What follows belongs to an exercise in optimizing a design on an open flow for small area; a production flow would make more cautious choices. RTL that was checked went through simulation tests only; none was proved equivalent to the original. The series may have gaps, and a smaller design here may also do less where the tests do not look. Function not checked in runs 3 and 7 to 9: the RTL went through the layout flow alone.

File: design/flow/design.v
`default_nettype none
`timescale 1ns/1ps
module acorn_prng (
    input clk,
    input reset,
    input wire load,
    input wire [1:0] select,
    input wire [11:0] gpio_seed,
    input wire [11:0] LA1_seed,
    output reg [11:0] out,
    output [12:0] io_oeb,
    output wire reset_out
);
assign io_oeb = 13'b0;
assign reset_out = reset;
reg [11:0] seed;
reg [3:0]  counter;
reg        first;           
reg [11:0] ring [0:13];
wire c0   = (counter == 4'd0);
wire c15  = (counter == 4'd15);
wire step = ~(counter[3] & counter[2] & counter[1]);    
wire [11:0] opa = c0  ? seed : ring[0];
wire [11:0] opb = c15 ? out  : (first ? 12'd0 : ring[1]);
wire [11:0] sum = opa + opb;
integer i;
always @(posedge clk) begin
	if (!load && step) begin
		ring[0] <= sum;
		for (i = 1; i < 13; i = i + 1)
			ring[i] <= ring[i+1];
		ring[13] <= ring[0];
	end
end
always @(posedge clk) begin
	if (reset) begin
		counter <= 0;
		first   <= 1'b1;
		out     <= 0;
		seed    <= 0;
	end else if (load) begin
		case (select)
			2'b00: seed <= 12'h801;
			2'b01: seed <= gpio_seed;
			2'b10: seed <= LA1_seed;
			2'b11: seed <= 12'hfff;
		endcase
	end else begin
		counter <= counter + 1'b1;
		if (c15) begin
			out   <= sum;
			first <= 1'b0;
		end
	end
end
endmodule
File: design/flow/run.sh
#!/bin/bash
# synth_recipe.tcl (not shown) runs the flow's synth.tcl, then flattens the netlist and writes it again
# the make line also repeats each setting of config.mk as NAME=value (left out here)
make -C /OpenROAD-flow-scripts/flow DESIGN_CONFIG=/design/flow/config.mk WORK_HOME=/design/flow/orfs CLKGATE_MAP_FILE= SYNTH_SCRIPT=/design/flow/synth_recipe.tcl finish
File: design/flow/config.mk
export PLATFORM = sky130hd
export DESIGN_NAME = acorn_prng
export DESIGN_NICKNAME = acorn_prng
export VERILOG_FILES = /design/flow/design.v
export SDC_FILE = /design/flow/constraint.sdc
export NUM_CORES = 4
export LEC_CHECK = 0
export CAP_MARGIN = 20
export CORE_MARGIN = 2
export CORE_UTILIZATION = 40
export SLEW_MARGIN = 20
File: design/flow/constraint.sdc
create_clock -name core_clock -period 5.0 [get_ports {clk}]
set_input_delay 1.0000 -clock core_clock [delete_from_list [all_inputs] [get_ports {clk}]]
set_output_delay 1.0000 -clock core_clock [all_outputs]
set_load 0.01 [all_outputs]
==> run_1/registers.png <==
The bar under the picture is 50 um long. Other sequential cells in the stronger gray, the rest of the logic in the fainter gray.
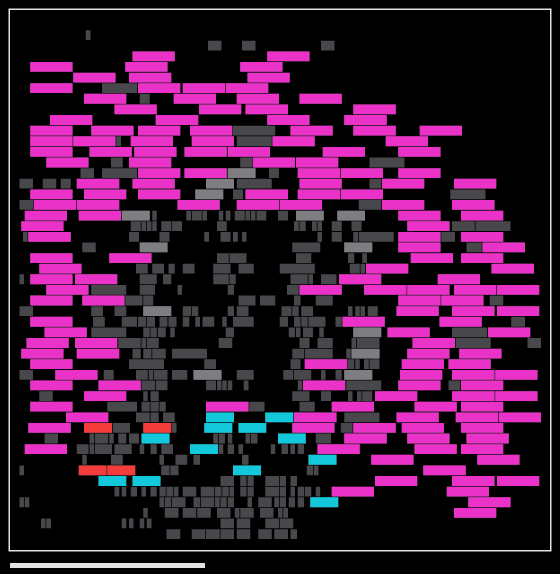
signal	color	placed flops
`seed`	cyan	12
`ring`	magenta	168
`counter`	red	4
not colored	13
sequential cell area share: 66.4%
share of the core filled with cells in the final layout: 47.5%

==> run_1/cts_layout.png <==
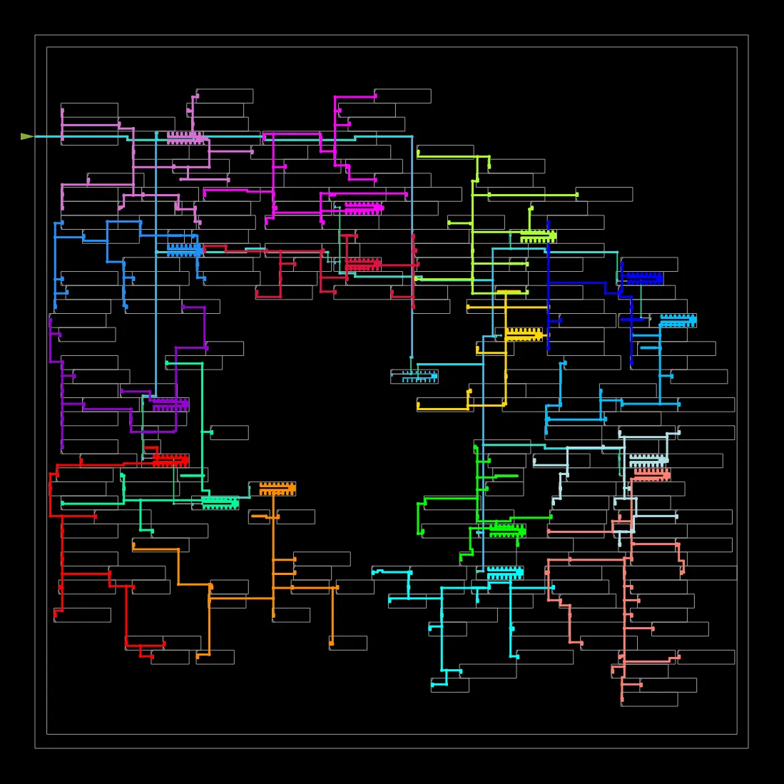
Clock Root Buffer: sky130_fd_sc_hd__clkbuf_16
sequential cell count of the final layout: 197

==> notes.md, run 1 <==
status=no timing/DRC/antenna violations; worst setup timing slack at the placement stage=1.62 ns; adder and majority gate portion of the synthesized area=2.53%; portion of the clock cycle consumed by the worst path in the final layout=a little over three fifths; antenna violations before repair=0; initial core utilization=40.5%; multiplexer share of the synthesized area=under 10%; clock transition at the registers of the reported paths=0.07 ns; hold buffer count at CTS=0; Starting DRT DRC Count=233; family of cells with the greatest summed delay on the critical path=compound AO/OA/AOI/OAI gates; endpoint arrival time on the critical path=3.49 ns; number of gates resized after CTS=0; net total in the final layout=542; compound-cell area share of the yosys netlist=5.20%; min setup slack post-route=1.83 ns; area growth from synthesis to layout=17.3%; pin count of the biggest net entering global routing=71; count of boundary I/O pins=55; netlist area before placement=7220 um2; CTS sink count=197; Worst Setup End Kind=flop; series of cell instances along the critical path=inv_1, ha_1, nor3b_2, buf_4, mux2_2, ha_1, fa_1, a211oi_1, o21bai_1, a211oi_1, xnor2_1, a21o_1; Diodes inserted=0; CP Launch Type=flop; Worst Path Max Fanout=12; clock latency on the worst-skew pair=between 0.4 and 0.5 ns; critical path class=reg2reg; register area=about 5600 um2; worst hold slack across all endpoints=0.421 ns; class of the tightest hold or removal check=reg2reg; overall routing resource usage=13.5%; fraction of synthesized cell area in xor and xnor cells=1.70%; DRC viols=0; commonest cells after routing, fill and taps aside=sky130_fd_sc_hd__edfxtp_1 (168), sky130_fd_sc_hd__clkdlybuf4s50_1 (41), sky130_fd_sc_hd__nand2_1 (36); filler cell count in the final layout=approximately 1.5k; area fraction in and, or, nand and nor cells after synthesis=7.68%; final instance area=8470 um2; worst-path cell with the longest stage delay=sky130_fd_sc_hd__fa_1; maximum count of clock buffers along a single path=2; Via-to-Cell Ratio=4.90; number of slew-limit violations in the final report=0; post-DP HPWL=around 7700 um; CTS tree=yes; main combinational cell family by area after synthesis=simple AND/OR/NAND/NOR gates; Setup Skew=0.0126 ns; number of buffer and inverter stages on the critical path=2; async set-reset flop share out of synthesis=0%; total of warnings raised by yosys=2; number of instances in the synthesized netlist=between 400 and 500; top flip-flop cell by instance count after synthesis=sky130_fd_sc_hd__edfxtp_1; global-route wire length before repair=19700 um; Synth Area per Inst=16.0 um2; Core Region=17800 um2; number of post-CTS setup repair buffers=0; setup TNS after final layout=0 ns; number of placed cells counting well taps=709; DRT antenna net count=0; max-capacitance violation count=0; clock buffer count from CTS=17; fin crit period=roughly 3.2 ns; WP data required=5.33 ns; area of the die=19100 um2; final setup fails=0; proportion of layout cells with a drive suffix above 1=10.5%; achievable frequency=between 0.3 and 0.4 GHz; GP Congestion=0.831; number of enable-type register cells in the synthesized netlist=168; overall die width=138 um; worst slew margin relative to its limit=a little over a third; Overflow after GRT=0; sequential cell area fraction in the yosys report=77.9%; via count of the first global-routing pass=3654; placed inst area=between 7000 and 8000 um2; number of non-filler instances in the completed layout=approximately 740; final hold vios=0; footprint of the multi-input gates=roughly 1500 um2; number of unique standard cell types used by synthesis=45; height of the chip=138 um; setup repair after global routing missed its margin=false; first-pass detailed-route iteration total=4; maximum cell stage delay along the critical path=between 0.4 and 0.5 ns; most common cell after layout, fill and taps aside=sky130_fd_sc_hd__edfxtp_1; count of standard-cell rows=49; number of storage elements in the synthesis netlist=197; Port-buffer cells=41; CTS H-Tree Depth=4; post-detailed-route wirelength per cell=16.7 um; transition time at the pin with the least slew margin=0.976 ns
==> run_1/met4.png <==
The bar under the picture is 50 um long.
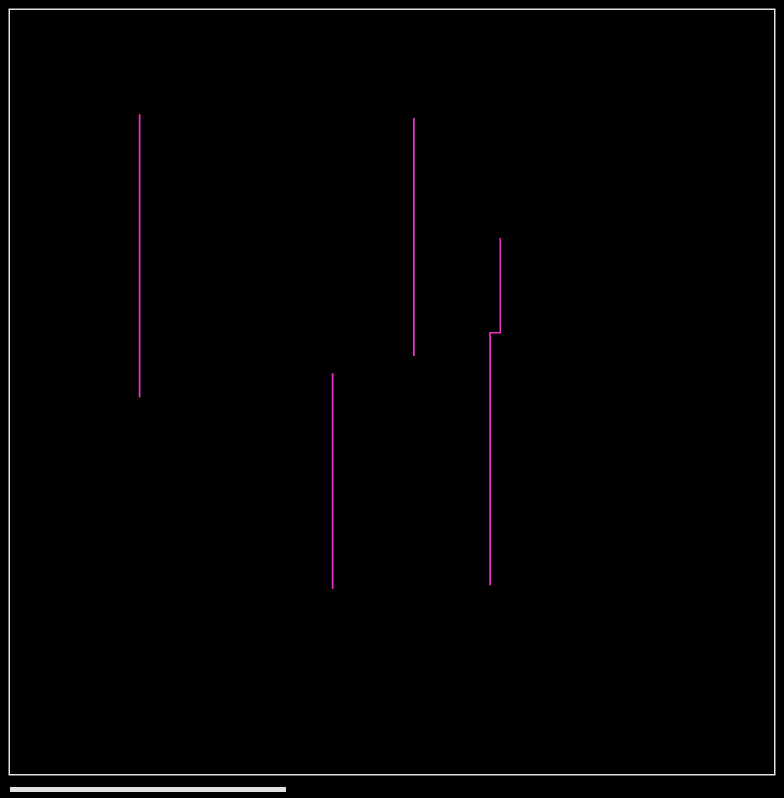
main direction	vertical
wire length on this layer	197 um
total vias in the final route: 3628
drt total wl: 12400 um

==> run 1: cell usage after synthesis (5+ instances only) <==
library cell / count / area share [%]
sky130_fd_sc_hd__a21o_1: 6 / 0.62
sky130_fd_sc_hd__a21oi_1: 32 / 2.2
sky130_fd_sc_hd__and3_1: 5 / 0.43
sky130_fd_sc_hd__buf_2: 5 / 0.35
sky130_fd_sc_hd__buf_4: 14 / 1.5
sky130_fd_sc_hd__clkbuf_1: 11 / 0.57
sky130_fd_sc_hd__dfxtp_1: 29 / 8.0
sky130_fd_sc_hd__edfxtp_1: 168 / 70
sky130_fd_sc_hd__ha_1: 13 / 2.3
sky130_fd_sc_hd__inv_1: 7 / 0.36
sky130_fd_sc_hd__mux2_2: 11 / 1.7
sky130_fd_sc_hd__nand2_1: 36 / 1.9
sky130_fd_sc_hd__nand3b_1: 11 / 1.1
sky130_fd_sc_hd__nor2_1: 31 / 1.6
sky130_fd_sc_hd__nor3_1: 11 / 0.76
sky130_fd_sc_hd__o21ai_0: 5 / 0.35
sky130_fd_sc_hd__xnor2_1: 8 / 0.97
sky130_fd_sc_hd__xor2_1: 6 / 0.73
==> run 1: area by class of cell <==
type                            count  share of cell area (%)
Sequential cell                   197                    66.4
Multi-Input combinational cell    229                    17.2
Timing Repair Buffer               47                    5.53
Clock buffer                       17                    5.02
Tap cell                          229                    3.38
Clock inverter                     15                    2.16
Inverter                            7                   0.310
==> run 1: routing by layer <==
| layer | GRT usage, % | vias up | part of all wire [%] |
|---|---|---|---|
| li1 | - | 1751 | - |
| met5 | 0 | - | 0 |
| met2 | 20.5 | 68 | 46 |
| met1 | 18.6 | 1795 | 48 |
| met3 | 3.74 | 14 | 4.1 |
| met4 | 5.48 | 0 | 1.6 |
==> run 1: final timing paths <==
path	start	endpoint	slack, ns	cells past startpoint
hold / removal	ring[4][10]	ring[3][10]	0.42	0
hold reg to reg	ring[4][10]	ring[3][10]	0.42	0
setup / recovery	counter[1]	out[10]	1.83	12
setup reg to reg	counter[1]	out[10]	1.83	12
==> run 1: cell families after synthesis <==
logic type	after synthesis
buffers and inverters	38
muxes	14
AOI/OAI and AO/OA	61
adders and majority gates	14
and+or+nand+nor	113
DFF	197
xor gates and xnor gates	14
other	1
==> run 1: sequential cells by signal, indices dropped and copies added (netlist names) <==
signal	count
counter	4
first	1
out	12
ring	168
seed	12
==> run 2, diff against run 1 <==
--- a/design/flow/config.mk
+++ b/design/flow/config.mk
@@ -7,5 +7,7 @@
 export LEC_CHECK = 0
+export ABC_AREA = 1
 export CAP_MARGIN = 20
 export CORE_MARGIN = 2
-export CORE_UTILIZATION = 40
+export CORE_UTILIZATION = 60
+export CTS_BUF_LIST = sky130_fd_sc_hd__clkbuf_4 sky130_fd_sc_hd__clkbuf_8
 export SLEW_MARGIN = 20
==> run_2/cts_layout.png <==
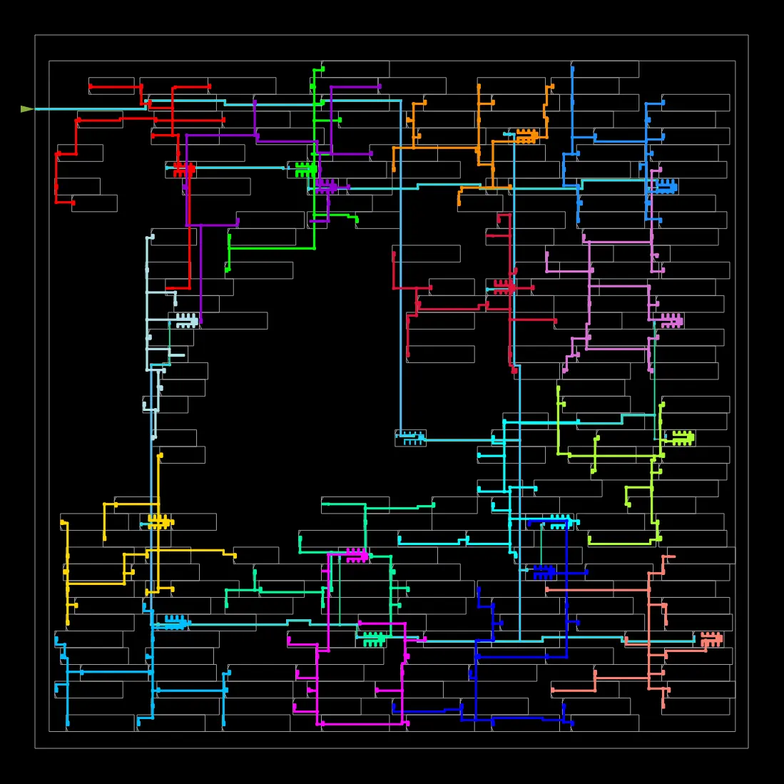
clock buffer count from CTS: 17
CTS H-Tree Depth: 4
Clock Root Buffer: sky130_fd_sc_hd__clkbuf_8

==> run_2/port_nets.png <==
The bar under the picture is 20 um long.
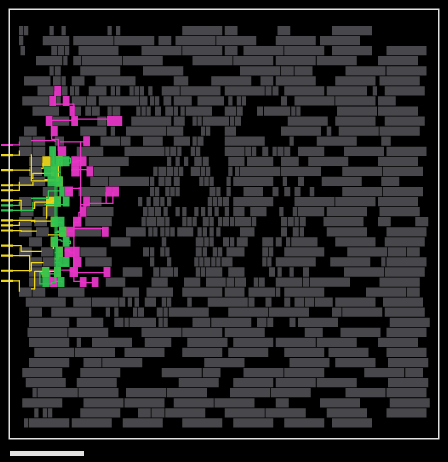
port	color	bits	direction	edge	end cells	buffers	wire
`load`	magenta	1	input	west	30	2	162 um
`LA1_seed`	yellow	12	input	west	12	12	148 um
`select`	green	2	input	west	23	2	148 um
count of boundary I/O pins: 55
Port-buffer cells: 41

==> run_2/registers.png <==
The bar under the picture is 20 um long. Other sequential cells in the stronger gray, the rest of the logic in the fainter gray.
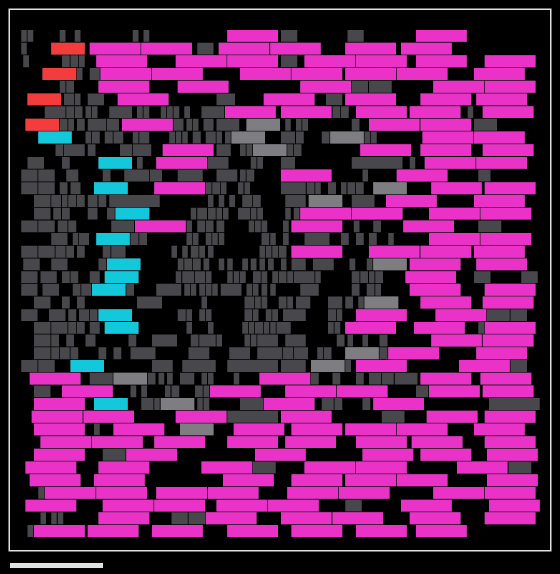
signal	color	placed flops	where
`seed`	cyan	12	west
`ring`	magenta	168	widely spread
`counter`	red	4	north-west
not colored	13
share of the core filled with cells in the final layout: 69.8%
register area: 5630 um2

==> run 2 against run 1 <==
Non-clock buffer count shrank 1. Fmax shrank 6.8%. Register-to-register slack gained 0.33 ns. Critical path depth shrank 10. Still clean on timing, DRC and antenna.
==> notes.md, run 2 <==
status=no timing/DRC/antenna violations; Setup Skew=0.00807 ns (-0.00449 ns); drt total wl=11700 um (-5.1%); proportion of layout cells with a drive suffix above 1=10.8% (+0.21 points); WL met3=566 um (+11%); number of gates resized after CTS=0 (unchanged); first-pass detailed-route iteration total=4 (unchanged); number of cells traversed by the worst hold path=0 (unchanged); max-capacitance violation count=0 (unchanged); total of warnings raised by yosys=2 (unchanged); achievable frequency=0.294 GHz (-6.8%); Synth Area per Inst=14.0 um2 (-12%); class of the tightest hold or removal check=reg2reg; worst hold slack across all endpoints=0.419 ns (-0.00196 ns); total vias in the final route=3974 (+9.5%); global-route wire length before repair=18700 um (-5.2%); met3 routing resource usage after global routing=6.17% (+2.4 points); final instance area=8450 um2 (-0.18%); Core Region=12100 um2 (-32%); critical path class=in2out; top cells by count, synth=sky130_fd_sc_hd__edfxtp_1 (168), sky130_fd_sc_hd__nand2_1 (73), sky130_fd_sc_hd__inv_1 (49), sky130_fd_sc_hd__nand3_1 (38), sky130_fd_sc_hd__o21ai_0 (38); Worst Path Max Fanout=11 (-1); initial core utilization=61.8% (+21 points); Overflow after GRT=0 (unchanged); GP Congestion=0.933 (+12%); met1 Track Usage GR=28.3% (+9.7 points); portion of synthesized cell area occupied by the leading cell type=67.4% (-2.5 points); top layer used by detailed routing=met4; length in cells of the worst reg-to-reg path=13 (+1); clock latency on the worst-skew pair=0.47 ns (+0.04 ns); WP data required=4.00 ns (-1.33 ns); Diodes inserted=0 (unchanged); sequential cell area fraction in the yosys report=75.1% (-2.8 points); area of the die=13400 um2 (-30%); post-DP HPWL=7600 um (-0.88%); number of enable-type register cells in the synthesized netlist=168 (unchanged); Worst Setup End Kind=output port; net total in the final layout=625 (+15%); number of slew-limit violations in the final report=0 (unchanged); antenna violations before repair=0 (unchanged); maximum cell stage delay along the critical path=0.75 ns (+0.33 ns); clock transition at the registers of the reported paths=0.09 ns (+0.02 ns); family of cells with the greatest summed delay on the critical path=buffers and inverters; cell accounting for the most synthesized area=sky130_fd_sc_hd__edfxtp_1; final hold vios=0 (unchanged); hold buffer count at CTS=0 (unchanged); maximum count of clock buffers along a single path=2 (unchanged); fin crit period=3.40 ns (+0.231 ns); endpoint arrival time on the critical path=2.40 ns (-1.09 ns); worst reg2reg path endpoint=out[6]; setup TNS after final layout=0 ns (unchanged); count of standard-cell rows=40 (-18%); Starting DRT DRC Count=422 (+81%); height of the chip=116 um (-16%); HP Start=ring[6][1]; async set-reset flop share out of synthesis=0% (unchanged); Most flops, register=ring; routed wl met2=5090 um (-11%); post-detailed-route wirelength per cell=15.4 um (-7.8%); netlist area before placement=7490 um2 (+3.7%); leading cell types by total area after synthesis=sky130_fd_sc_hd__edfxtp_1 (67%), sky130_fd_sc_hd__dfxtp_1 (7.8%), sky130_fd_sc_hd__nand2_1 (3.7%); CP Launch Type=input pin; worst hold endpoint=ring[5][1]; pin count of the biggest net entering global routing=56 (-21%); worst slew margin relative to its limit=56.9% (+22 points); final setup fails=0 (unchanged); overall die width=116 um (-16%); transition time at the pin with the least slew margin=0.647 ns (-0.329 ns); DRT met1 WL=5900 um (-0.32%); register-to-register setup slack=2.16 ns (+0.33 ns); area growth from synthesis to layout=12.9%; commonest cells after routing, fill and taps aside=sky130_fd_sc_hd__edfxtp_1 (168), sky130_fd_sc_hd__nand2_1 (73), sky130_fd_sc_hd__inv_1 (48); number of unique standard cell types used by synthesis=35 (-22%); DRC viols=0 (unchanged); series of cell instances along the critical path=clkdlybuf4s50_1, clkdlybuf4s50_1; top flip-flop cell by instance count after synthesis=sky130_fd_sc_hd__edfxtp_1; via count of the first global-routing pass=3705 (+1.4%); most heavily used metal layer in global routing=met1; instance count on the critical path=2 (-10); overall routing resource usage=19.2% (+5.7 points); Largest regs=ring (168), out (12), seed (12); number of storage elements in the synthesis netlist=197 (unchanged); setup repair after global routing missed its margin=false; Via-to-Cell Ratio=5.21 (+6.4%); most common cell after layout, fill and taps aside=sky130_fd_sc_hd__edfxtp_1; CTS tree=yes; DRT antenna net count=0 (unchanged); placed inst area=8000 um2 (+1.8%); reg-to-reg critical path startpoint=counter[1]; CTS sink count=197 (unchanged); portion of the clock cycle consumed by the worst path in the final layout=67.9% (+4.6 points); number of buffer and inverter stages on the critical path=2 (unchanged); filler cell count in the final layout=868 (-43%); number of instances in the synthesized netlist=535 (+18%)
[run 2: cell types whose count changed after synthesis, sizes merged, moves of 10 or more]
cell,previous run,this run
nand3b,11,1
inv,7,51
nor3,11,0
nand3,3,40
o21ai,6,43
nand2,36,80
a21oi,32,18
[run 2: cells by family after synthesis]
kind of cell    Yosys count  synth area share (%)
mux                      11                  2.16
compound gates           75                  5.43
fa+ha+maj                14                  2.44
flops                   197                  75.1
simple gates            151                  9.06
other cells               1                0.0501
xor+xnor                  5                 0.585
buf+inv                  81                  5.16
[run 2: per-stage QoR]
step / cells / utilization [%] / worst slack [ns]
after floorplan: 547 / - / 0.673
after global placement: 731 / 66.1 / 1.54
after detailed placement: 731 / 66.1 / 1.47
after CTS: 763 / 69.8 / 1.58
after global routing: 763 / 69.8 / 1.53
final: 763 / 69.8 / 1.60
[run 2: worst max-delay path by stage]
stage	from	end	slack [ns]
global placement	load	ring[2][9]	1.54
CTS	reset	reset_out	1.58
global route	reset	reset_out	1.53
floorplan	load	ring[0][0]	0.67
finish	reset	reset_out	1.60
detailed placement	load	ring[1][9]	1.47
[run 2: layout make-up]
type,instances,area (um2),share of cell area [%]
repair buffers,46,448,5.30
multi-input cells,269,1520,18.0
flip-flops and latches,197,5630,66.6
clock inverters,13,203,2.40
inverters,51,195,2.31
clock buffers,19,249,2.95
well taps,168,210,2.49
[run 2: worst reg2reg max path, stage by stage, from the launching register on]
cell and delay [ns]:
sky130_fd_sc_hd__dfxtp_1 0.37, sky130_fd_sc_hd__inv_1 0.09, sky130_fd_sc_hd__ha_1 0.22, sky130_fd_sc_hd__nand2_2 0.36, sky130_fd_sc_hd__mux2_4 0.35, sky130_fd_sc_hd__ha_1 0.24, sky130_fd_sc_hd__fa_1 0.44, sky130_fd_sc_hd__nand2_1 0.09
sky130_fd_sc_hd__nand3_1 0.12, sky130_fd_sc_hd__nand3_1 0.10, sky130_fd_sc_hd__nand2_1 0.06, sky130_fd_sc_hd__xor2_1 0.16, sky130_fd_sc_hd__o21ai_1 0.12, sky130_fd_sc_hd__inv_1 0.04
==> run 3, diff against run 2 <==
--- a/design/flow/design.v
+++ b/design/flow/design.v
@@ -18,2 +18,3 @@
 reg        first;           
+reg        seed_zero;       
 reg [11:0] ring [0:13];
@@ -22,3 +23,3 @@
 wire step = ~(counter[3] & counter[2] & counter[1]);    
-wire [11:0] opa = c0  ? seed : ring[0];
+wire [11:0] opa = c0  ? (seed_zero ? 12'd0 : seed) : ring[0];
 wire [11:0] opb = c15 ? out  : (first ? 12'd0 : ring[1]);
@@ -35,8 +36,3 @@
 always @(posedge clk) begin
-	if (reset) begin
-		counter <= 0;
-		first   <= 1'b1;
-		out     <= 0;
-		seed    <= 0;
-	end else if (load) begin
+	if (load) begin
 		case (select)
@@ -47,2 +43,12 @@
 		endcase
+	end
+end
+always @(posedge clk) begin
+	if (reset) begin
+		counter <= 0;
+		first   <= 1'b1;
+		out     <= 0;
+		seed_zero <= 1'b1;
+	end else if (load) begin
+		seed_zero <= 1'b0;
 	end else begin
--- a/design/flow/config.mk
+++ b/design/flow/config.mk
@@ -7,7 +7,5 @@
 export LEC_CHECK = 0
-export ABC_AREA = 1
 export CAP_MARGIN = 20
 export CORE_MARGIN = 2
-export CORE_UTILIZATION = 60
-export CTS_BUF_LIST = sky130_fd_sc_hd__clkbuf_4 sky130_fd_sc_hd__clkbuf_8
+export CORE_UTILIZATION = 40
 export SLEW_MARGIN = 20
==> run_3/port_nets.png <==
The bar under the picture is 50 um long.
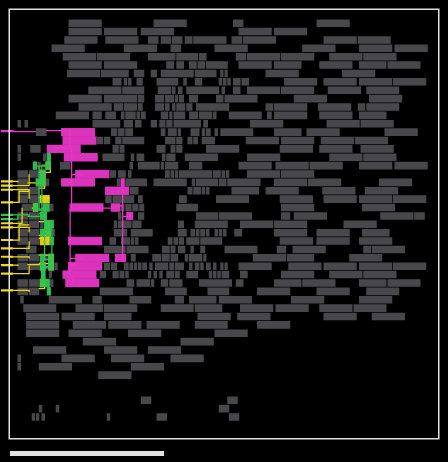
port	color	bits	direction	edge	end cells	buffers	wire
`select`	green	2	input	west	22	2	138 um
`LA1_seed`	yellow	12	input	west	12	12	147 um
`load`	magenta	1	input	west	17	1	132 um

==> run_3/registers.png <==
The bar under the picture is 50 um long. Other sequential cells in the stronger gray, the rest of the logic in the fainter gray.
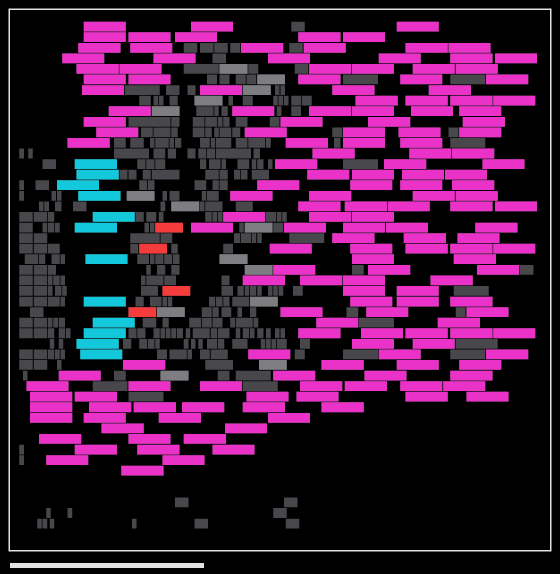
signal	color	placed flops	where
`seed`	cyan	12	west
`ring`	magenta	168	widely spread
`counter`	red	4	west
not colored	14
share of the core filled with cells in the final layout: 47.4%
register area: 5770 um2
sequential cell area share: 67.9%

==> run_3/met3.png <==
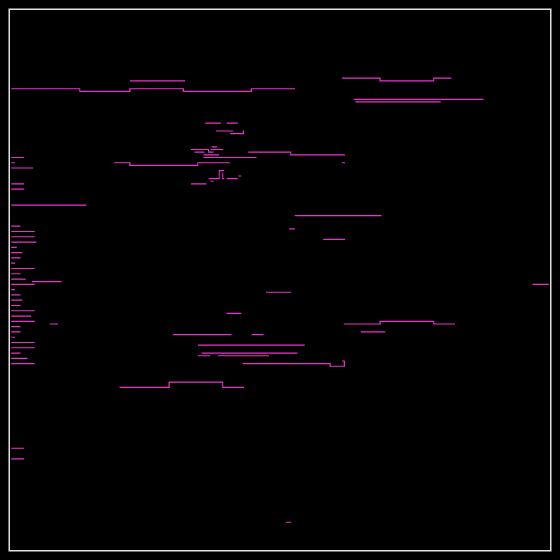
longest straight run	33.1 um
nets with wire on the layer	63
share of all routed wire	5.7%
main direction	horizontal
drt total wl: 11500 um
total vias in the final route: 3660
met3 routing resource usage after global routing: 4.14%

==> run 3 against run 2 <==
Sequential share of layout area increased by 1.4 points. Die area increased by 44%. Via count decreased by 7.9%. Critical path type unchanged.
==> notes.md, run 3 <==
Clock Root Buffer=sky130_fd_sc_hd__clkbuf_16; first-pass detailed-route iteration total=5 (+1); setup repair after global routing missed its margin=false; number of cells traversed by the worst hold path=0 (unchanged); fin crit period=3.75 ns (+0.349 ns); portion of the clock cycle consumed by the worst path in the final layout=74.9% (+7.0 points); CTS tree=yes; number of enable-type register cells in the synthesized netlist=180 (+7.1%); setup TNS after final layout=0 ns (unchanged); worst setup timing slack at the placement stage=1.28 ns (-0.195 ns); hold buffer count at CTS=0 (unchanged); transition time at the pin with the least slew margin=0.897 ns (+0.250 ns); Starting DRT DRC Count=308 (-27%); filler cell count in the final layout=1515 (+75%); Largest regs=ring (168), out (12), seed (12); number of slew-limit violations in the final report=0 (unchanged); number of unique standard cell types used by synthesis=43 (+23%); via count of the first global-routing pass=3579 (-3.4%); total of warnings raised by yosys=2 (unchanged); count leader, synth=sky130_fd_sc_hd__edfxtp_1; overall die width=139 um (+20%); initial core utilization=40.7% (-21 points); number of storage elements in the synthesis netlist=198 (+0.51%); Synth Area per Inst=16.1 um2 (+15%); family of cells with the greatest summed delay on the critical path=buffers and inverters; class of the tightest hold or removal check=reg2reg; footprint of the multi-input gates=1380 um2 (-9.6%); Port-buffer cells=41 (unchanged); Via-to-Cell Ratio=4.96 (-4.8%); DRT antenna net count=0 (unchanged); proportion of layout cells with a drive suffix above 1=7.27% (-3.5 points); global-route wire length before repair=18500 um (-1.0%); post-detailed-route wirelength per cell=15.6 um (+1.4%); crit-path most repeated cell=sky130_fd_sc_hd__clkdlybuf4s50_1; async set-reset flop share out of synthesis=0% (unchanged); Overflow after GRT=0 (unchanged); commonest cells after routing, fill and taps aside=sky130_fd_sc_hd__edfxtp_1 (180), sky130_fd_sc_hd__nand2_1 (45), sky130_fd_sc_hd__clkdlybuf4s50_1 (41); worst-path cell with the longest stage delay=sky130_fd_sc_hd__clkdlybuf4s50_1; net total in the final layout=540 (-14%); critical path class=in2out; achievable frequency=0.267 GHz (-9.3%); clock transition at the registers of the reported paths=0.07 ns (-0.02 ns); series of cell instances along the critical path=clkdlybuf4s50_1, clkdlybuf4s50_1; clock latency on the worst-skew pair=0.43 ns (-0.04 ns); worst hold endpoint=ring[3][11]; number of placed cells counting well taps=707 (-3.3%); top flip-flop cell by instance count after synthesis=sky130_fd_sc_hd__edfxtp_1; status=no timing/DRC/antenna violations; register-to-register setup slack=1.55 ns (-0.61 ns); final instance area=8490 um2 (+0.41%); Diodes inserted=0 (unchanged); number of non-filler instances in the completed layout=738 (-3.3%); height of the chip=139 um (+20%); placed inst area=7900 um2 (-1.3%); number of buffer and inverter stages on the critical path=2 (unchanged); Most flops, register=ring; HP Start=ring[4][11]; top cells by count, synth=sky130_fd_sc_hd__edfxtp_1 (180), sky130_fd_sc_hd__nand2_1 (45), sky130_fd_sc_hd__nor2_1 (31), sky130_fd_sc_hd__a21oi_1 (20), sky130_fd_sc_hd__dfxtp_1 (18); area growth from synthesis to layout=16.6%; number of post-CTS setup repair buffers=0; CTS sink count=198 (+0.51%); worst slew margin relative to its limit=40.0% (-17 points); number of gates resized after CTS=0 (unchanged); pin count of the biggest net entering global routing=123 (+120%); portion of synthesized cell area occupied by the leading cell type=74.2% (+6.9 points); antenna violations before repair=0 (unchanged); min setup slack post-route=1.25 ns (-0.349 ns); Core Region=17900 um2 (+48%); maximum count of clock buffers along a single path=2 (unchanged); worst hold slack across all endpoints=0.420 ns (+0.000764 ns); cell accounting for the most synthesized area=sky130_fd_sc_hd__edfxtp_1; Setup Skew=0.00793 ns (-0.000134 ns); length in cells of the worst reg-to-reg path=10 (-3); CP Launch Type=input pin; Worst Path Max Fanout=22 (+11); number of instances in the synthesized netlist=452 (-16%); DRC viols=0 (unchanged); final setup fails=0 (unchanged); netlist area before placement=7280 um2 (-2.8%); sequential cell area fraction in the yosys report=79.2% (+4.1 points); instance count on the critical path=2 (unchanged); clock buffer count from CTS=17 (unchanged); Worst setup startpoint=reset; number of flip-flops in the largest register=~170; overall routing resource usage=12.5% (-6.7 points); area of the die=19300 um2 (+44%); most common cell after layout, fill and taps aside=sky130_fd_sc_hd__edfxtp_1; Worst Setup End Kind=output port; maximum cell stage delay along the critical path=1.06 ns (+0.31 ns); count of standard-cell rows=49 (+23%); post-DP HPWL=7050 um (-7.2%); CTS H-Tree Depth=4 (unchanged); max-capacitance violation count=0 (unchanged); worst reg2reg path endpoint=ring[0][11]; count of boundary I/O pins=55 (unchanged); leading cell types by total area after synthesis=sky130_fd_sc_hd__edfxtp_1 (74%), sky130_fd_sc_hd__dfxtp_1 (4.9%), sky130_fd_sc_hd__nand2_1 (2.3%); endpoint arrival time on the critical path=2.75 ns (+0.35 ns); final hold vios=0 (unchanged); GP Congestion=0.856 (-8.2%); WP data required=4.00 ns (about the same); reg-to-reg critical path startpoint=counter[1]
## run 3: cell types whose count changed after synthesis, sizes merged, moves of 12 or more
cell	previous run	this run
o21ai	43	17
nand3	40	3
edfxtp	168	180
inv	51	7
nand2	80	45
nand2b	0	13
## run 3: how the worst max path moves through the flow
stage                            end
after detailed placement   reset_out
after global routing       reset_out
after CTS                  reset_out
final                      reset_out
after global placement     reset_out
after floorplan           ring[0][0]
## run 3: layout make-up
| class | count | share of cell area, % |
|---|---|---|
| Sequential cell | 198 | 67.9 |
| Multi-Input combinational cell | 229 | 16.2 |
| Inverter | 7 | 0.310 |
| Timing Repair Buffer | 44 | 5.25 |
| Clock buffer | 17 | 5.01 |
| Clock inverter | 14 | 1.92 |
| Tap cell | 229 | 3.38 |
## run 3: kinds of logic after synthesis
group	synth area share, %
AOI/OAI and AO/OA	5.10
xor gates and xnor gates	1.68
adders and majority gates	2.51
buffers and inverters	2.75
DFF	79.2
muxes	0.412
other	0.0515
and+or+nand+nor	8.30
## run 3: worst reg2reg max path: cells and delay by family (launching register included)
family,cells,cell delay [ns]
XOR/XNOR,1,0.16
buffers and inverters,1,0.07
flip-flops,1,0.44
AO/OA/AOI/OAI,3,0.87
adder cells (fa/ha/maj),2,0.55
AND/OR/NAND/NOR,3,1.10
## run 3: metal layers
layer  track usage [%]  part of all wire (%)
met5                 0                     0
met3              4.14                   5.7
met4              5.00                   2.0
met1              17.5                    48
met2              18.2                    44
## run 3: stage by stage
stage                     util [%]
after detailed placement      44.1
after floorplan                  -
final                         47.4
after global placement        44.1
after global routing          47.4
after CTS                     47.4
==> run 4, diff against run 3 <==
--- a/design/flow/design.v
+++ b/design/flow/design.v
@@ -18,3 +18,2 @@
 reg        first;           
-reg        seed_zero;       
 reg [11:0] ring [0:13];
@@ -23,3 +22,3 @@
 wire step = ~(counter[3] & counter[2] & counter[1]);    
-wire [11:0] opa = c0  ? (seed_zero ? 12'd0 : seed) : ring[0];
+wire [11:0] opa = c0  ? seed : ring[0];
 wire [11:0] opb = c15 ? out  : (first ? 12'd0 : ring[1]);
@@ -36,3 +35,8 @@
 always @(posedge clk) begin
-	if (load) begin
+	if (reset) begin
+		counter <= 0;
+		first   <= 1'b1;
+		out     <= 0;
+		seed    <= 0;
+	end else if (load) begin
 		case (select)
@@ -43,12 +47,2 @@
 		endcase
-	end
-end
-always @(posedge clk) begin
-	if (reset) begin
-		counter <= 0;
-		first   <= 1'b1;
-		out     <= 0;
-		seed_zero <= 1'b1;
-	end else if (load) begin
-		seed_zero <= 1'b0;
 	end else begin
==> design/flow/flow/run.sh (new file) <==
#!/bin/bash
set -euo pipefail
export BUFFER_PORTS_ARGS="-buffer_cell sky130_fd_sc_hd__buf_1"
export CTS_ARGS="-sink_clustering_enable -repair_clock_nets -dont_use_dummy_load -buf_list sky130_fd_sc_hd__clkbuf_8"
bash standard.sh > standard.log 2>&1
==> design/flow/standard.sh (new file) <==
#!/bin/bash
# synth_recipe.tcl (not shown) runs the flow's synth.tcl, then flattens the netlist and writes it again
# the make line also repeats each setting of config.mk as NAME=value (left out here)
make -C /OpenROAD-flow-scripts/flow DESIGN_CONFIG=/design/flow/config.mk WORK_HOME=/design/flow/orfs CLKGATE_MAP_FILE= SYNTH_SCRIPT=/design/flow/synth_recipe.tcl "${@:-finish}"
removed: design/flow/run.sh
==> run_4/port_nets.png <==
The bar under the picture is 50 um long.
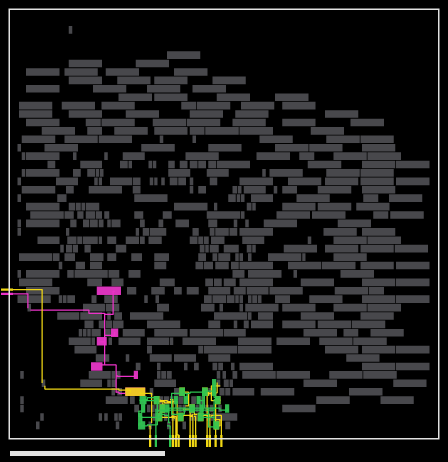
port	color	bits	direction	edge	end cells	buffers	wire
`select`	green	2	input	south	22	2	185 um
`load`	magenta	1	input	west	7	1	96.4 um
`LA1_seed`	yellow	12	input	11 south, 1 west	12	12	249 um

==> run_4/met3.png <==
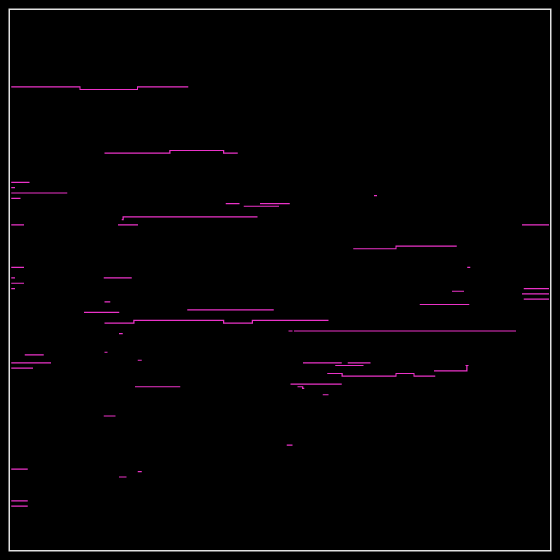
longest straight run	56.6 um
share of all routed wire	4.3%
nets with wire on the layer	40
main direction	horizontal
total vias in the final route: 3610
met3 routing resource usage after global routing: 3.71%

==> run_4/cts_layout.png <==
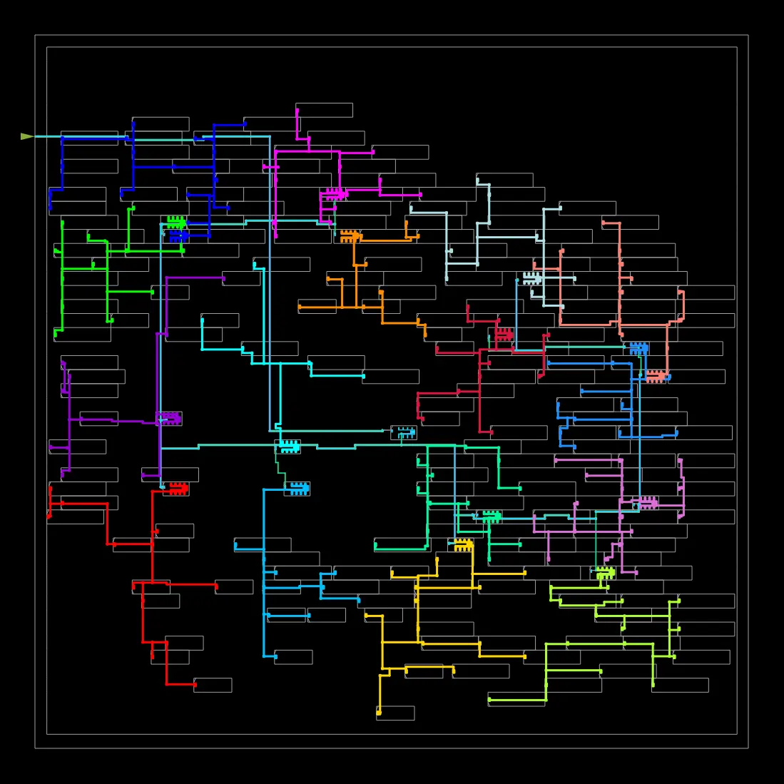
CTS sink count: 197

==> run 4 against run 3 <==
Fmax rose by 19%. Largest cell class unchanged. Non-clock buffer count did not move. First-iteration DRC count fell by 22%. Synthesized area fell by 0.84%. Worst hold slack got worse by 0.018 ns. Wire length rose by 6.5%.
==> notes.md, run 4 <==
antenna violations before repair=0 (unchanged); area growth from synthesis to layout=8.23%; portion of synthesized cell area occupied by the leading cell type=69.9% (-4.4 points); final instance area=7810 um2 (-7.9%); cell accounting for the most synthesized area=sky130_fd_sc_hd__edfxtp_1; clock latency on the worst-skew pair=0.45 ns (+0.02 ns); multiplexer share of the synthesized area=2.13% (+1.7 points); placed inst area=7580 um2 (-4.0%); Setup Skew=0.0315 ns (+0.0236 ns); count of boundary I/O pins=55 (unchanged); commonest cells after routing, fill and taps aside=sky130_fd_sc_hd__edfxtp_1 (168), sky130_fd_sc_hd__buf_1 (41), sky130_fd_sc_hd__nand2_1 (36); Core Region=17800 um2 (-0.34%); netlist area before placement=7220 um2 (-0.84%); main combinational cell family by area after synthesis=simple AND/OR/NAND/NOR gates; count of standard-cell rows=49 (unchanged); sequential cell area fraction in the yosys report=77.9% (-1.3 points); achievable frequency=0.319 GHz (+19%); pin count of the biggest net entering global routing=169 (+37%); Worst Setup End Kind=flop; Port-buffer cells=41 (unchanged); number of post-CTS setup repair buffers=0 (unchanged); DRT antenna net count=0 (unchanged); via count of the first global-routing pass=3664 (+2.4%); series of cell instances along the critical path=inv_1, ha_1, nor3b_2, buf_4, mux2_2, ha_1, o21ai_1, o21ai_0, nand4_1, and3_1, xor2_1; CTS tree=yes; clock transition at the registers of the reported paths=0.09 ns (+0.02 ns); total of warnings raised by yosys=2 (unchanged); net total in the final layout=539 (-0.19%); setup TNS after final layout=0 ns (unchanged); leading cell types by total area after synthesis=sky130_fd_sc_hd__edfxtp_1 (70%), sky130_fd_sc_hd__dfxtp_1 (8.0%), sky130_fd_sc_hd__ha_1 (2.3%); number of instances in the synthesized netlist=452 (unchanged); maximum count of clock buffers along a single path=2 (unchanged); transition time at the pin with the least slew margin=0.929 ns (+0.0311 ns); final setup fails=0 (unchanged); max-capacitance violation count=0 (unchanged); filler cell count in the final layout=1578 (+4.2%); compound-cell area share of the yosys netlist=5.20% (+0.095 points); top cells by count, synth=sky130_fd_sc_hd__edfxtp_1 (168), sky130_fd_sc_hd__nand2_1 (36), sky130_fd_sc_hd__a21oi_1 (32), sky130_fd_sc_hd__nor2_1 (31), sky130_fd_sc_hd__dfxtp_1 (29); area of the die=19100 um2 (-0.82%); post-detailed-route wirelength per cell=17.0 um (+8.7%); class of the tightest hold or removal check=reg2reg; Diodes inserted=0 (unchanged); Most flops, register=ring; status=no timing/DRC/antenna violations; WP data required=5.17 ns (+1.17 ns); length in cells of the worst reg-to-reg path=11 (+1); hold buffer count at CTS=0 (unchanged); Synth Area per Inst=16.0 um2 (-0.84%); number of slew-limit violations in the final report=0 (unchanged); number of storage elements in the synthesis netlist=197 (-0.51%); initial core utilization=40.5% (-0.20 points); worst reg2reg path endpoint=ring[0][11]; Starting DRT DRC Count=241 (-22%); count leader, synth=sky130_fd_sc_hd__edfxtp_1; worst slew margin relative to its limit=38.1% (-1.9 points); worst hold endpoint=ring[9][7]; height of the chip=138 um (-0.41%); CP Launch Type=flop; Overflow after GRT=0 (unchanged); area fraction in and, or, nand and nor cells after synthesis=7.68% (-0.62 points); worst-path cell with the longest stage delay=sky130_fd_sc_hd__o21ai_0; top flip-flop cell by instance count after synthesis=sky130_fd_sc_hd__edfxtp_1; Largest regs=ring (168), out (12), seed (12); endpoint arrival time on the critical path=3.31 ns (+0.56 ns); most common cell after layout, fill and taps aside=sky130_fd_sc_hd__edfxtp_1; final hold vios=0 (unchanged); critical path class=reg2reg; adder and majority gate portion of the synthesized area=2.53% (+0.021 points); global-route wire length before repair=19600 um (+5.9%); number of flip-flops in the largest register=168 (unchanged); drt total wl=12300 um (+6.5%); setup repair after global routing missed its margin=false; portion of the clock cycle consumed by the worst path in the final layout=62.7% (-12 points); first-pass detailed-route iteration total=4 (-1); clock buffer count from CTS=17 (unchanged); proportion of layout cells with a drive suffix above 1=7.49% (+0.22 points); CTS H-Tree Depth=4 (unchanged); DRC viols=0 (unchanged); overall die width=138 um (-0.41%); Worst Path Max Fanout=12 (-45%); post-DP HPWL=7800 um (+11%); Clock Root Buffer=sky130_fd_sc_hd__clkbuf_8; number of cells traversed by the worst hold path=0 (unchanged); fraction of synthesized cell area in xor and xnor cells=1.70% (+0.014 points); reg-to-reg critical path startpoint=counter[1]; number of enable-type register cells in the synthesized netlist=168 (-6.7%); register-to-register setup slack=1.86 ns (+0.31 ns); number of gates resized after CTS=0 (unchanged); crit-path most repeated cell=sky130_fd_sc_hd__ha_1; fin crit period=3.14 ns (-0.608 ns)
-- run 4: worst max-delay path: cells and delay by family (launching register included) --
kind	cells	cell delay (ns)
AO/OA/AOI/OAI	2	0.58
XOR/XNOR	1	0.16
adder cells (fa/ha/maj)	2	0.53
buffers and inverters	2	0.27
flip-flops	1	0.44
multiplexers	1	0.29
AND/OR/NAND/NOR	3	0.60
-- run 4: kinds of logic after synthesis --
family	after synthesis
DFF	197
and+or+nand+nor	113
AOI/OAI and AO/OA	61
buffers and inverters	38
adders and majority gates	14
xor gates and xnor gates	14
muxes	14
other	1
-- run 4: final cells by class --
cell class	instances	area (um2)	area share, %
clock buffer	17	234	2.99
inverter	7	26.3	0.336
multi-input combinational	229	1450	18.6
timing repair buffer	44	189	2.42
tap	229	287	3.67
sequential	197	5630	72.0
-- run 4: worst max-delay path by stage --
stage                           from     endpoint  slack [ns]  cells after the start
after detailed placement  counter[1]       out[8]        1.94                     12
after global routing      counter[1]  ring[0][10]        1.60                     11
after global placement    counter[1]  ring[0][10]        1.98                     11
final                     counter[1]  ring[0][11]        1.86                     11
after CTS                 counter[1]   ring[0][8]        1.88                     11
after floorplan                 load   ring[0][0]        0.50                      2
-- run 4: routing by layer --
metal  vias to the layer above  part of all wire (%)  GRT usage [%]  wire, um
li1                       1725                     -              -         -
met1                      1788                    48           18.3      5830
met2                        76                    46           20.2      5610
met3                        21                   4.3           3.71       523
met4                         0                   2.5           6.28       301
met5                         -                     0              0         0
-- run 4: per-stage QoR --
step	std cells	utilization, %	worst slack (ns)	hold WS, ns
floorplan	464	-	0.498	0.400
detailed placement	706	42.5	1.94	0.405
finish	723	43.8	1.86	0.402
CTS	723	43.8	1.88	0.403
global placement	706	42.5	1.98	0.400
global route	723	43.8	1.60	0.416
==> run 5, diff against run 4 <==
==> design/flow/flow/run.sh (replaced) <==
#!/bin/bash
set -euo pipefail
export BUFFER_PORTS_ARGS="-buffer_cell sky130_fd_sc_hd__buf_1"
export CTS_ARGS="-sink_clustering_enable -repair_clock_nets -dont_use_dummy_load -sink_clustering_size 50 -sink_clustering_max_diameter 150 -buf_list sky130_fd_sc_hd__clkbuf_16"
bash standard.sh > standard.log 2>&1
==> run_5/registers.png <==
The bar under the picture is 50 um long. Other sequential cells in the stronger gray, the rest of the logic in the fainter gray.
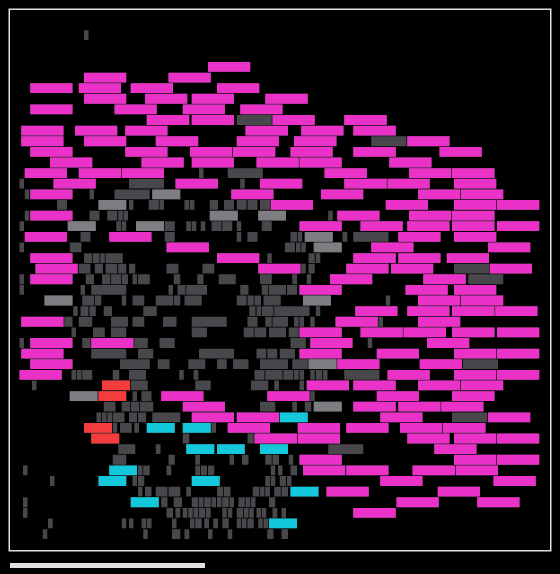
signal	color	placed flops
`ring`	magenta	168
`seed`	cyan	12
`counter`	red	4
not colored	13
register area: 5630 um2
sequential cell area share: 70.3%

==> run_5/cts_layout.png <==
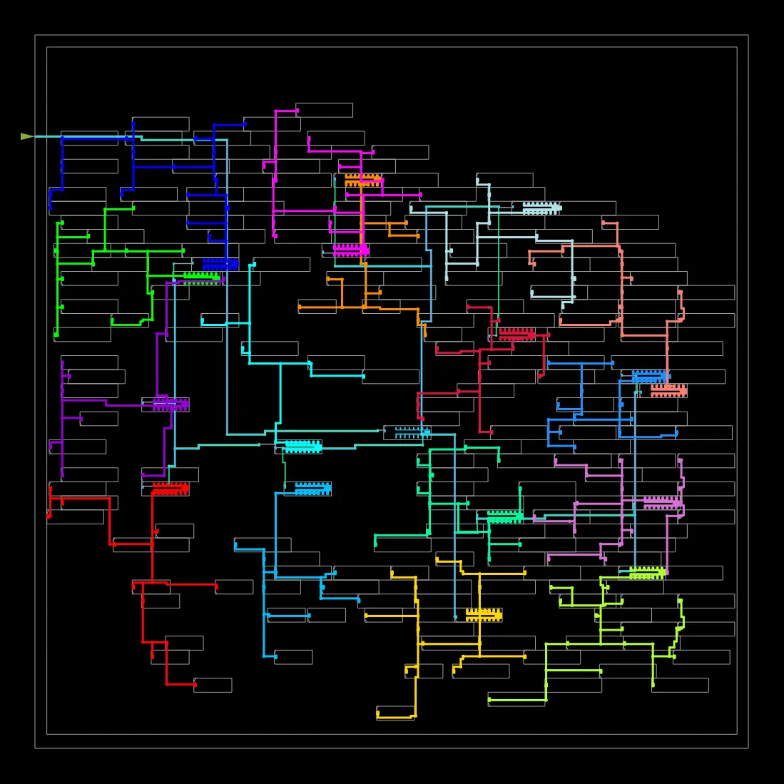
Clock Root Buffer: sky130_fd_sc_hd__clkbuf_16

==> run_5/met3.png <==
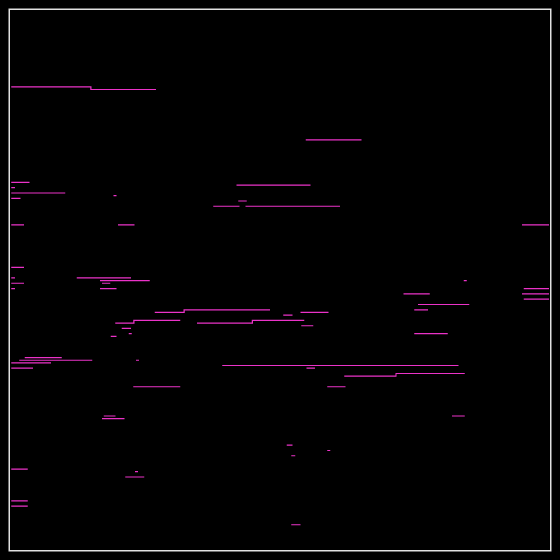
wire length on this layer	500 um
main direction	horizontal
nets with wire on the layer	41
longest straight run	60.3 um
total vias in the final route: 3623
drt total wl: 12400 um

==> run 5 against run 4 <==
Still clean. Wire length up 1.1%. Critical path depth is the same. Final area rose by 2.5%. Critical endpoint unchanged. Highest routed layer unchanged.
==> notes.md, run 5 <==
status=no timing/DRC/antenna violations; CTS tree=yes; top cells by count, synth=sky130_fd_sc_hd__edfxtp_1 (168), sky130_fd_sc_hd__nand2_1 (36), sky130_fd_sc_hd__a21oi_1 (32), sky130_fd_sc_hd__nor2_1 (31), sky130_fd_sc_hd__dfxtp_1 (29); worst hold slack across all endpoints=0.408 ns (+0.00563 ns); area of the die=19100 um2 (unchanged); Starting DRT DRC Count=269 (+12%); transition time at the pin with the least slew margin=0.965 ns (+0.0369 ns); worst-path cell with the longest stage delay=sky130_fd_sc_hd__o21ai_0; cell accounting for the most synthesized area=sky130_fd_sc_hd__edfxtp_1; number of slew-limit violations in the final report=0 (unchanged); commonest cells after routing, fill and taps aside=sky130_fd_sc_hd__edfxtp_1 (168), sky130_fd_sc_hd__buf_1 (41), sky130_fd_sc_hd__nand2_1 (36); total of warnings raised by yosys=2 (unchanged); first-pass detailed-route iteration total=4 (unchanged); final hold vios=0 (unchanged); number of placed cells counting well taps=706 (unchanged); number of enable-type register cells in the synthesized netlist=168 (unchanged); area growth from synthesis to layout=10.9%; Synth Area per Inst=16.0 um2 (unchanged); fin crit period=3.14 ns (+0.00699 ns); overall die width=138 um (unchanged); number of storage elements in the synthesis netlist=197 (unchanged); Core Region=17800 um2 (unchanged); number of flip-flops in the largest register=168 (unchanged); WP data required=5.15 ns (-0.02 ns); clock transition at the registers of the reported paths=0.06 ns (-0.03 ns); critical path class=reg2reg; final instance area=8010 um2 (+2.5%); DRC viols=0 (unchanged); placed inst area=7580 um2 (unchanged); DRT antenna net count=0 (unchanged); via count of the first global-routing pass=3667 (+0.082%); sequential cell area fraction in the yosys report=77.9% (unchanged); number of instances in the synthesized netlist=452 (unchanged); final setup fails=0 (unchanged); Largest regs=ring (168), out (12), seed (12); count leader, synth=sky130_fd_sc_hd__edfxtp_1; count of boundary I/O pins=55 (unchanged); initial core utilization=40.5% (unchanged); Diodes inserted=0 (unchanged); setup repair after global routing missed its margin=false; series of cell instances along the critical path=inv_1, ha_1, nor3b_2, buf_4, mux2_2, ha_1, o21ai_1, o21ai_0, nand4_1, and3_1, xor2_1; netlist area before placement=7220 um2 (unchanged); setup TNS after final layout=0 ns (unchanged); crit-path most repeated cell=sky130_fd_sc_hd__ha_1; top flip-flop cell by instance count after synthesis=sky130_fd_sc_hd__edfxtp_1; share of the core filled with cells in the final layout=44.9% (+1.1 points); endpoint arrival time on the critical path=3.30 ns (about the same); CTS H-Tree Depth=4 (unchanged); maximum count of clock buffers along a single path=2 (unchanged); clock latency on the worst-skew pair=0.43 ns (-0.02 ns); clock buffer count from CTS=17 (unchanged); max-capacitance violation count=0 (unchanged)
==> run 5: changes by cell type in the layout (fill, tap and decap cells not counted) <==
cell,change
sky130_fd_sc_hd__clkbuf_16,+17
sky130_fd_sc_hd__clkbuf_8,-17
==> run 5: logic make-up after synthesis <==
logic type / synth area share, %
other cells: 0.0519
simple gates: 7.68
mux: 2.13
fa+ha+maj: 2.53
xor+xnor: 1.70
flops: 77.9
compound gates: 5.20
buf+inv: 2.79
==> run 5: per-stage QoR <==
stage | worst slack (ns)
detailed placement | 1.94
CTS | 1.90
global placement | 1.98
finish | 1.86
floorplan | 0.498
global route | 1.61
==> run 5: final timing paths <==
path	start	endpoint	cells after the start	slack (ns)
hold reg to reg	ring[10][7]	ring[9][7]	0	0.41
setup reg to reg	counter[1]	ring[0][11]	11	1.86
hold / removal	ring[10][7]	ring[9][7]	0	0.41
setup / recovery	counter[1]	ring[0][11]	11	1.86
==> run 5: critical path, delay by kind of cell, from the launching register on <==
family                     cells  cell delay [ns]
adders and majority gates      2             0.53
muxes                          1             0.29
AOI/OAI and AO/OA              2             0.59
DFF                            1             0.44
xor gates and xnor gates       1             0.16
and+or+nand+nor                3             0.59
buffers and inverters          2             0.27
==> run 5: layout make-up <==
class | instances | area, um2 | area share (%)
clock buffers | 17 | 425 | 5.31
well taps | 229 | 287 | 3.58
flip-flops and latches | 197 | 5630 | 70.3
repair buffers | 44 | 189 | 2.36
multi-input cells | 229 | 1450 | 18.1
inverters | 7 | 26.3 | 0.328
==> run 5: routing by layer <==
metal | vias to the layer above | part of all wire [%] | global-route usage [%]
met4 | 0 | 3.1 | 7.09
met1 | 1785 | 47 | 18.3
li1 | 1731 | - | -
met3 | 27 | 4.0 | 3.71
met5 | - | 0 | 0
met2 | 80 | 46 | 20.2
==> run 6, diff against run 5 <==
==> design/flow/flow/run.sh (replaced) <==
#!/bin/bash
set -euo pipefail
export BUFFER_PORTS_ARGS="-buffer_cell sky130_fd_sc_hd__buf_1"
export CTS_ARGS="-sink_clustering_enable -repair_clock_nets -dont_use_dummy_load -sink_clustering_size 30 -sink_clustering_max_diameter 100 -buf_list sky130_fd_sc_hd__clkbuf_8"
bash standard.sh > standard.log 2>&1
==> run_6/registers.png <==
The bar under the picture is 50 um long. Other sequential cells in the stronger gray, the rest of the logic in the fainter gray.
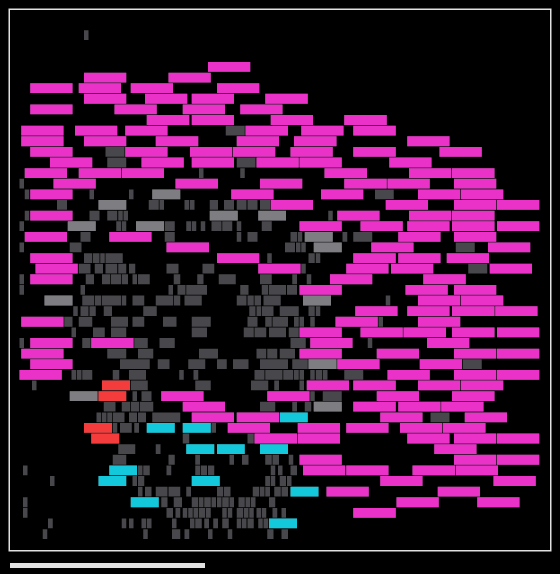
signal	color	placed flops
`ring`	magenta	168
`counter`	red	4
`seed`	cyan	12
not colored	13
sequential cell area share: 72.0%

==> run 6 against run 5 <==
Still clean on timing, DRC and antenna. Sequential share of layout area rose by 1.7 points. Fmax is 0.22% higher. Die area did not move.
==> notes.md, run 6 <==
status=no timing/DRC/antenna violations; number of post-CTS setup repair buffers=0; first-pass detailed-route iteration total=4 (unchanged); Starting DRT DRC Count=241 (-10%); area of the die=19100 um2 (unchanged); count leader, synth=sky130_fd_sc_hd__edfxtp_1; drt total wl=12300 um (-1.1%); setup TNS after final layout=0 ns (unchanged); max-capacitance violation count=0 (unchanged); share of the core filled with cells in the final layout=43.8% (-1.1 points); final hold vios=0 (unchanged); worst hold slack across all endpoints=0.402 ns (-0.00563 ns); maximum count of clock buffers along a single path=2 (unchanged); setup repair after global routing missed its margin=false; total of warnings raised by yosys=2 (unchanged); number of storage elements in the synthesis netlist=197 (unchanged); Diodes inserted=0 (unchanged); area growth from synthesis to layout=8.23%; Synth Area per Inst=16.0 um2 (unchanged); via count of the first global-routing pass=3664 (-0.082%); CTS tree=yes; number of flip-flops in the largest register=168 (unchanged); Via-to-Cell Ratio=4.99; fin crit period=3.14 ns (-0.00699 ns); Worst Path Max Fanout=12; clock transition at the registers of the reported paths=0.09 ns (+0.03 ns); count of boundary I/O pins=55 (unchanged); DRC viols=0 (unchanged); WP data required=5.17 ns (+0.02 ns); clock buffer count from CTS=17 (unchanged); number of placed cells counting well taps=706 (unchanged); worst setup timing slack at the placement stage=1.94 ns (unchanged); top cells by count, synth=sky130_fd_sc_hd__edfxtp_1 (168), sky130_fd_sc_hd__nand2_1 (36), sky130_fd_sc_hd__a21oi_1 (32), sky130_fd_sc_hd__nor2_1 (31), sky130_fd_sc_hd__dfxtp_1 (29); placed inst area=7580 um2 (unchanged); overall die width=138 um (unchanged); Largest regs=ring (168), out (12), seed (12); netlist area before placement=7220 um2 (unchanged); critical path class=reg2reg; Setup Skew=0.0315 ns; DRT antenna net count=0 (unchanged); proportion of layout cells with a drive suffix above 1=about 7.5%; clock latency on the worst-skew pair=0.45 ns (+0.02 ns); final instance area=7810 um2 (-2.4%); final setup fails=0 (unchanged); commonest cells after routing, fill and taps aside=sky130_fd_sc_hd__edfxtp_1 (168), sky130_fd_sc_hd__buf_1 (41), sky130_fd_sc_hd__nand2_1 (36); number of slew-limit violations in the final report=0 (unchanged); top flip-flop cell by instance count after synthesis=sky130_fd_sc_hd__edfxtp_1; cell accounting for the most synthesized area=sky130_fd_sc_hd__edfxtp_1; overall routing resource usage=13.4%; Core Region=17800 um2 (unchanged); CTS H-Tree Depth=4 (unchanged); min setup slack post-route=1.86 ns (+0.00699 ns); Clock Root Buffer=sky130_fd_sc_hd__clkbuf_8; sequential cell area fraction in the yosys report=77.9% (unchanged); transition time at the pin with the least slew margin=0.929 ns (-0.0369 ns); total vias in the final route=3610 (-0.36%); number of enable-type register cells in the synthesized netlist=168 (unchanged); initial core utilization=40.5% (unchanged); endpoint arrival time on the critical path=3.31 ns (about the same); number of instances in the synthesized netlist=452 (unchanged)
[run 6: changes by cell type in the layout (fill, tap and decap cells not counted)]
cell / before / now
sky130_fd_sc_hd__clkbuf_8: 0 / 17
sky130_fd_sc_hd__clkbuf_16: 17 / 0
[run 6: layout make-up]
cell class / count / area [um2]
Fill cell: 1578 / 10000
Sequential cell: 197 / 5630
Multi-Input combinational cell: 229 / 1450
Tap cell: 229 / 287
Clock buffer: 17 / 234
Timing Repair Buffer: 44 / 189
Inverter: 7 / 26.3
[run 6: layer usage]
| metal | vias to the layer above | GRT usage [%] | share of wire [%] |
|---|---|---|---|
| met5 | - | 0 | 0 |
| met3 | 21 | 3.71 | 4.3 |
| met4 | 0 | 6.28 | 2.5 |
| met1 | 1788 | 18.3 | 48 |
| met2 | 76 | 20.2 | 46 |
| li1 | 1725 | - | - |
[run 6: cell families after synthesis]
group | count (synthesis) | synth area share [%]
buffers and inverters | 38 | 2.79
adders and majority gates | 14 | 2.53
AOI/OAI and AO/OA | 61 | 5.20
muxes | 14 | 2.13
DFF | 197 | 77.9
other | 1 | 0.0519
xor gates and xnor gates | 14 | 1.70
and+or+nand+nor | 113 | 7.68
[run 6: final timing paths]
kind / from / endpoint / slack [ns] / cells past startpoint
worst min-delay path: ring[10][7] / ring[9][7] / 0.40 / 0
worst max register to register: counter[1] / ring[0][11] / 1.86 / 11
worst min register to register: ring[10][7] / ring[9][7] / 0.40 / 0
worst max-delay path: counter[1] / ring[0][11] / 1.86 / 11
[run 6: worst max-delay path, stage by stage, from the launching register on]
cell and delay (ns):
sky130_fd_sc_hd__dfxtp_1 0.44, sky130_fd_sc_hd__inv_1 0.07, sky130_fd_sc_hd__ha_1 0.17, sky130_fd_sc_hd__nor3b_2 0.15
sky130_fd_sc_hd__buf_4 0.20, sky130_fd_sc_hd__mux2_2 0.29, sky130_fd_sc_hd__ha_1 0.36, sky130_fd_sc_hd__o21ai_1 0.07
sky130_fd_sc_hd__o21ai_0 0.51, sky130_fd_sc_hd__nand4_1 0.21, sky130_fd_sc_hd__and3_1 0.24, sky130_fd_sc_hd__xor2_1 0.16
==> run 7, diff against run 6 <==
--- a/design/flow/design.v
+++ b/design/flow/design.v
@@ -24,3 +24,12 @@
 wire [11:0] opb = c15 ? out  : (first ? 12'd0 : ring[1]);
-wire [11:0] sum = opa + opb;
+wire [12:0] cy;
+wire [11:0] sum;
+assign cy[0] = 1'b0;
+genvar g;
+generate
+	for (g = 0; g < 12; g = g + 1) begin : add
+		assign sum[g]  = opa[g] ^ opb[g] ^ cy[g];
+		assign cy[g+1] = (opa[g] & opb[g]) | (cy[g] & (opa[g] ^ opb[g]));
+	end
+endgenerate
 integer i;
==> design/flow/flow/run.sh (replaced) <==
#!/bin/bash
set -euo pipefail
export BUFFER_PORTS_ARGS="-buffer_cell sky130_fd_sc_hd__buf_1"
export CTS_ARGS="-repair_clock_nets -dont_use_dummy_load -buf_list sky130_fd_sc_hd__clkbuf_8"
bash standard.sh > standard.log 2>&1
==> run_7/density.png <==
The bar under the picture is 50 um long. The die is cut into 14 by 14 equal tiles; dark blue is low, red is high, 0 to 100% covered.
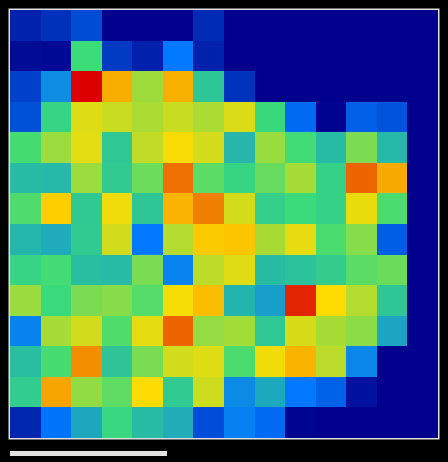
densest ninth of the die	center
fullest tile	100%
emptiest ninth of the die	north-east
tiles over 75% full	9.2%
nearly empty tiles	21%
mean over tiles	40%
initial core utilization: 40.7%
share of the core filled with cells in the final layout: 45.1%

==> run_7/port_nets.png <==
The bar under the picture is 50 um long.
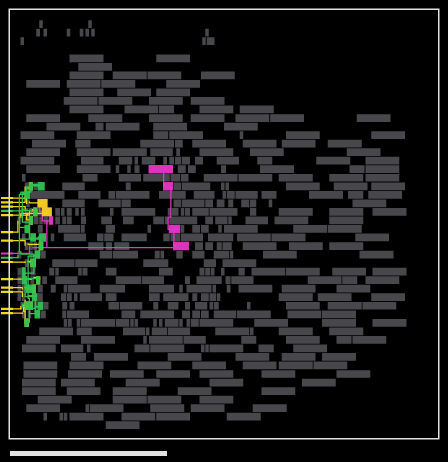
port	color	bits	direction	edge	end cells	buffers	wire
`select`	green	2	input	west	22	2	167 um
`load`	magenta	1	input	west	7	1	104 um
`LA1_seed`	yellow	12	input	west	12	12	122 um

==> run_7/registers.png <==
The bar under the picture is 50 um long. Other sequential cells in the stronger gray, the rest of the logic in the fainter gray.
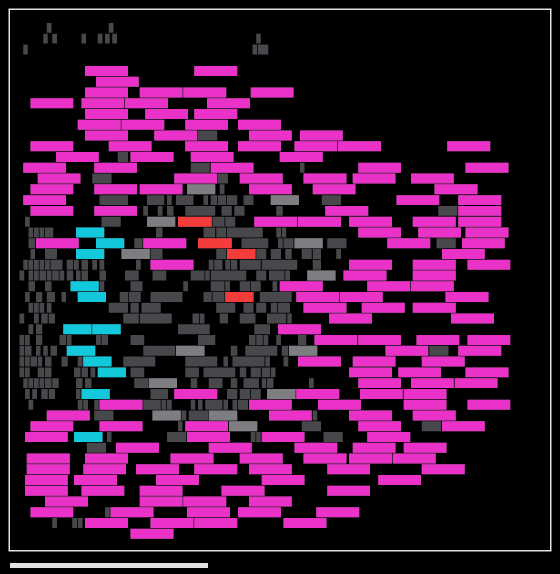
signal	color	placed flops	where
`ring`	magenta	168	widely spread
`seed`	cyan	12	west
`counter`	red	4	center
sequential cell area share: 72.4%
register area: 5630 um2

==> run 7 against run 6 <==
Still clean on timing, DRC and antenna. First-iteration DRC count shrank 26%. Via count decreased by 10%. Clock-buffer cell count is the same. Sequential share of layout area rose by 0.44 points. Critical path depth is 9 higher. Wire length down 12%. Largest cell class unchanged.
==> notes.md, run 7 <==
Via-to-Cell Ratio=4.76 (-4.8%); via count of the first global-routing pass=3144 (-14%); transition time at the pin with the least slew margin=0.772 ns (-0.157 ns); first-pass detailed-route iteration total=4 (unchanged); clock transition at the registers of the reported paths=0.08 ns (about the same); area growth from synthesis to layout=10.8%; worst-path cell with the longest stage delay=sky130_fd_sc_hd__dfxtp_4; Synth Area per Inst=17.5 um2 (+9.3%); HP Start=ring[12][5]; number of slew-limit violations in the final report=0 (unchanged); clock buffer count from CTS=17 (unchanged); worst setup timing slack at the placement stage=-0.109 ns (-2.05 ns); worst hold slack across all endpoints=0.400 ns (-0.00188 ns); DRT met1 WL=5210 um (-11%); placed inst area=7410 um2 (-2.2%); number of instances in the synthesized netlist=402 (-11%); DRT antenna net count=0 (unchanged); setup repair after global routing missed its margin=true; top cells by count, synth=sky130_fd_sc_hd__edfxtp_1 (168), sky130_fd_sc_hd__a21oi_1 (34), sky130_fd_sc_hd__nor2_1 (32), sky130_fd_sc_hd__dfxtp_1 (29), sky130_fd_sc_hd__buf_4 (17); CTS H-Tree Depth=4 (unchanged); WP data required=5.19 ns (+0.02 ns); commonest cells after routing, fill and taps aside=sky130_fd_sc_hd__edfxtp_1 (168), sky130_fd_sc_hd__buf_1 (41), sky130_fd_sc_hd__a21oi_1 (34); fin crit period=4.92 ns (+1.78 ns); netlist area before placement=7020 um2 (-2.8%); final setup fails=0 (unchanged); Diodes inserted=0 (unchanged); max-capacitance violation count=0 (unchanged); sequential cell area fraction in the yosys report=80.2% (+2.3 points); Core Region=17200 um2 (-3.4%); endpoint arrival time on the critical path=5.11 ns (+1.80 ns); routed wl met2=4840 um (-14%); total vias in the final route=3243 (-10%); critical path class=reg2reg; status=no timing/DRC/antenna violations; min setup slack post-route=0.0836 ns (-1.78 ns); number of enable-type register cells in the synthesized netlist=168 (unchanged); count of boundary I/O pins=55 (unchanged); Worst Path Max Fanout=4 (-8); number of storage elements in the synthesis netlist=197 (unchanged); cell accounting for the most synthesized area=sky130_fd_sc_hd__edfxtp_1; setup TNS after final layout=0 ns (unchanged); Setup Skew=0.0224 ns (-0.00908 ns); maximum cell stage delay along the critical path=0.39 ns (-0.12 ns); WL met3=613 um (+17%); CTS tree=yes; family of cells with the greatest summed delay on the critical path=adder cells; area of the die=18600 um2 (-2.7%); Clock Root Buffer=sky130_fd_sc_hd__clkbuf_8; final instance area=7780 um2 (-0.48%); final hold vios=0 (unchanged); drt total wl=10800 um (-12%)
==> run 7: cell count changes in the layout (fill, tap and decap cells not counted), moves of 5 or more <==
cell and change:
sky130_fd_sc_hd__nand2_1 -22, sky130_fd_sc_hd__ha_1 -13, sky130_fd_sc_hd__xnor2_1 -6, sky130_fd_sc_hd__buf_4 +12
sky130_fd_sc_hd__a21o_1 -5, sky130_fd_sc_hd__nand3b_1 -11, sky130_fd_sc_hd__mux2_2 -10, sky130_fd_sc_hd__mux2i_1 +5
sky130_fd_sc_hd__fa_2 +10, sky130_fd_sc_hd__nand2b_1 +6, sky130_fd_sc_hd__a211oi_2 +6
==> run 7: routing by layer <==
layer / vias to the layer above / global-route usage, %
met5: - / 0
met4: 0 / 4.17
met3: 9 / 4.14
met2: 73 / 17.9
met1: 1617 / 17.5
li1: 1544 / -
==> run 7: cell families (layout without fill, tap and decap cells) <==
| group | after synthesis | after routing | share of synthesized area (%) |
|---|---|---|---|
| other | 1 | 13 | 0.0535 |
| muxes | 12 | 12 | 1.78 |
| xor gates and xnor gates | 4 | 4 | 0.499 |
| adders and majority gates | 13 | 13 | 3.39 |
| and+or+nand+nor | 81 | 81 | 5.81 |
| AOI/OAI and AO/OA | 53 | 53 | 4.89 |
| DFF | 197 | 197 | 80.2 |
| buffers and inverters | 41 | 84 | 3.39 |
==> run 7: final timing paths <==
check	to	slack (ns)	cells past startpoint
worst min register to register	ring[11][5]	0.40	0
worst max register to register	ring[0][11]	0.08	20
worst max-delay path	ring[0][11]	0.08	20
worst min-delay path	ring[11][5]	0.40	0
==> run 7: layout make-up <==
class	count	area, um2
tap	225	282
multi-input combinational	176	1300
sequential	197	5630
clock buffer	17	234
timing repair buffer	56	279
fill	1496	9460
inverter	11	46.3
==> run 7: timing repair <==
item / in CTS / in global routing
setup buffers: 2 / 4
endpoints found under the hold margin: 0 / 0
pin swaps: 1 / 0
resized for setup: 6 / 20
endpoints found under the setup margin: 2 / 2
==> run 8, diff against run 7 <==
==> design/flow/flow/run.sh (replaced) <==
#!/bin/bash
set -euo pipefail
export BUFFER_PORTS_ARGS="-buffer_cell sky130_fd_sc_hd__buf_1"
export CTS_ARGS="-sink_clustering_enable -repair_clock_nets -dont_use_dummy_load -sink_buffer_max_cap_derate 1.0 -buf_list sky130_fd_sc_hd__clkbuf_8"
bash standard.sh > standard.log 2>&1
==> run 8 against run 7 <==
Core utilization unchanged. Wire length unchanged. Clock skew unchanged. Synthesized cell count is the same. Sequential share of layout area unchanged. Cell count unchanged. Fmax unchanged. Critical path depth is the same. Largest cell class unchanged. Register-to-register slack barely moved. Highest routed layer unchanged. Clock-buffer cell count stayed put. Worst hold slack unchanged.
==> notes.md, run 8 <==
Via-to-Cell Ratio=4.76 (unchanged); min setup slack post-route=0.0836 ns (unchanged); CP Launch Type=flop; portion of the clock cycle consumed by the worst path in the final layout=98.3%; number of flip-flops in the largest register=168; height of the chip=136 um; maximum count of clock buffers along a single path=2; count of standard-cell rows=48; number of unique standard cell types used by synthesis=39; max-capacitance violation count=0 (unchanged); Largest regs=ring (168), out (12), seed (12); proportion of layout cells with a drive suffix above 1=14.7%; number of enable-type register cells in the synthesized netlist=168 (unchanged); WP data required=5.19 ns (about the same); final instance area=7780 um2 (unchanged); total of warnings raised by yosys=2; Port-buffer cells=41; endpoint arrival time on the critical path=5.11 ns (about the same); Setup Skew=0.0224 ns (unchanged); share of the core filled with cells in the final layout=45.1% (unchanged); compound-cell area share of the yosys netlist=4.89% (unchanged); number of non-filler instances in the completed layout=682; number of placed cells counting well taps=659; worst slew margin relative to its limit=48.6%; critical path class=reg2reg; pin count of the biggest net entering global routing=126; setup TNS after final layout=0 ns (unchanged); Most flops, register=ring; commonest cells after routing, fill and taps aside=sky130_fd_sc_hd__edfxtp_1 (168), sky130_fd_sc_hd__buf_1 (41), sky130_fd_sc_hd__a21oi_1 (34); clock buffer count from CTS=17 (unchanged); placed inst area=7410 um2 (unchanged); number of instances in the synthesized netlist=402 (unchanged); top cells by count, synth=sky130_fd_sc_hd__edfxtp_1 (168), sky130_fd_sc_hd__a21oi_1 (34), sky130_fd_sc_hd__nor2_1 (32), sky130_fd_sc_hd__dfxtp_1 (29), sky130_fd_sc_hd__buf_4 (17); GP Congestion=0.780; number of storage elements in the synthesis netlist=197 (unchanged); filler cell count in the final layout=1496 (unchanged); final setup fails=0 (unchanged); async set-reset flop share out of synthesis=0%; setup repair after global routing missed its margin=true; clock transition at the registers of the reported paths=0.08 ns (about the same); multiplexer share of the synthesized area=1.78% (unchanged); Worst Setup End Kind=flop; sequential cell area fraction in the yosys report=80.2% (unchanged); area fraction in and, or, nand and nor cells after synthesis=5.81% (unchanged); net total in the final layout=501; overall die width=136 um; hold buffer count at CTS=0; DRT antenna net count=0 (unchanged); number of cells traversed by the worst hold path=0 (unchanged); Worst Path Max Fanout=4 (unchanged); CTS H-Tree Depth=4 (unchanged); top flip-flop cell by instance count after synthesis=sky130_fd_sc_hd__edfxtp_1; overall routing resource usage=12.3%; Diodes inserted=0 (unchanged); initial core utilization=40.7% (unchanged); Core Region=17200 um2 (unchanged); global-route wire length before repair=16800 um; count of boundary I/O pins=55 (unchanged); CTS tree=yes; worst hold slack across all endpoints=0.400 ns (unchanged); post-DP HPWL=between 6000 and 7000 um; transition time at the pin with the least slew margin=0.772 ns (unchanged); Synth Area per Inst=17.5 um2 (unchanged); number of gates resized after CTS=6 (unchanged); DRC viols=0; Overflow after GRT=0; area of the die=18600 um2 (unchanged); total vias in the final route=3243 (unchanged); antenna violations before repair=0; achievable frequency=0.203 GHz; clock latency on the worst-skew pair=0.44 ns; netlist area before placement=7020 um2 (unchanged); worst setup timing slack at the placement stage=-0.109 ns (unchanged); status=no timing/DRC/antenna violations; post-detailed-route wirelength per cell=15.8 um; first-pass detailed-route iteration total=4 (unchanged); main combinational cell family by area after synthesis=simple AND/OR/NAND/NOR gates; adder and majority gate portion of the synthesized area=3.39% (unchanged); final hold vios=0 (unchanged); via count of the first global-routing pass=3144 (unchanged); fraction of synthesized cell area in xor and xnor cells=0.499% (unchanged); area growth from synthesis to layout=10.8% (unchanged); cell accounting for the most synthesized area=sky130_fd_sc_hd__edfxtp_1; most common cell after layout, fill and taps aside=sky130_fd_sc_hd__edfxtp_1; fin crit period=4.92 ns (unchanged); portion of synthesized cell area occupied by the leading cell type=71.9%; length in cells of the worst reg-to-reg path=20 (unchanged); number of post-CTS setup repair buffers=2 (unchanged); Starting DRT DRC Count=179; class of the tightest hold or removal check=reg2reg; number of slew-limit violations in the final report=0 (unchanged)
-- run 8: cell counts after synthesis --
Identical to the previous run, type by type.
-- run 8: final cells by class --
type | instances | area [um2] | area share [%]
Inverter | 11 | 46.3 | 0.595
Sequential cell | 197 | 5630 | 72.4
Clock buffer | 17 | 234 | 3.01
Timing Repair Buffer | 56 | 279 | 3.59
Multi-Input combinational cell | 176 | 1300 | 16.7
Tap cell | 225 | 282 | 3.62
-- run 8: metal layers --
layer / up-vias / routed length, um / track usage (%) / share of wire [%]
li1: 1544 / - / - / -
met1: 1617 / 5210 / 17.5 / 48
met2: 73 / 4840 / 17.9 / 45
met3: 9 / 613 / 4.14 / 5.7
met4: 0 / 130 / 4.17 / 1.2
met5: - / 0 / 0 / 0
-- run 8: path summary, 6_finish.rpt --
path / startpoint / to / slack (ns)
hold / removal: ring[12][5] / ring[11][5] / 0.40
setup / recovery: counter[0] / ring[0][11] / 0.08
hold reg to reg: ring[12][5] / ring[11][5] / 0.40
setup reg to reg: counter[0] / ring[0][11] / 0.08
-- run 8: worst max-delay path, stage by stage, from the launching register on --
cell,delay (ns)
sky130_fd_sc_hd__dfxtp_4,0.39
sky130_fd_sc_hd__inv_4,0.04
sky130_fd_sc_hd__ha_4,0.14
sky130_fd_sc_hd__nor3b_4,0.15
sky130_fd_sc_hd__buf_4,0.13
sky130_fd_sc_hd__mux2_2,0.23
sky130_fd_sc_hd__fa_2,0.21
sky130_fd_sc_hd__fa_2,0.19
sky130_fd_sc_hd__fa_2,0.19
sky130_fd_sc_hd__inv_2,0.03
sky130_fd_sc_hd__fa_2,0.33
sky130_fd_sc_hd__fa_2,0.35
sky130_fd_sc_hd__fa_2,0.35
sky130_fd_sc_hd__fa_2,0.34
sky130_fd_sc_hd__fa_2,0.35
sky130_fd_sc_hd__fa_2,0.34
sky130_fd_sc_hd__fa_2,0.38
sky130_fd_sc_hd__nand2b_4,0.15
sky130_fd_sc_hd__a21boi_2,0.17
sky130_fd_sc_hd__nor2_1,0.07
sky130_fd_sc_hd__xnor2_1,0.13
==> run_8/cts_layout.png <==
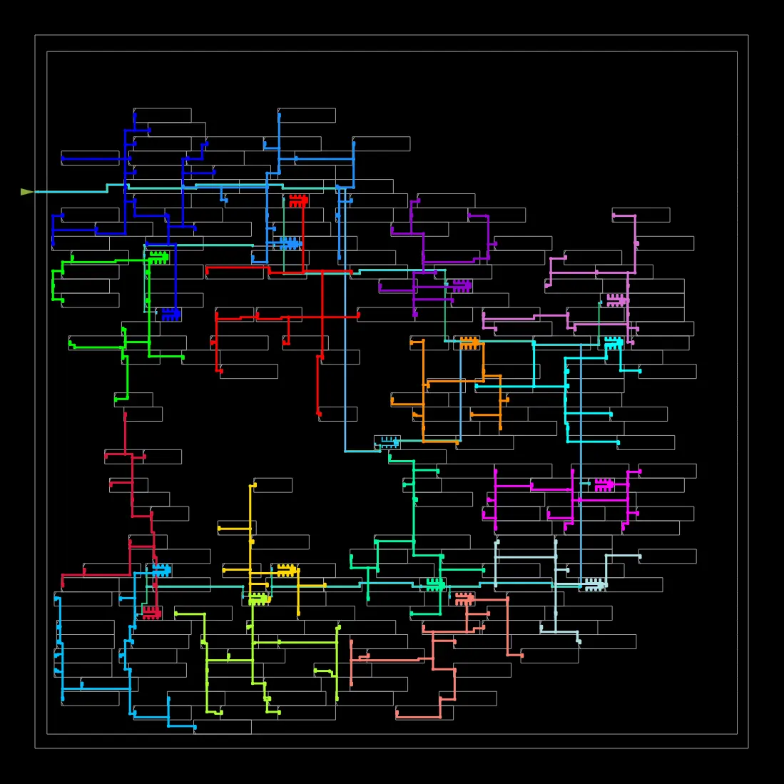
Clock Root Buffer: sky130_fd_sc_hd__clkbuf_8

==> run_8/met3.png <==
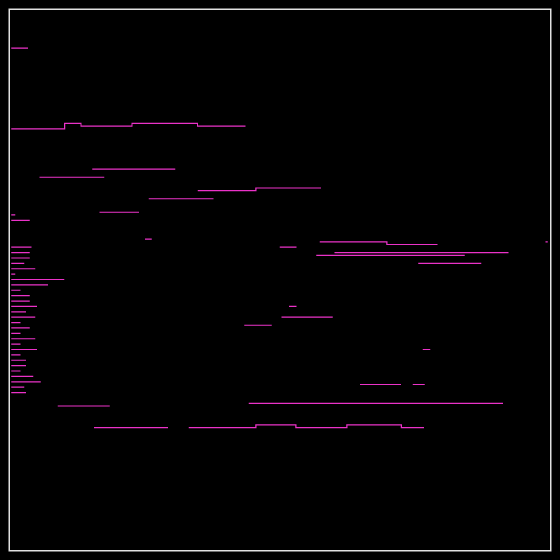
longest straight run	63.9 um
wire length on this layer	614 um
met3 routing resource usage after global routing: 4.14%
drt total wl: 10800 um

==> run 9, diff against run 8 <==
==> design/flow/design.v (replaced) <==
`default_nettype none
`timescale 1ns/1ps
module acorn_prng (
    input clk,
    input reset,
    input wire load,
    input wire [1:0] select,
    input wire [11:0] gpio_seed,
    input wire [11:0] LA1_seed,
    output reg [11:0] out,
    output [12:0] io_oeb,
    output wire reset_out
);
assign io_oeb = 13'b0;
assign reset_out = reset;
reg [11:0] seed;
reg [3:0]  counter;
reg        first;           
reg [11:0] ring [0:13];
reg        c0;              
reg        c15;             
reg        c14;             
reg        rdb;             
wire step = ~(counter[3] & counter[2] & counter[1]);    
wire [11:0] opa = c0  ? seed : ring[0];
wire [11:0] opb = ({12{c15}} & out) | ({12{rdb}} & ring[1]);
wire [12:0] cy;
wire [11:0] sum;
assign cy[0] = 1'b0;
genvar g;
generate
	for (g = 0; g < 12; g = g + 1) begin : add
		assign sum[g]  = opa[g] ^ opb[g] ^ cy[g];
		assign cy[g+1] = (opa[g] & opb[g]) | (cy[g] & (opa[g] ^ opb[g]));
	end
endgenerate
wire        sh = ~load & step;
wire        hd = load | c14 | c15;           
wire [11:0] ring_nx [0:13];
genvar r;
generate
	for (r = 0; r < 14; r = r + 1) begin : rg
		wire [11:0] src = (r == 0) ? sum : (r == 13) ? ring[0] : ring[(r + 1) % 14];
		assign ring_nx[r] = ({12{sh}} & src) | ({12{hd}} & ring[r]);
		always @(posedge clk)
			ring[r] <= ring_nx[r];
	end
endgenerate
wire        ld     = load & ~reset;
wire        ld_g   = ld & ~select[1] &  select[0];
wire        ld_l   = ld &  select[1] & ~select[0];
wire        ld_f   = ld &  select[1] &  select[0];
wire        ld_e   = ld & (select[1] ~^ select[0]);
wire        keep_s = ~load & ~reset;
wire [11:0] seed_nx = ({12{ld_g}} & gpio_seed) | ({12{ld_l}} & LA1_seed)
                    | {ld_e, {10{ld_f}}, ld_e} | ({12{keep_s}} & seed);
wire        upd    = ~reset & ~load & c15;
wire        keep_o = ~reset & (load | ~c15);
wire [11:0] out_nx = ({12{upd}} & sum) | ({12{keep_o}} & out);
wire        run      = ~reset & ~load;
wire [3:0]  cnt_nx   = reset ? 4'd0 : run ? counter + 1'b1 : counter;
wire        c15_nx   = reset ? 1'b0 : run ? c14 : c15;
wire        first_nx = reset | (first & ~(run & c15));
always @(posedge clk) begin
	seed    <= seed_nx;
	out     <= out_nx;
	counter <= cnt_nx;
	c0      <= reset ? 1'b1 : run ? c15 : c0;
	c14     <= reset ? 1'b0 : run ? (counter == 4'd13) : c14;
	c15     <= c15_nx;
	first   <= first_nx;
	rdb     <= ~c15_nx & ~first_nx;
end
endmodule
==> design/flow/flow/run.sh (replaced) <==
#!/bin/bash
set -euo pipefail
export BUFFER_PORTS_ARGS="-buffer_cell sky130_fd_sc_hd__buf_1"
export CTS_ARGS="-sink_clustering_enable -repair_clock_nets -dont_use_dummy_load -buf_list sky130_fd_sc_hd__clkbuf_8"
bash standard.sh > standard.log 2>&1
==> run_9/cts_layout.png <==
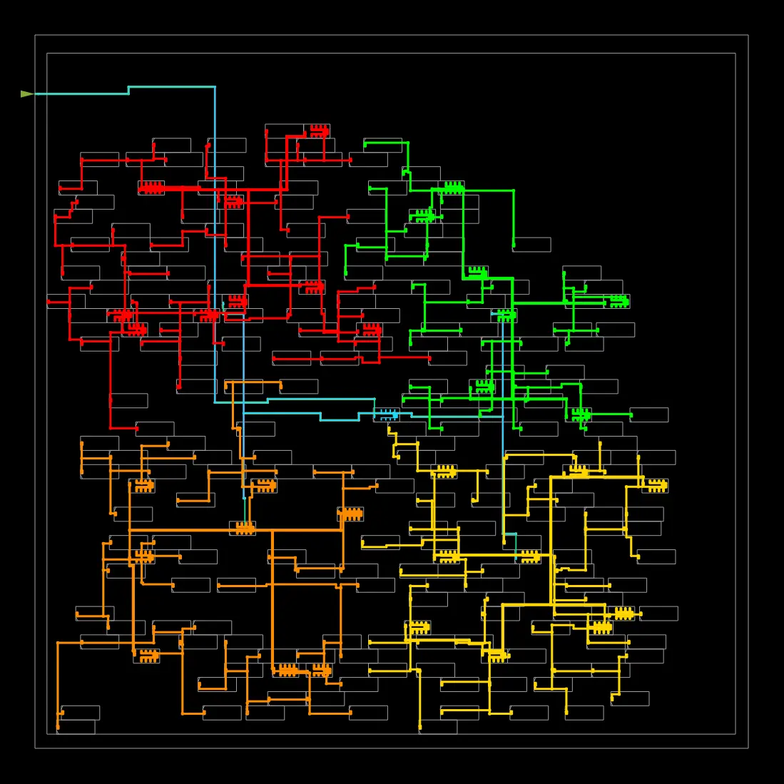
clock buffer count from CTS: 34
CTS sink count: 201
sequential cell count of the final layout: 201
CTS H-Tree Depth: 2

==> run_9/port_nets.png <==
The bar under the picture is 50 um long.
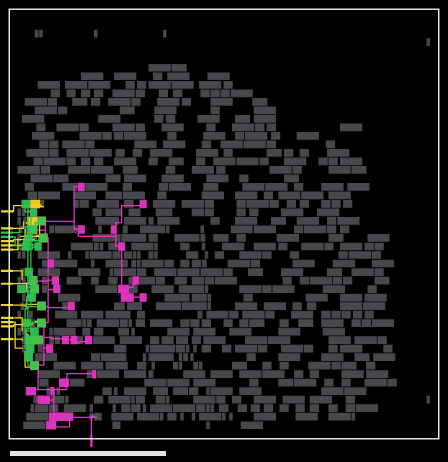
port	color	bits	direction	edge	end cells	buffers	wire
`LA1_seed`	yellow	12	input	west	12	12	130 um
`select`	green	2	input	west	22	2	170 um
`load`	magenta	1	input	south	37	2	280 um

==> run 9 against run 8 <==
Still clean on timing, DRC and antenna. Via count is 38% higher. Worst hold slack better by 0.046 ns. Final area is 0.53% lower. Wire length is 21% higher. Critical path type unchanged. Critical endpoint is now out[10]. Highest routed layer unchanged.
==> notes.md, run 9 <==
status=no timing/DRC/antenna violations; max-capacitance violation count=0 (unchanged); Worst setup startpoint=c0; HP Start=first; clock transition at the registers of the reported paths=0.05 ns (-0.03 ns); DRT antenna net count=0 (unchanged); hold buffer count at CTS=0 (unchanged); top flip-flop cell by instance count after synthesis=sky130_fd_sc_hd__dfxtp_1; number of gates resized after CTS=0 (-6); maximum cell stage delay along the critical path=0.43 ns (+0.04 ns); number of slew-limit violations in the final report=0 (unchanged); Largest regs=ring (168), out (12), seed (12); Worst Setup End Kind=flop; clock latency on the worst-skew pair=0.50 ns (+0.06 ns); Overflow after GRT=0 (unchanged); number of instances in the synthesized netlist=584 (+45%); most common cell after layout, fill and taps aside=sky130_fd_sc_hd__dfxtp_1; first-pass detailed-route iteration total=4 (unchanged); CTS tree=yes; commonest cells after routing, fill and taps aside=sky130_fd_sc_hd__dfxtp_1 (200), sky130_fd_sc_hd__a22o_1 (178), sky130_fd_sc_hd__buf_1 (41); setup TNS after final layout=0 ns (unchanged); initial core utilization=40.9% (+0.21 points); setup repair after global routing missed its margin=true; WP data required=5.37 ns (+0.18 ns); area growth from synthesis to layout=9.69%; number of non-filler instances in the completed layout=838 (+23%); met3 routing resource usage after global routing=4.30% (+0.16 points); post-DP HPWL=7520 um (+12%); Diodes inserted=0 (unchanged); crit-path most repeated cell=sky130_fd_sc_hd__fa_2; GP Congestion=0.806 (+3.4%); Core Region=17200 um2 (unchanged); Setup Skew=0.0337 ns (+0.0112 ns); series of cell instances along the critical path=mux2_4, ha_4, fa_2, fa_2, fa_2, fa_2, fa_2, fa_2, fa_2, fa_2, fa_2, inv_2, fa_2, a211oi_1; compound-cell area share of the yosys netlist=27.0% (+22 points); overall routing resource usage=14.7% (+2.3 points); final setup fails=0 (unchanged); proportion of layout cells with a drive suffix above 1=10.9% (-3.7 points); cell accounting for the most synthesized area=sky130_fd_sc_hd__dfxtp_1; adder and majority gate portion of the synthesized area=3.37% (-0.017 points); worst reg2reg path endpoint=out[10]; portion of the clock cycle consumed by the worst path in the final layout=98.9% (+0.56 points); multiplexer share of the synthesized area=2.02% (+0.24 points); portion of synthesized cell area occupied by the leading cell type=57.1% (-15 points); number of buffer and inverter stages on the critical path=1 (-2); worst-path cell with the longest stage delay=sky130_fd_sc_hd__fa_2; final hold vios=0 (unchanged); number of flip-flops in the largest register=168 (unchanged); number of cells traversed by the worst hold path=1 (+1); family of cells with the greatest summed delay on the critical path=adder cells; number of post-CTS setup repair buffers=0 (-2); Synth Area per Inst=12.1 um2 (-31%); area fraction in and, or, nand and nor cells after synthesis=3.44% (-2.4 points); worst hold slack across all endpoints=0.446 ns (+0.0457 ns); worst slew margin relative to its limit=37.8% (-11 points); via count of the first global-routing pass=4460 (+42%); global-route wire length before repair=22200 um (+32%); number of unique standard cell types used by synthesis=30 (-23%); Worst Path Max Fanout=2 (-2); number of placed cells counting well taps=803 (+22%); endpoint arrival time on the critical path=5.32 ns (+0.21 ns); height of the chip=137 um (+0.25%); count of standard-cell rows=48 (unchanged); capture point of the worst path=out[10]; length in cells of the worst reg-to-reg path=14 (-30%); instance count on the critical path=14 (-30%); achievable frequency=0.202 GHz (-0.56%); main combinational cell family by area after synthesis=compound AO/OA/AOI/OAI gates; fin crit period=4.94 ns (+0.0278 ns); Starting DRT DRC Count=312 (+74%)
==> run_9/met4.png <==
The bar under the picture is 50 um long.
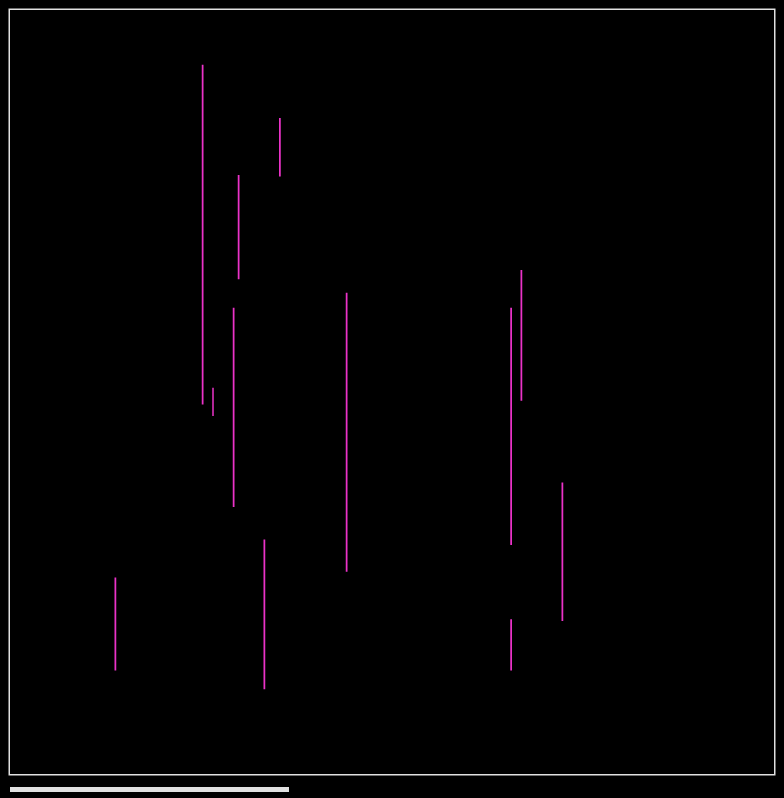
wire length on this layer	320 um
share of all routed wire	2.4%
nets with wire on the layer	8
main direction	vertical
drt total wl: 13100 um
total vias in the final route: 4487

run 9: changes by cell type after synthesis, moves of 13 or more:
cell and delta:
sky130_fd_sc_hd__clkbuf_1 +15, sky130_fd_sc_hd__nor2_1 -24, sky130_fd_sc_hd__edfxtp_1 -168, sky130_fd_sc_hd__buf_6 +13
sky130_fd_sc_hd__dfxtp_1 +172, sky130_fd_sc_hd__a22o_1 +178
run 9: cell type report:
cell class	instances	area [um2]	share of cell area, %
flip-flops and latches	201	4030	52.0
multi-input cells	325	2690	34.7
clock buffers	34	468	6.05
repair buffers	49	259	3.35
well taps	225	282	3.64
inverters	4	15.0	0.194
run 9: layer usage:
metal | up-vias | part of all wire, % | wire [um]
met5 | - | 0 | 0
met1 | 2183 | 50 | 6590
li1 | 2188 | - | -
met3 | 29 | 5.2 | 678
met2 | 87 | 42 | 5510
met4 | 0 | 2.4 | 320
run 9: cell families (layout without fill, tap and decap cells):
logic type,Yosys count,after routing
multiplexers,13,13
flip-flops,201,201
buffers and inverters,70,87
adder cells (fa/ha/maj),13,13
AO/OA/AOI/OAI,232,232
other,1,13
AND/OR/NAND/NOR,50,50
XOR/XNOR,4,4
run 9: worst min-delay path by stage:
stage,to,slack [ns]
2_1_floorplan,first,0.42
3_3_place_gp,first,0.43
3_5_place_dp,first,0.44
4_1_cts,ring[12][4],0.45
5_1_grt,ring[12][4],0.47
6_report,first,0.45
run 9: per-stage QoR:
step | setup WS (ns) | cell area, um2
floorplan | 0.146 | 7130
global placement | 0.118 | 7210
detailed placement | 0.0324 | 7210
CTS | 0.00605 | 7680
global route | -0.0282 | 7730
finish | 0.0558 | 7730
==> run 10, diff against run 9 <==
--- a/design/flow/design.v
+++ b/design/flow/design.v
@@ -21,3 +21,2 @@
 reg        c15;             
-reg        c14;             
 reg        rdb;             
@@ -37,3 +36,3 @@
 wire        sh = ~load & step;
-wire        hd = load | c14 | c15;           
+wire        hd = load | c15 | (counter == 4'd14);    
 wire [11:0] ring_nx [0:13];
@@ -61,3 +60,3 @@
 wire [3:0]  cnt_nx   = reset ? 4'd0 : run ? counter + 1'b1 : counter;
-wire        c15_nx   = reset ? 1'b0 : run ? c14 : c15;
+wire        c15_nx   = reset ? 1'b0 : run ? (counter == 4'd14) : c15;
 wire        first_nx = reset | (first & ~(run & c15));
@@ -68,3 +67,2 @@
 	c0      <= reset ? 1'b1 : run ? c15 : c0;
-	c14     <= reset ? 1'b0 : run ? (counter == 4'd13) : c14;
 	c15     <= c15_nx;
--- a/design/flow/config.mk
+++ b/design/flow/config.mk
@@ -7,2 +7,3 @@
 export LEC_CHECK = 0
+export ABC_AREA = 1
 export CAP_MARGIN = 20
==> run_10/cts_layout.png <==
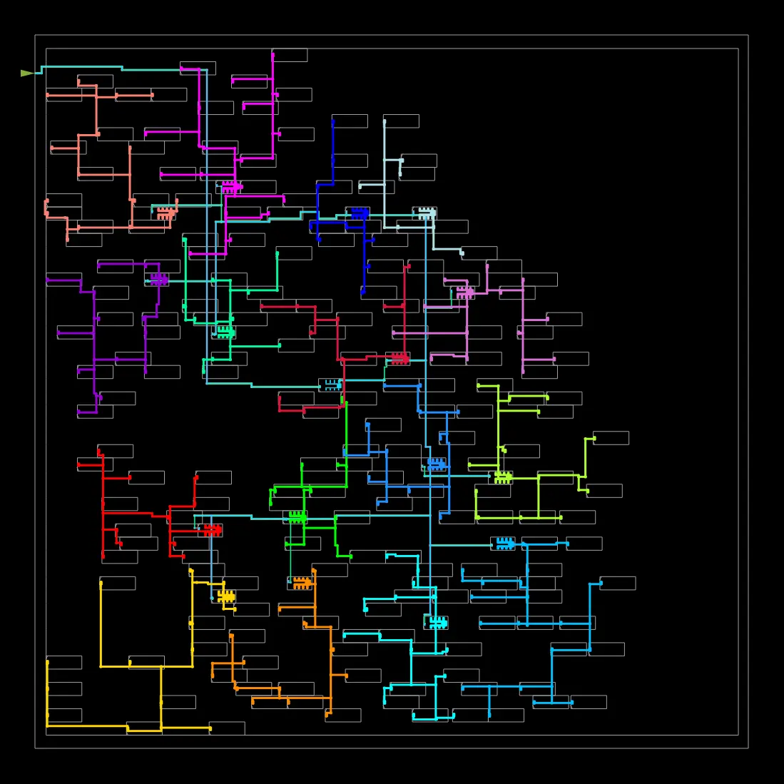
CTS sink count: 200
sequential cell count of the final layout: 200
CTS H-Tree Depth: 4
clock buffer count from CTS: 17

==> run_10/registers.png <==
The bar under the picture is 50 um long. Other sequential cells in the stronger gray, the rest of the logic in the fainter gray.
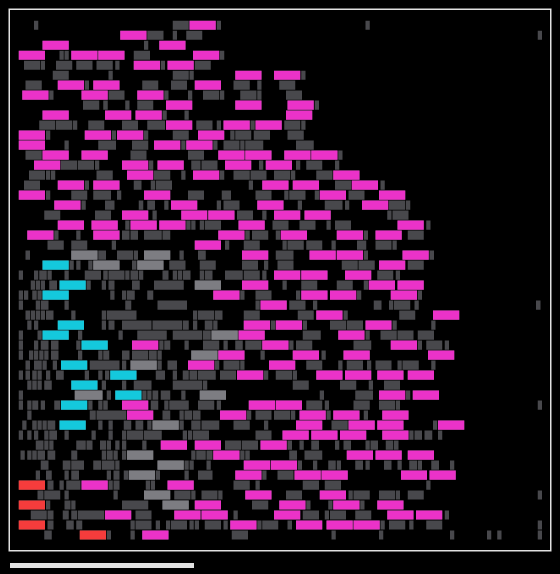
signal	color	placed flops
`ring`	magenta	168
`seed`	cyan	12
`counter`	red	4
not colored	16
share of the core filled with cells in the final layout: 42.7%
register area: 4010 um2
sequential cell area share: 46.5%

==> run_10/met3.png <==
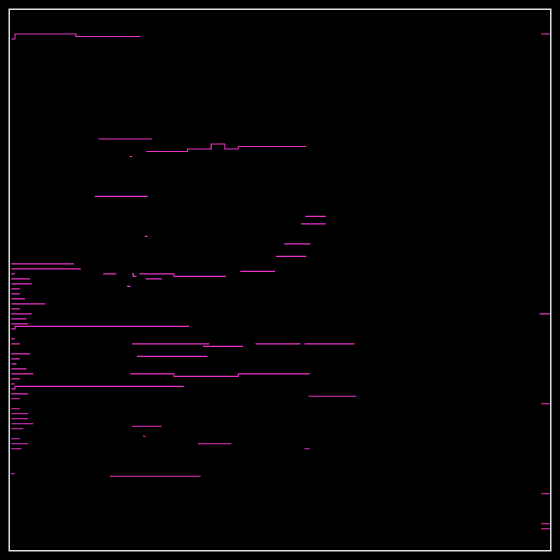
nets with wire on the layer	56
wire length on this layer	609 um
share of all routed wire	4.6%
main direction	horizontal
drt total wl: 13300 um
total vias in the final route: 4949
met3 routing resource usage after global routing: 3.82%

==> run 10 against run 9 <==
Worst hold slack gained 0.027 ns. Synthesized cell count is 35% higher. Register-to-register slack better by 0.10 ns. Final area is 11% higher. Critical path depth grew 1. Setup slack improved by 0.10 ns. Largest cell class unchanged. Still clean. Cell count grew 29%. Wire length is 1.5% higher. Highest routed layer unchanged.
==> notes.md, run 10 <==
status=no timing/DRC/antenna violations; area growth from synthesis to layout=5.34%; max-capacitance violation count=0 (unchanged); WP data required=5.37 ns (about the same); cell accounting for the most synthesized area=sky130_fd_sc_hd__dfxtp_1; Setup Skew=0.0381 ns (+0.00449 ns); clock transition at the registers of the reported paths=0.11 ns (+0.06 ns); hold buffer count at CTS=0 (unchanged); number of flip-flops in the largest register=168 (unchanged); Worst Path Max Fanout=5 (+3); Overflow after GRT=0 (unchanged); main combinational cell family by area after synthesis=compound AO/OA/AOI/OAI gates; GP Congestion=0.810 (+0.41%); first-pass detailed-route iteration total=4 (unchanged); min setup slack post-route=0.156 ns (+0.100 ns); portion of the clock cycle consumed by the worst path in the final layout=96.9% (-2.0 points); number of instances in the synthesized netlist=787 (+35%); post-DP HPWL=8230 um (+9.5%); area fraction in and, or, nand and nor cells after synthesis=5.57% (+2.1 points); Worst setup startpoint=c0; Diodes inserted=0 (unchanged); height of the chip=147 um (+7.4%); global-route wire length before repair=22900 um (+3.0%); number of unique standard cell types used by synthesis=28 (-6.7%); top flip-flop cell by instance count after synthesis=sky130_fd_sc_hd__dfxtp_1; maximum cell stage delay along the critical path=0.45 ns (+0.02 ns); HP Start=ring[13][8]; endpoint arrival time on the critical path=5.21 ns (-0.11 ns); clock latency on the worst-skew pair=0.47 ns (-0.03 ns); Core Region=20200 um2 (+17%); via count of the first global-routing pass=4879 (+9.4%); crit-path most repeated cell=sky130_fd_sc_hd__fa_2; Synth Area per Inst=10.4 um2 (-14%); family of cells with the greatest summed delay on the critical path=adder cells; worst setup timing slack at the placement stage=0.0439 ns (+0.0115 ns); number of buffer and inverter stages on the critical path=1 (unchanged); multiplexer share of the synthesized area=0% (-2.0 points); adder and majority gate portion of the synthesized area=2.91% (-0.46 points); Starting DRT DRC Count=310 (-0.64%)
-- run 10: layout make-up --
class	instances	share of cell area [%]
clock buffer	17	2.72
inverter	205	9.05
multi-input combinational	335	34.9
sequential	200	46.5
tap	270	3.92
timing repair buffer	52	2.89
-- run 10: cells by family after synthesis --
kind of cell,Yosys count
buffers and inverters,264
AND/OR/NAND/NOR,101
adder cells (fa/ha/maj),13
flip-flops,200
AO/OA/AOI/OAI,208
other,1
-- run 10: routing by layer --
layer,GRT usage [%],routed length [um],vias to the layer above
met2,19.2,5480,88
met4,4.42,223,0
met5,0,0,-
li1,-,-,2584
met3,3.82,609,16
met1,17.7,6990,2261
-- run 10: timing repair --
item                       4_1_cts  5_1_grt
gates resized for setup          0        6
setup endpoints to repair        0        4
buffers inserted                 0        0
hold endpoints to repair         0        0
-- run 10: through the flow --
| step | cell area, um2 | utilization [%] | std cells | hold slack, ns |
|---|---|---|---|---|
| after global placement | 8360 | 41.5 | 1062 | 0.459 |
| after floorplan | 8250 | - | 799 | 0.429 |
| after global routing | 8610 | 42.7 | 1079 | 0.486 |
| after detailed placement | 8360 | 41.5 | 1062 | 0.458 |
| after CTS | 8600 | 42.6 | 1079 | 0.470 |
| final | 8610 | 42.7 | 1079 | 0.473 |
-- run 10: worst paths after layout --
kind,end,slack [ns],cells past startpoint
max,ring[0][10],0.16,15
max reg2reg,ring[0][10],0.16,15
min,ring[12][8],0.47,2
min reg2reg,ring[12][8],0.47,2
==> run 11, diff against run 10 <==
--- a/design/flow/config.mk
+++ b/design/flow/config.mk
@@ -7,3 +7,2 @@
 export LEC_CHECK = 0
-export ABC_AREA = 1
 export CAP_MARGIN = 20
==> run 11 against run 10 <==
Critical path depth stayed put. Core utilization rose by 0.60 points. First-iteration DRC count shrank 27%. Non-clock buffer count decreased by 2. Flip-flop and latch count unchanged. Highest routed layer unchanged. Setup slack lost 0.025 ns.
==> notes.md, run 11 <==
status=no timing/DRC/antenna violations; clock network share of area=3.14% (+0.42 points); most heavily used metal layer in global routing=met2; DRT antenna net count=0; total of warnings raised by yosys=2; final setup fails=0; Core Region=17200 um2 (-15%); number of post-CTS setup repair buffers=0 (unchanged); Largest regs=ring (168), out (12), seed (12); number of instances in the synthesized netlist=583 (-26%); setup TNS after final layout=0 ns; count of standard-cell rows=48; net total in the final layout=639; area of the die=18700 um2; min setup slack post-route=0.131 ns (-0.0253 ns); first-pass detailed-route iteration total=4 (unchanged); met1 Track Usage GR=19.9% (+2.2 points); Worst Setup End Kind=flop; comb_multi_in=324 (-3.3%); height of the chip=137 um (-7.1%); commonest cells after routing, fill and taps aside=sky130_fd_sc_hd__dfxtp_1 (199), sky130_fd_sc_hd__a22o_1 (178), sky130_fd_sc_hd__buf_1 (41); most area-hungry cell class in the final design=flip-flops and latches; global-route wire length before repair=21000 um (-8.4%); worst hold slack across all endpoints=0.457 ns (-0.0159 ns); via count of the first global-routing pass=4213 (-14%); layout clock buffer count=17 (unchanged); number of flip-flops in the largest register=168 (unchanged); hold buffer count at CTS=0 (unchanged); class of the tightest hold or removal check=reg2reg; number of placed cells counting well taps=803 (-24%); placed inst area=7190 um2 (-14%); routed wl met2=5590 um (+2.1%); final hold vios=0; portion of the clock cycle consumed by the worst path in the final layout=97.4% (+0.51 points); sequential cell area fraction in the yosys report=56.9%; endpoint arrival time on the critical path=5.20 ns (about the same); area fraction in and, or, nand and nor cells after synthesis=3.47% (-2.1 points); pin count of the biggest net entering global routing=91; number of unique standard cell types used by synthesis=32 (+14%); Starting DRT DRC Count=226 (-27%); clock transition at the registers of the reported paths=0.08 ns (-0.03 ns); met2 demand-to-capacity share in global routing=20.8% (+1.6 points); sequential cell area share=53.7% (+7.2 points); register area=4010 um2 (unchanged); WP data required=5.33 ns (-0.04 ns); max-capacitance violation count=0 (unchanged); top layer used by detailed routing=met4; filler cell count in the final layout=1619; top cells by count, synth=sky130_fd_sc_hd__dfxtp_1 (200), sky130_fd_sc_hd__a22o_1 (178), sky130_fd_sc_hd__a21oi_1 (26), sky130_fd_sc_hd__clkbuf_1 (22), sky130_fd_sc_hd__nand2_1 (21); DRT met1 WL=6300 um (-9.7%); CTS sink count=200 (unchanged); non-clock buffer count in the final layout=50 (-3.8%); count of boundary I/O pins=55; cell accounting for the most synthesized area=sky130_fd_sc_hd__dfxtp_1; portion of synthesized cell area occupied by the leading cell type=a little under three fifths; DRC viols=0; main combinational cell family by area after synthesis=compound AO/OA/AOI/OAI gates; Setup Skew=0.0311 ns (-0.00707 ns); achievable frequency=0.205 GHz; footprint of the multi-input gates=2690 um2; area growth from synthesis to layout=6.12%; well-tap cell count=225 (-17%); maximum count of clock buffers along a single path=2; clock latency on the worst-skew pair=0.46 ns (about the same); multiplexer share of the synthesized area=1.89% (+1.9 points); number of enable-type register cells in the synthesized netlist=0; WL met3=464 um (-24%); Port-buffer cells=41; fraction of area in multi-input gates=36.0% (+1.1 points); setup repair after global routing missed its margin=false; GP Congestion=0.759 (-6.3%); clock buffer count from CTS=17 (unchanged); fraction of synthesized cell area in xor and xnor cells=less than 1%; crit-path most repeated cell=sky130_fd_sc_hd__fa_2; maximum cell stage delay along the critical path=0.39 ns (-0.06 ns); top flip-flop cell by instance count after synthesis=sky130_fd_sc_hd__dfxtp_1; series of cell instances along the critical path=mux2_4, ha_4, fa_2, fa_2, fa_2, fa_2, fa_2, fa_2, fa_2, fa_2, fa_2, inv_2, fa_2, xnor3_1, a22o_1; layout inverter count without the clock tree=4 (-98%); non-clock buffer contribution to total cell area=3.24% (+0.34 points); most common cell after layout, fill and taps aside=sky130_fd_sc_hd__dfxtp_1; critical path class=reg2reg; Overflow after GRT=0 (unchanged); count leader, synth=sky130_fd_sc_hd__dfxtp_1; Worst Path Max Fanout=2 (-3); post-DP HPWL=7550 um (-8.3%); compound-cell area share of the yosys netlist=27.2%; number of buffer and inverter stages on the critical path=1 (unchanged); CTS H-Tree Depth=4 (unchanged); sequential cell count of the final layout=200 (unchanged); final instance area=7460 um2 (-13%); Most flops, register=ring; Diodes inserted=0 (unchanged); Synth Area per Inst=12.1 um2 (+16%); number of non-filler instances in the completed layout=820 (-24%); leading cell types by total area after synthesis=sky130_fd_sc_hd__dfxtp_1 (57%), sky130_fd_sc_hd__a22o_1 (22%), sky130_fd_sc_hd__fa_1 (2.8%); worst setup timing slack at the placement stage=0.0270 ns (-0.0169 ns); adder and majority gate portion of the synthesized area=3.38% (+0.47 points); family of cells with the greatest summed delay on the critical path=adder cells
## run 11: cell count changes in the layout (fill, tap and decap cells not counted), sizes merged, moves of 10 or more
cell	change
nand4	-12
a21oi	+25
o21ai	-17
o22ai	-189
mux2	+10
inv	-201
nand2	-44
o211ai	+10
a22o	+178
a21o	+11
nand2b	+15
nand3	-10
## run 11: logic make-up after synthesis
group	after synthesis
fa+ha+maj	13
buf+inv	71
flops	200
compound gates	233
mux	12
xor+xnor	4
other cells	1
simple gates	49
## run 11: path summary, 6_finish.rpt
| kind | start | to | slack (ns) | cells past startpoint |
|---|---|---|---|---|
| min reg2reg | ring[6][5] | ring[5][5] | 0.46 | 1 |
| min | ring[6][5] | ring[5][5] | 0.46 | 1 |
| max reg2reg | c0 | ring[0][11] | 0.13 | 15 |
| max | c0 | ring[0][11] | 0.13 | 15 |
## run 11: metrics by stage
stage | utilization (%)
finish | 43.3
global route | 43.3
CTS | 43.1
detailed placement | 41.7
global placement | 41.7
floorplan | -
## run 11: worst register-to-register path, cell delays in order, from the launching register on
cell,delay [ns]
sky130_fd_sc_hd__dfxtp_2,0.36
sky130_fd_sc_hd__mux2_4,0.32
sky130_fd_sc_hd__ha_4,0.16
sky130_fd_sc_hd__fa_2,0.39
sky130_fd_sc_hd__fa_2,0.35
sky130_fd_sc_hd__fa_2,0.37
sky130_fd_sc_hd__fa_2,0.36
sky130_fd_sc_hd__fa_2,0.35
sky130_fd_sc_hd__fa_2,0.35
sky130_fd_sc_hd__fa_2,0.34
sky130_fd_sc_hd__fa_2,0.35
sky130_fd_sc_hd__fa_2,0.39
sky130_fd_sc_hd__inv_2,0.07
sky130_fd_sc_hd__fa_2,0.20
sky130_fd_sc_hd__xnor3_1,0.22
sky130_fd_sc_hd__a22o_1,0.20
## run 11: timing repair
action                                  4_1_cts  5_1_grt
resized for setup                             1        9
hold endpoints to repair                      0        0
endpoints found under the setup margin        1        4
==> run_11/registers.png <==
The bar under the picture is 50 um long. Other sequential cells in the stronger gray, the rest of the logic in the fainter gray.
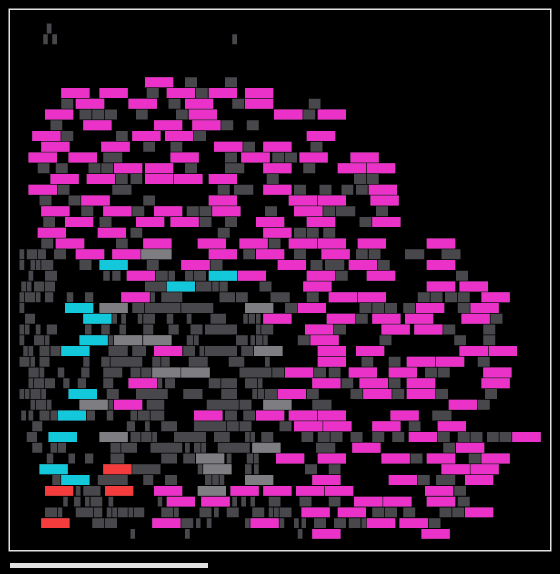
signal	color	placed flops
`ring`	magenta	168
`counter`	red	4
`seed`	cyan	12
not colored	16
share of the core filled with cells in the final layout: 43.3%

==> run_11/cts_layout.png <==
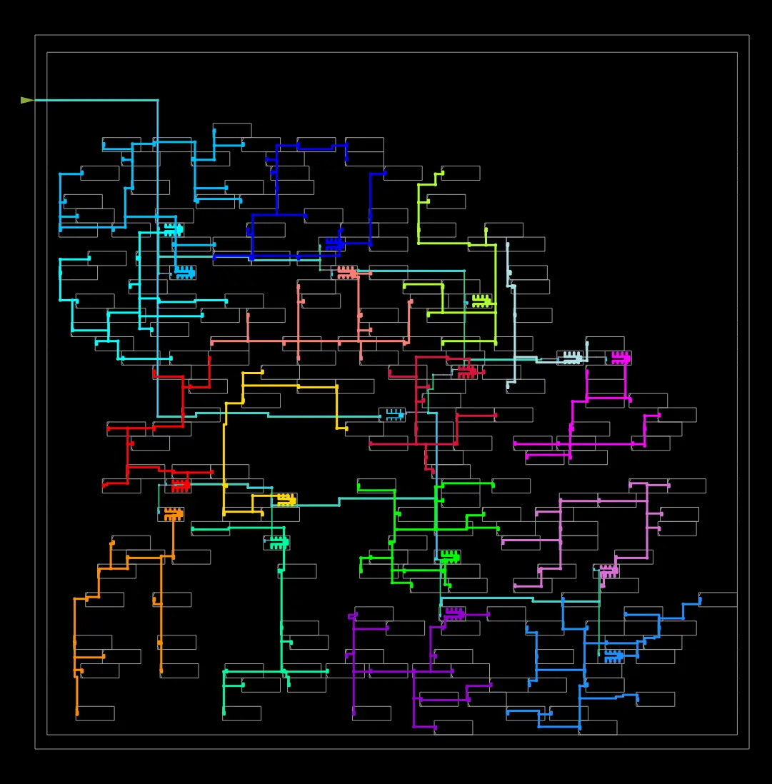

==> run_11/met3.png <==
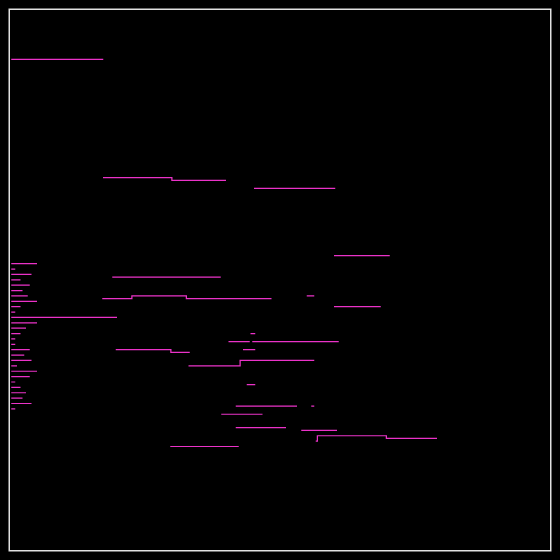
share of all routed wire	3.7%
main direction	horizontal
wire length on this layer	464 um
longest straight run	27.1 um
total vias in the final route: 4354
met3 routing resource usage after global routing: 4.00%
drt total wl: 12500 um


==> gallery <==
Wires at chosen ports, followed through buffers.
The bar under the picture is 50 um long.
picture 1
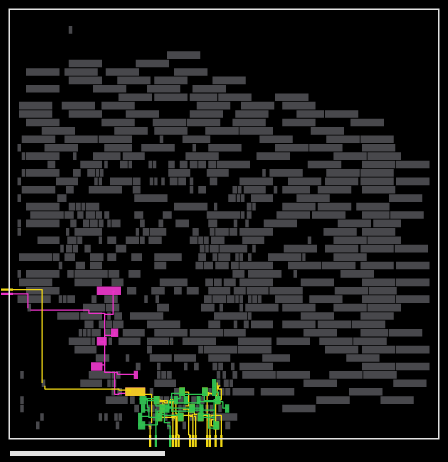
picture 2
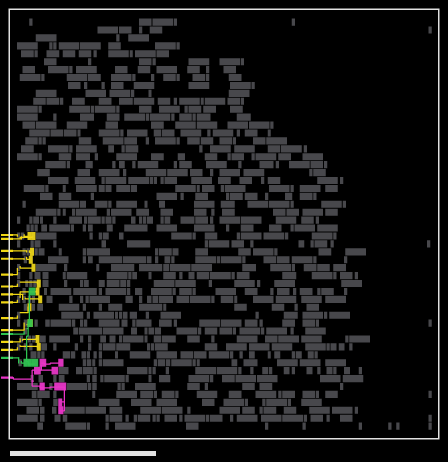
picture 3
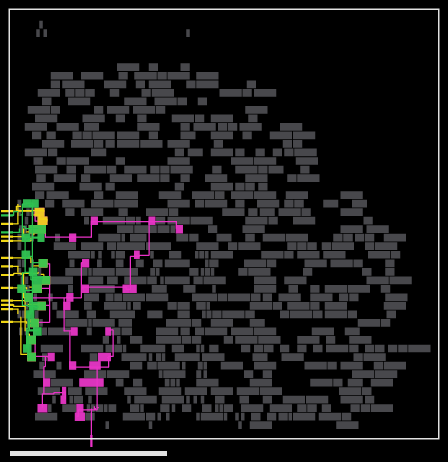
Of these, most cells: picture 2
Picture 1 comes from run 5.
Picture 2 comes from run 10.
Picture 3 comes from run 11.


==> layout pictures side by side <==
Met3 routing.
Plate I
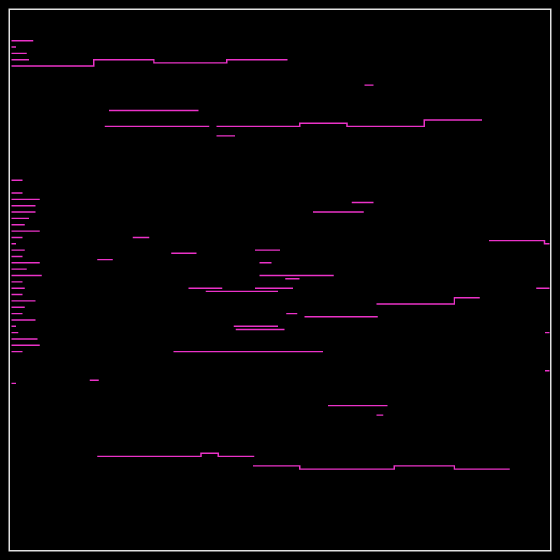
Plate II
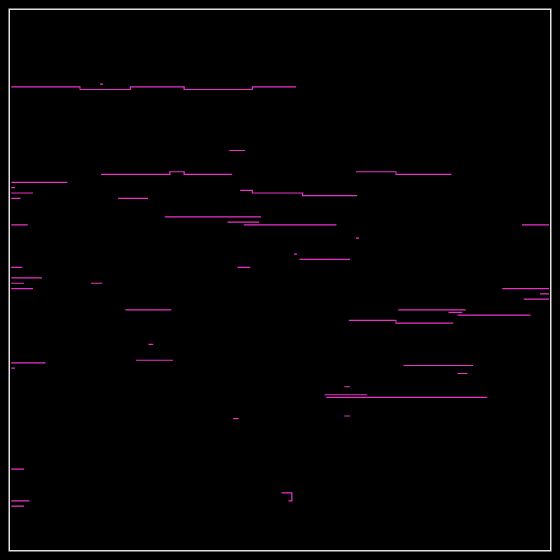
Plate III
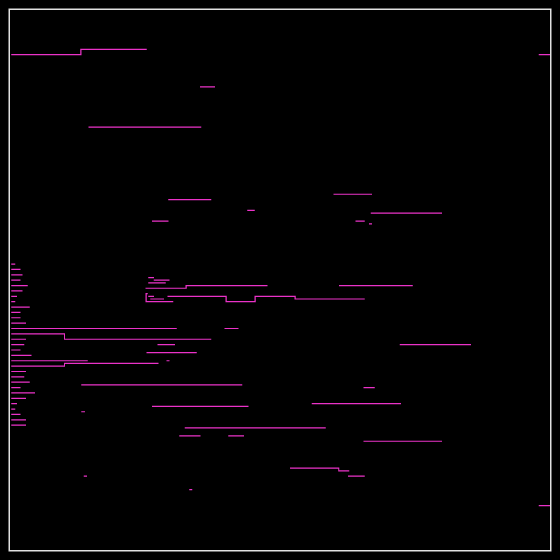
- run 2 = Plate I
- run 1 = Plate II
- run 9 = Plate III

-- re-timing with driven ports --
In the flow no input, the clock included, has a driving cell. The finished layouts below were timed again as built, in two steps.
Step 1, drivers: a clkbuf_16 drives clk and a buf_2 each remaining input, both assumed.
Step 2 adds t to the input delays and takes it off the output delays; t is the mean of the earliest and latest rising clock arrival at the registers after step 1. Input paths then give back, and output paths get back, about the clock's delay inside the block.
a / b / c = ideal / step 1 / step 2; a / b = the first two.
| run | t, ns | setup WS [ns] | hold WS [ns] | worst setup path at the end |
|---|---|---|---|---|
| run 1 | 0.469 | 1.834 / 1.834 / 1.699 | 0.421 / 0.421 / 0.421 | input to register |
| run 2 | 0.503 | 1.603 / 1.572 / 1.514 | 0.419 / 0.419 / 0.419 | input to register |
| run 3 | 0.464 | 1.255 / 1.227 / 1.227 | 0.420 / 0.420 / 0.420 | input to output |
| run 4 | 0.471 | 1.863 / 1.863 / 1.863 | 0.402 / 0.402 / 0.402 | register to register |
| run 5 | 0.459 | 1.856 / 1.856 / 1.856 | 0.408 / 0.408 / 0.408 | register to register |
| run 6 | 0.471 | 1.863 / 1.863 / 1.863 | 0.402 / 0.402 / 0.402 | register to register |
| run 7 | 0.470 | 0.084 / 0.084 / 0.084 | 0.400 / 0.400 / 0.400 | register to register |
| run 8 | 0.470 | 0.084 / 0.084 / 0.084 | 0.400 / 0.400 / 0.400 | register to register |
| run 9 | 0.512 | 0.056 / 0.056 / 0.056 | 0.446 / 0.446 / 0.446 | register to register |
| run 10 | 0.483 | 0.156 / 0.156 / 0.156 | 0.473 / 0.473 / 0.473 | register to register |
| run 11 | 0.469 | 0.131 / 0.131 / 0.131 | 0.457 / 0.457 / 0.457 | register to register |
After both steps every run listed still meets setup and hold. For run 1, which loses most, drivers alone change the setup slack by 0.000 ns; drivers and shift together by -0.135 ns.
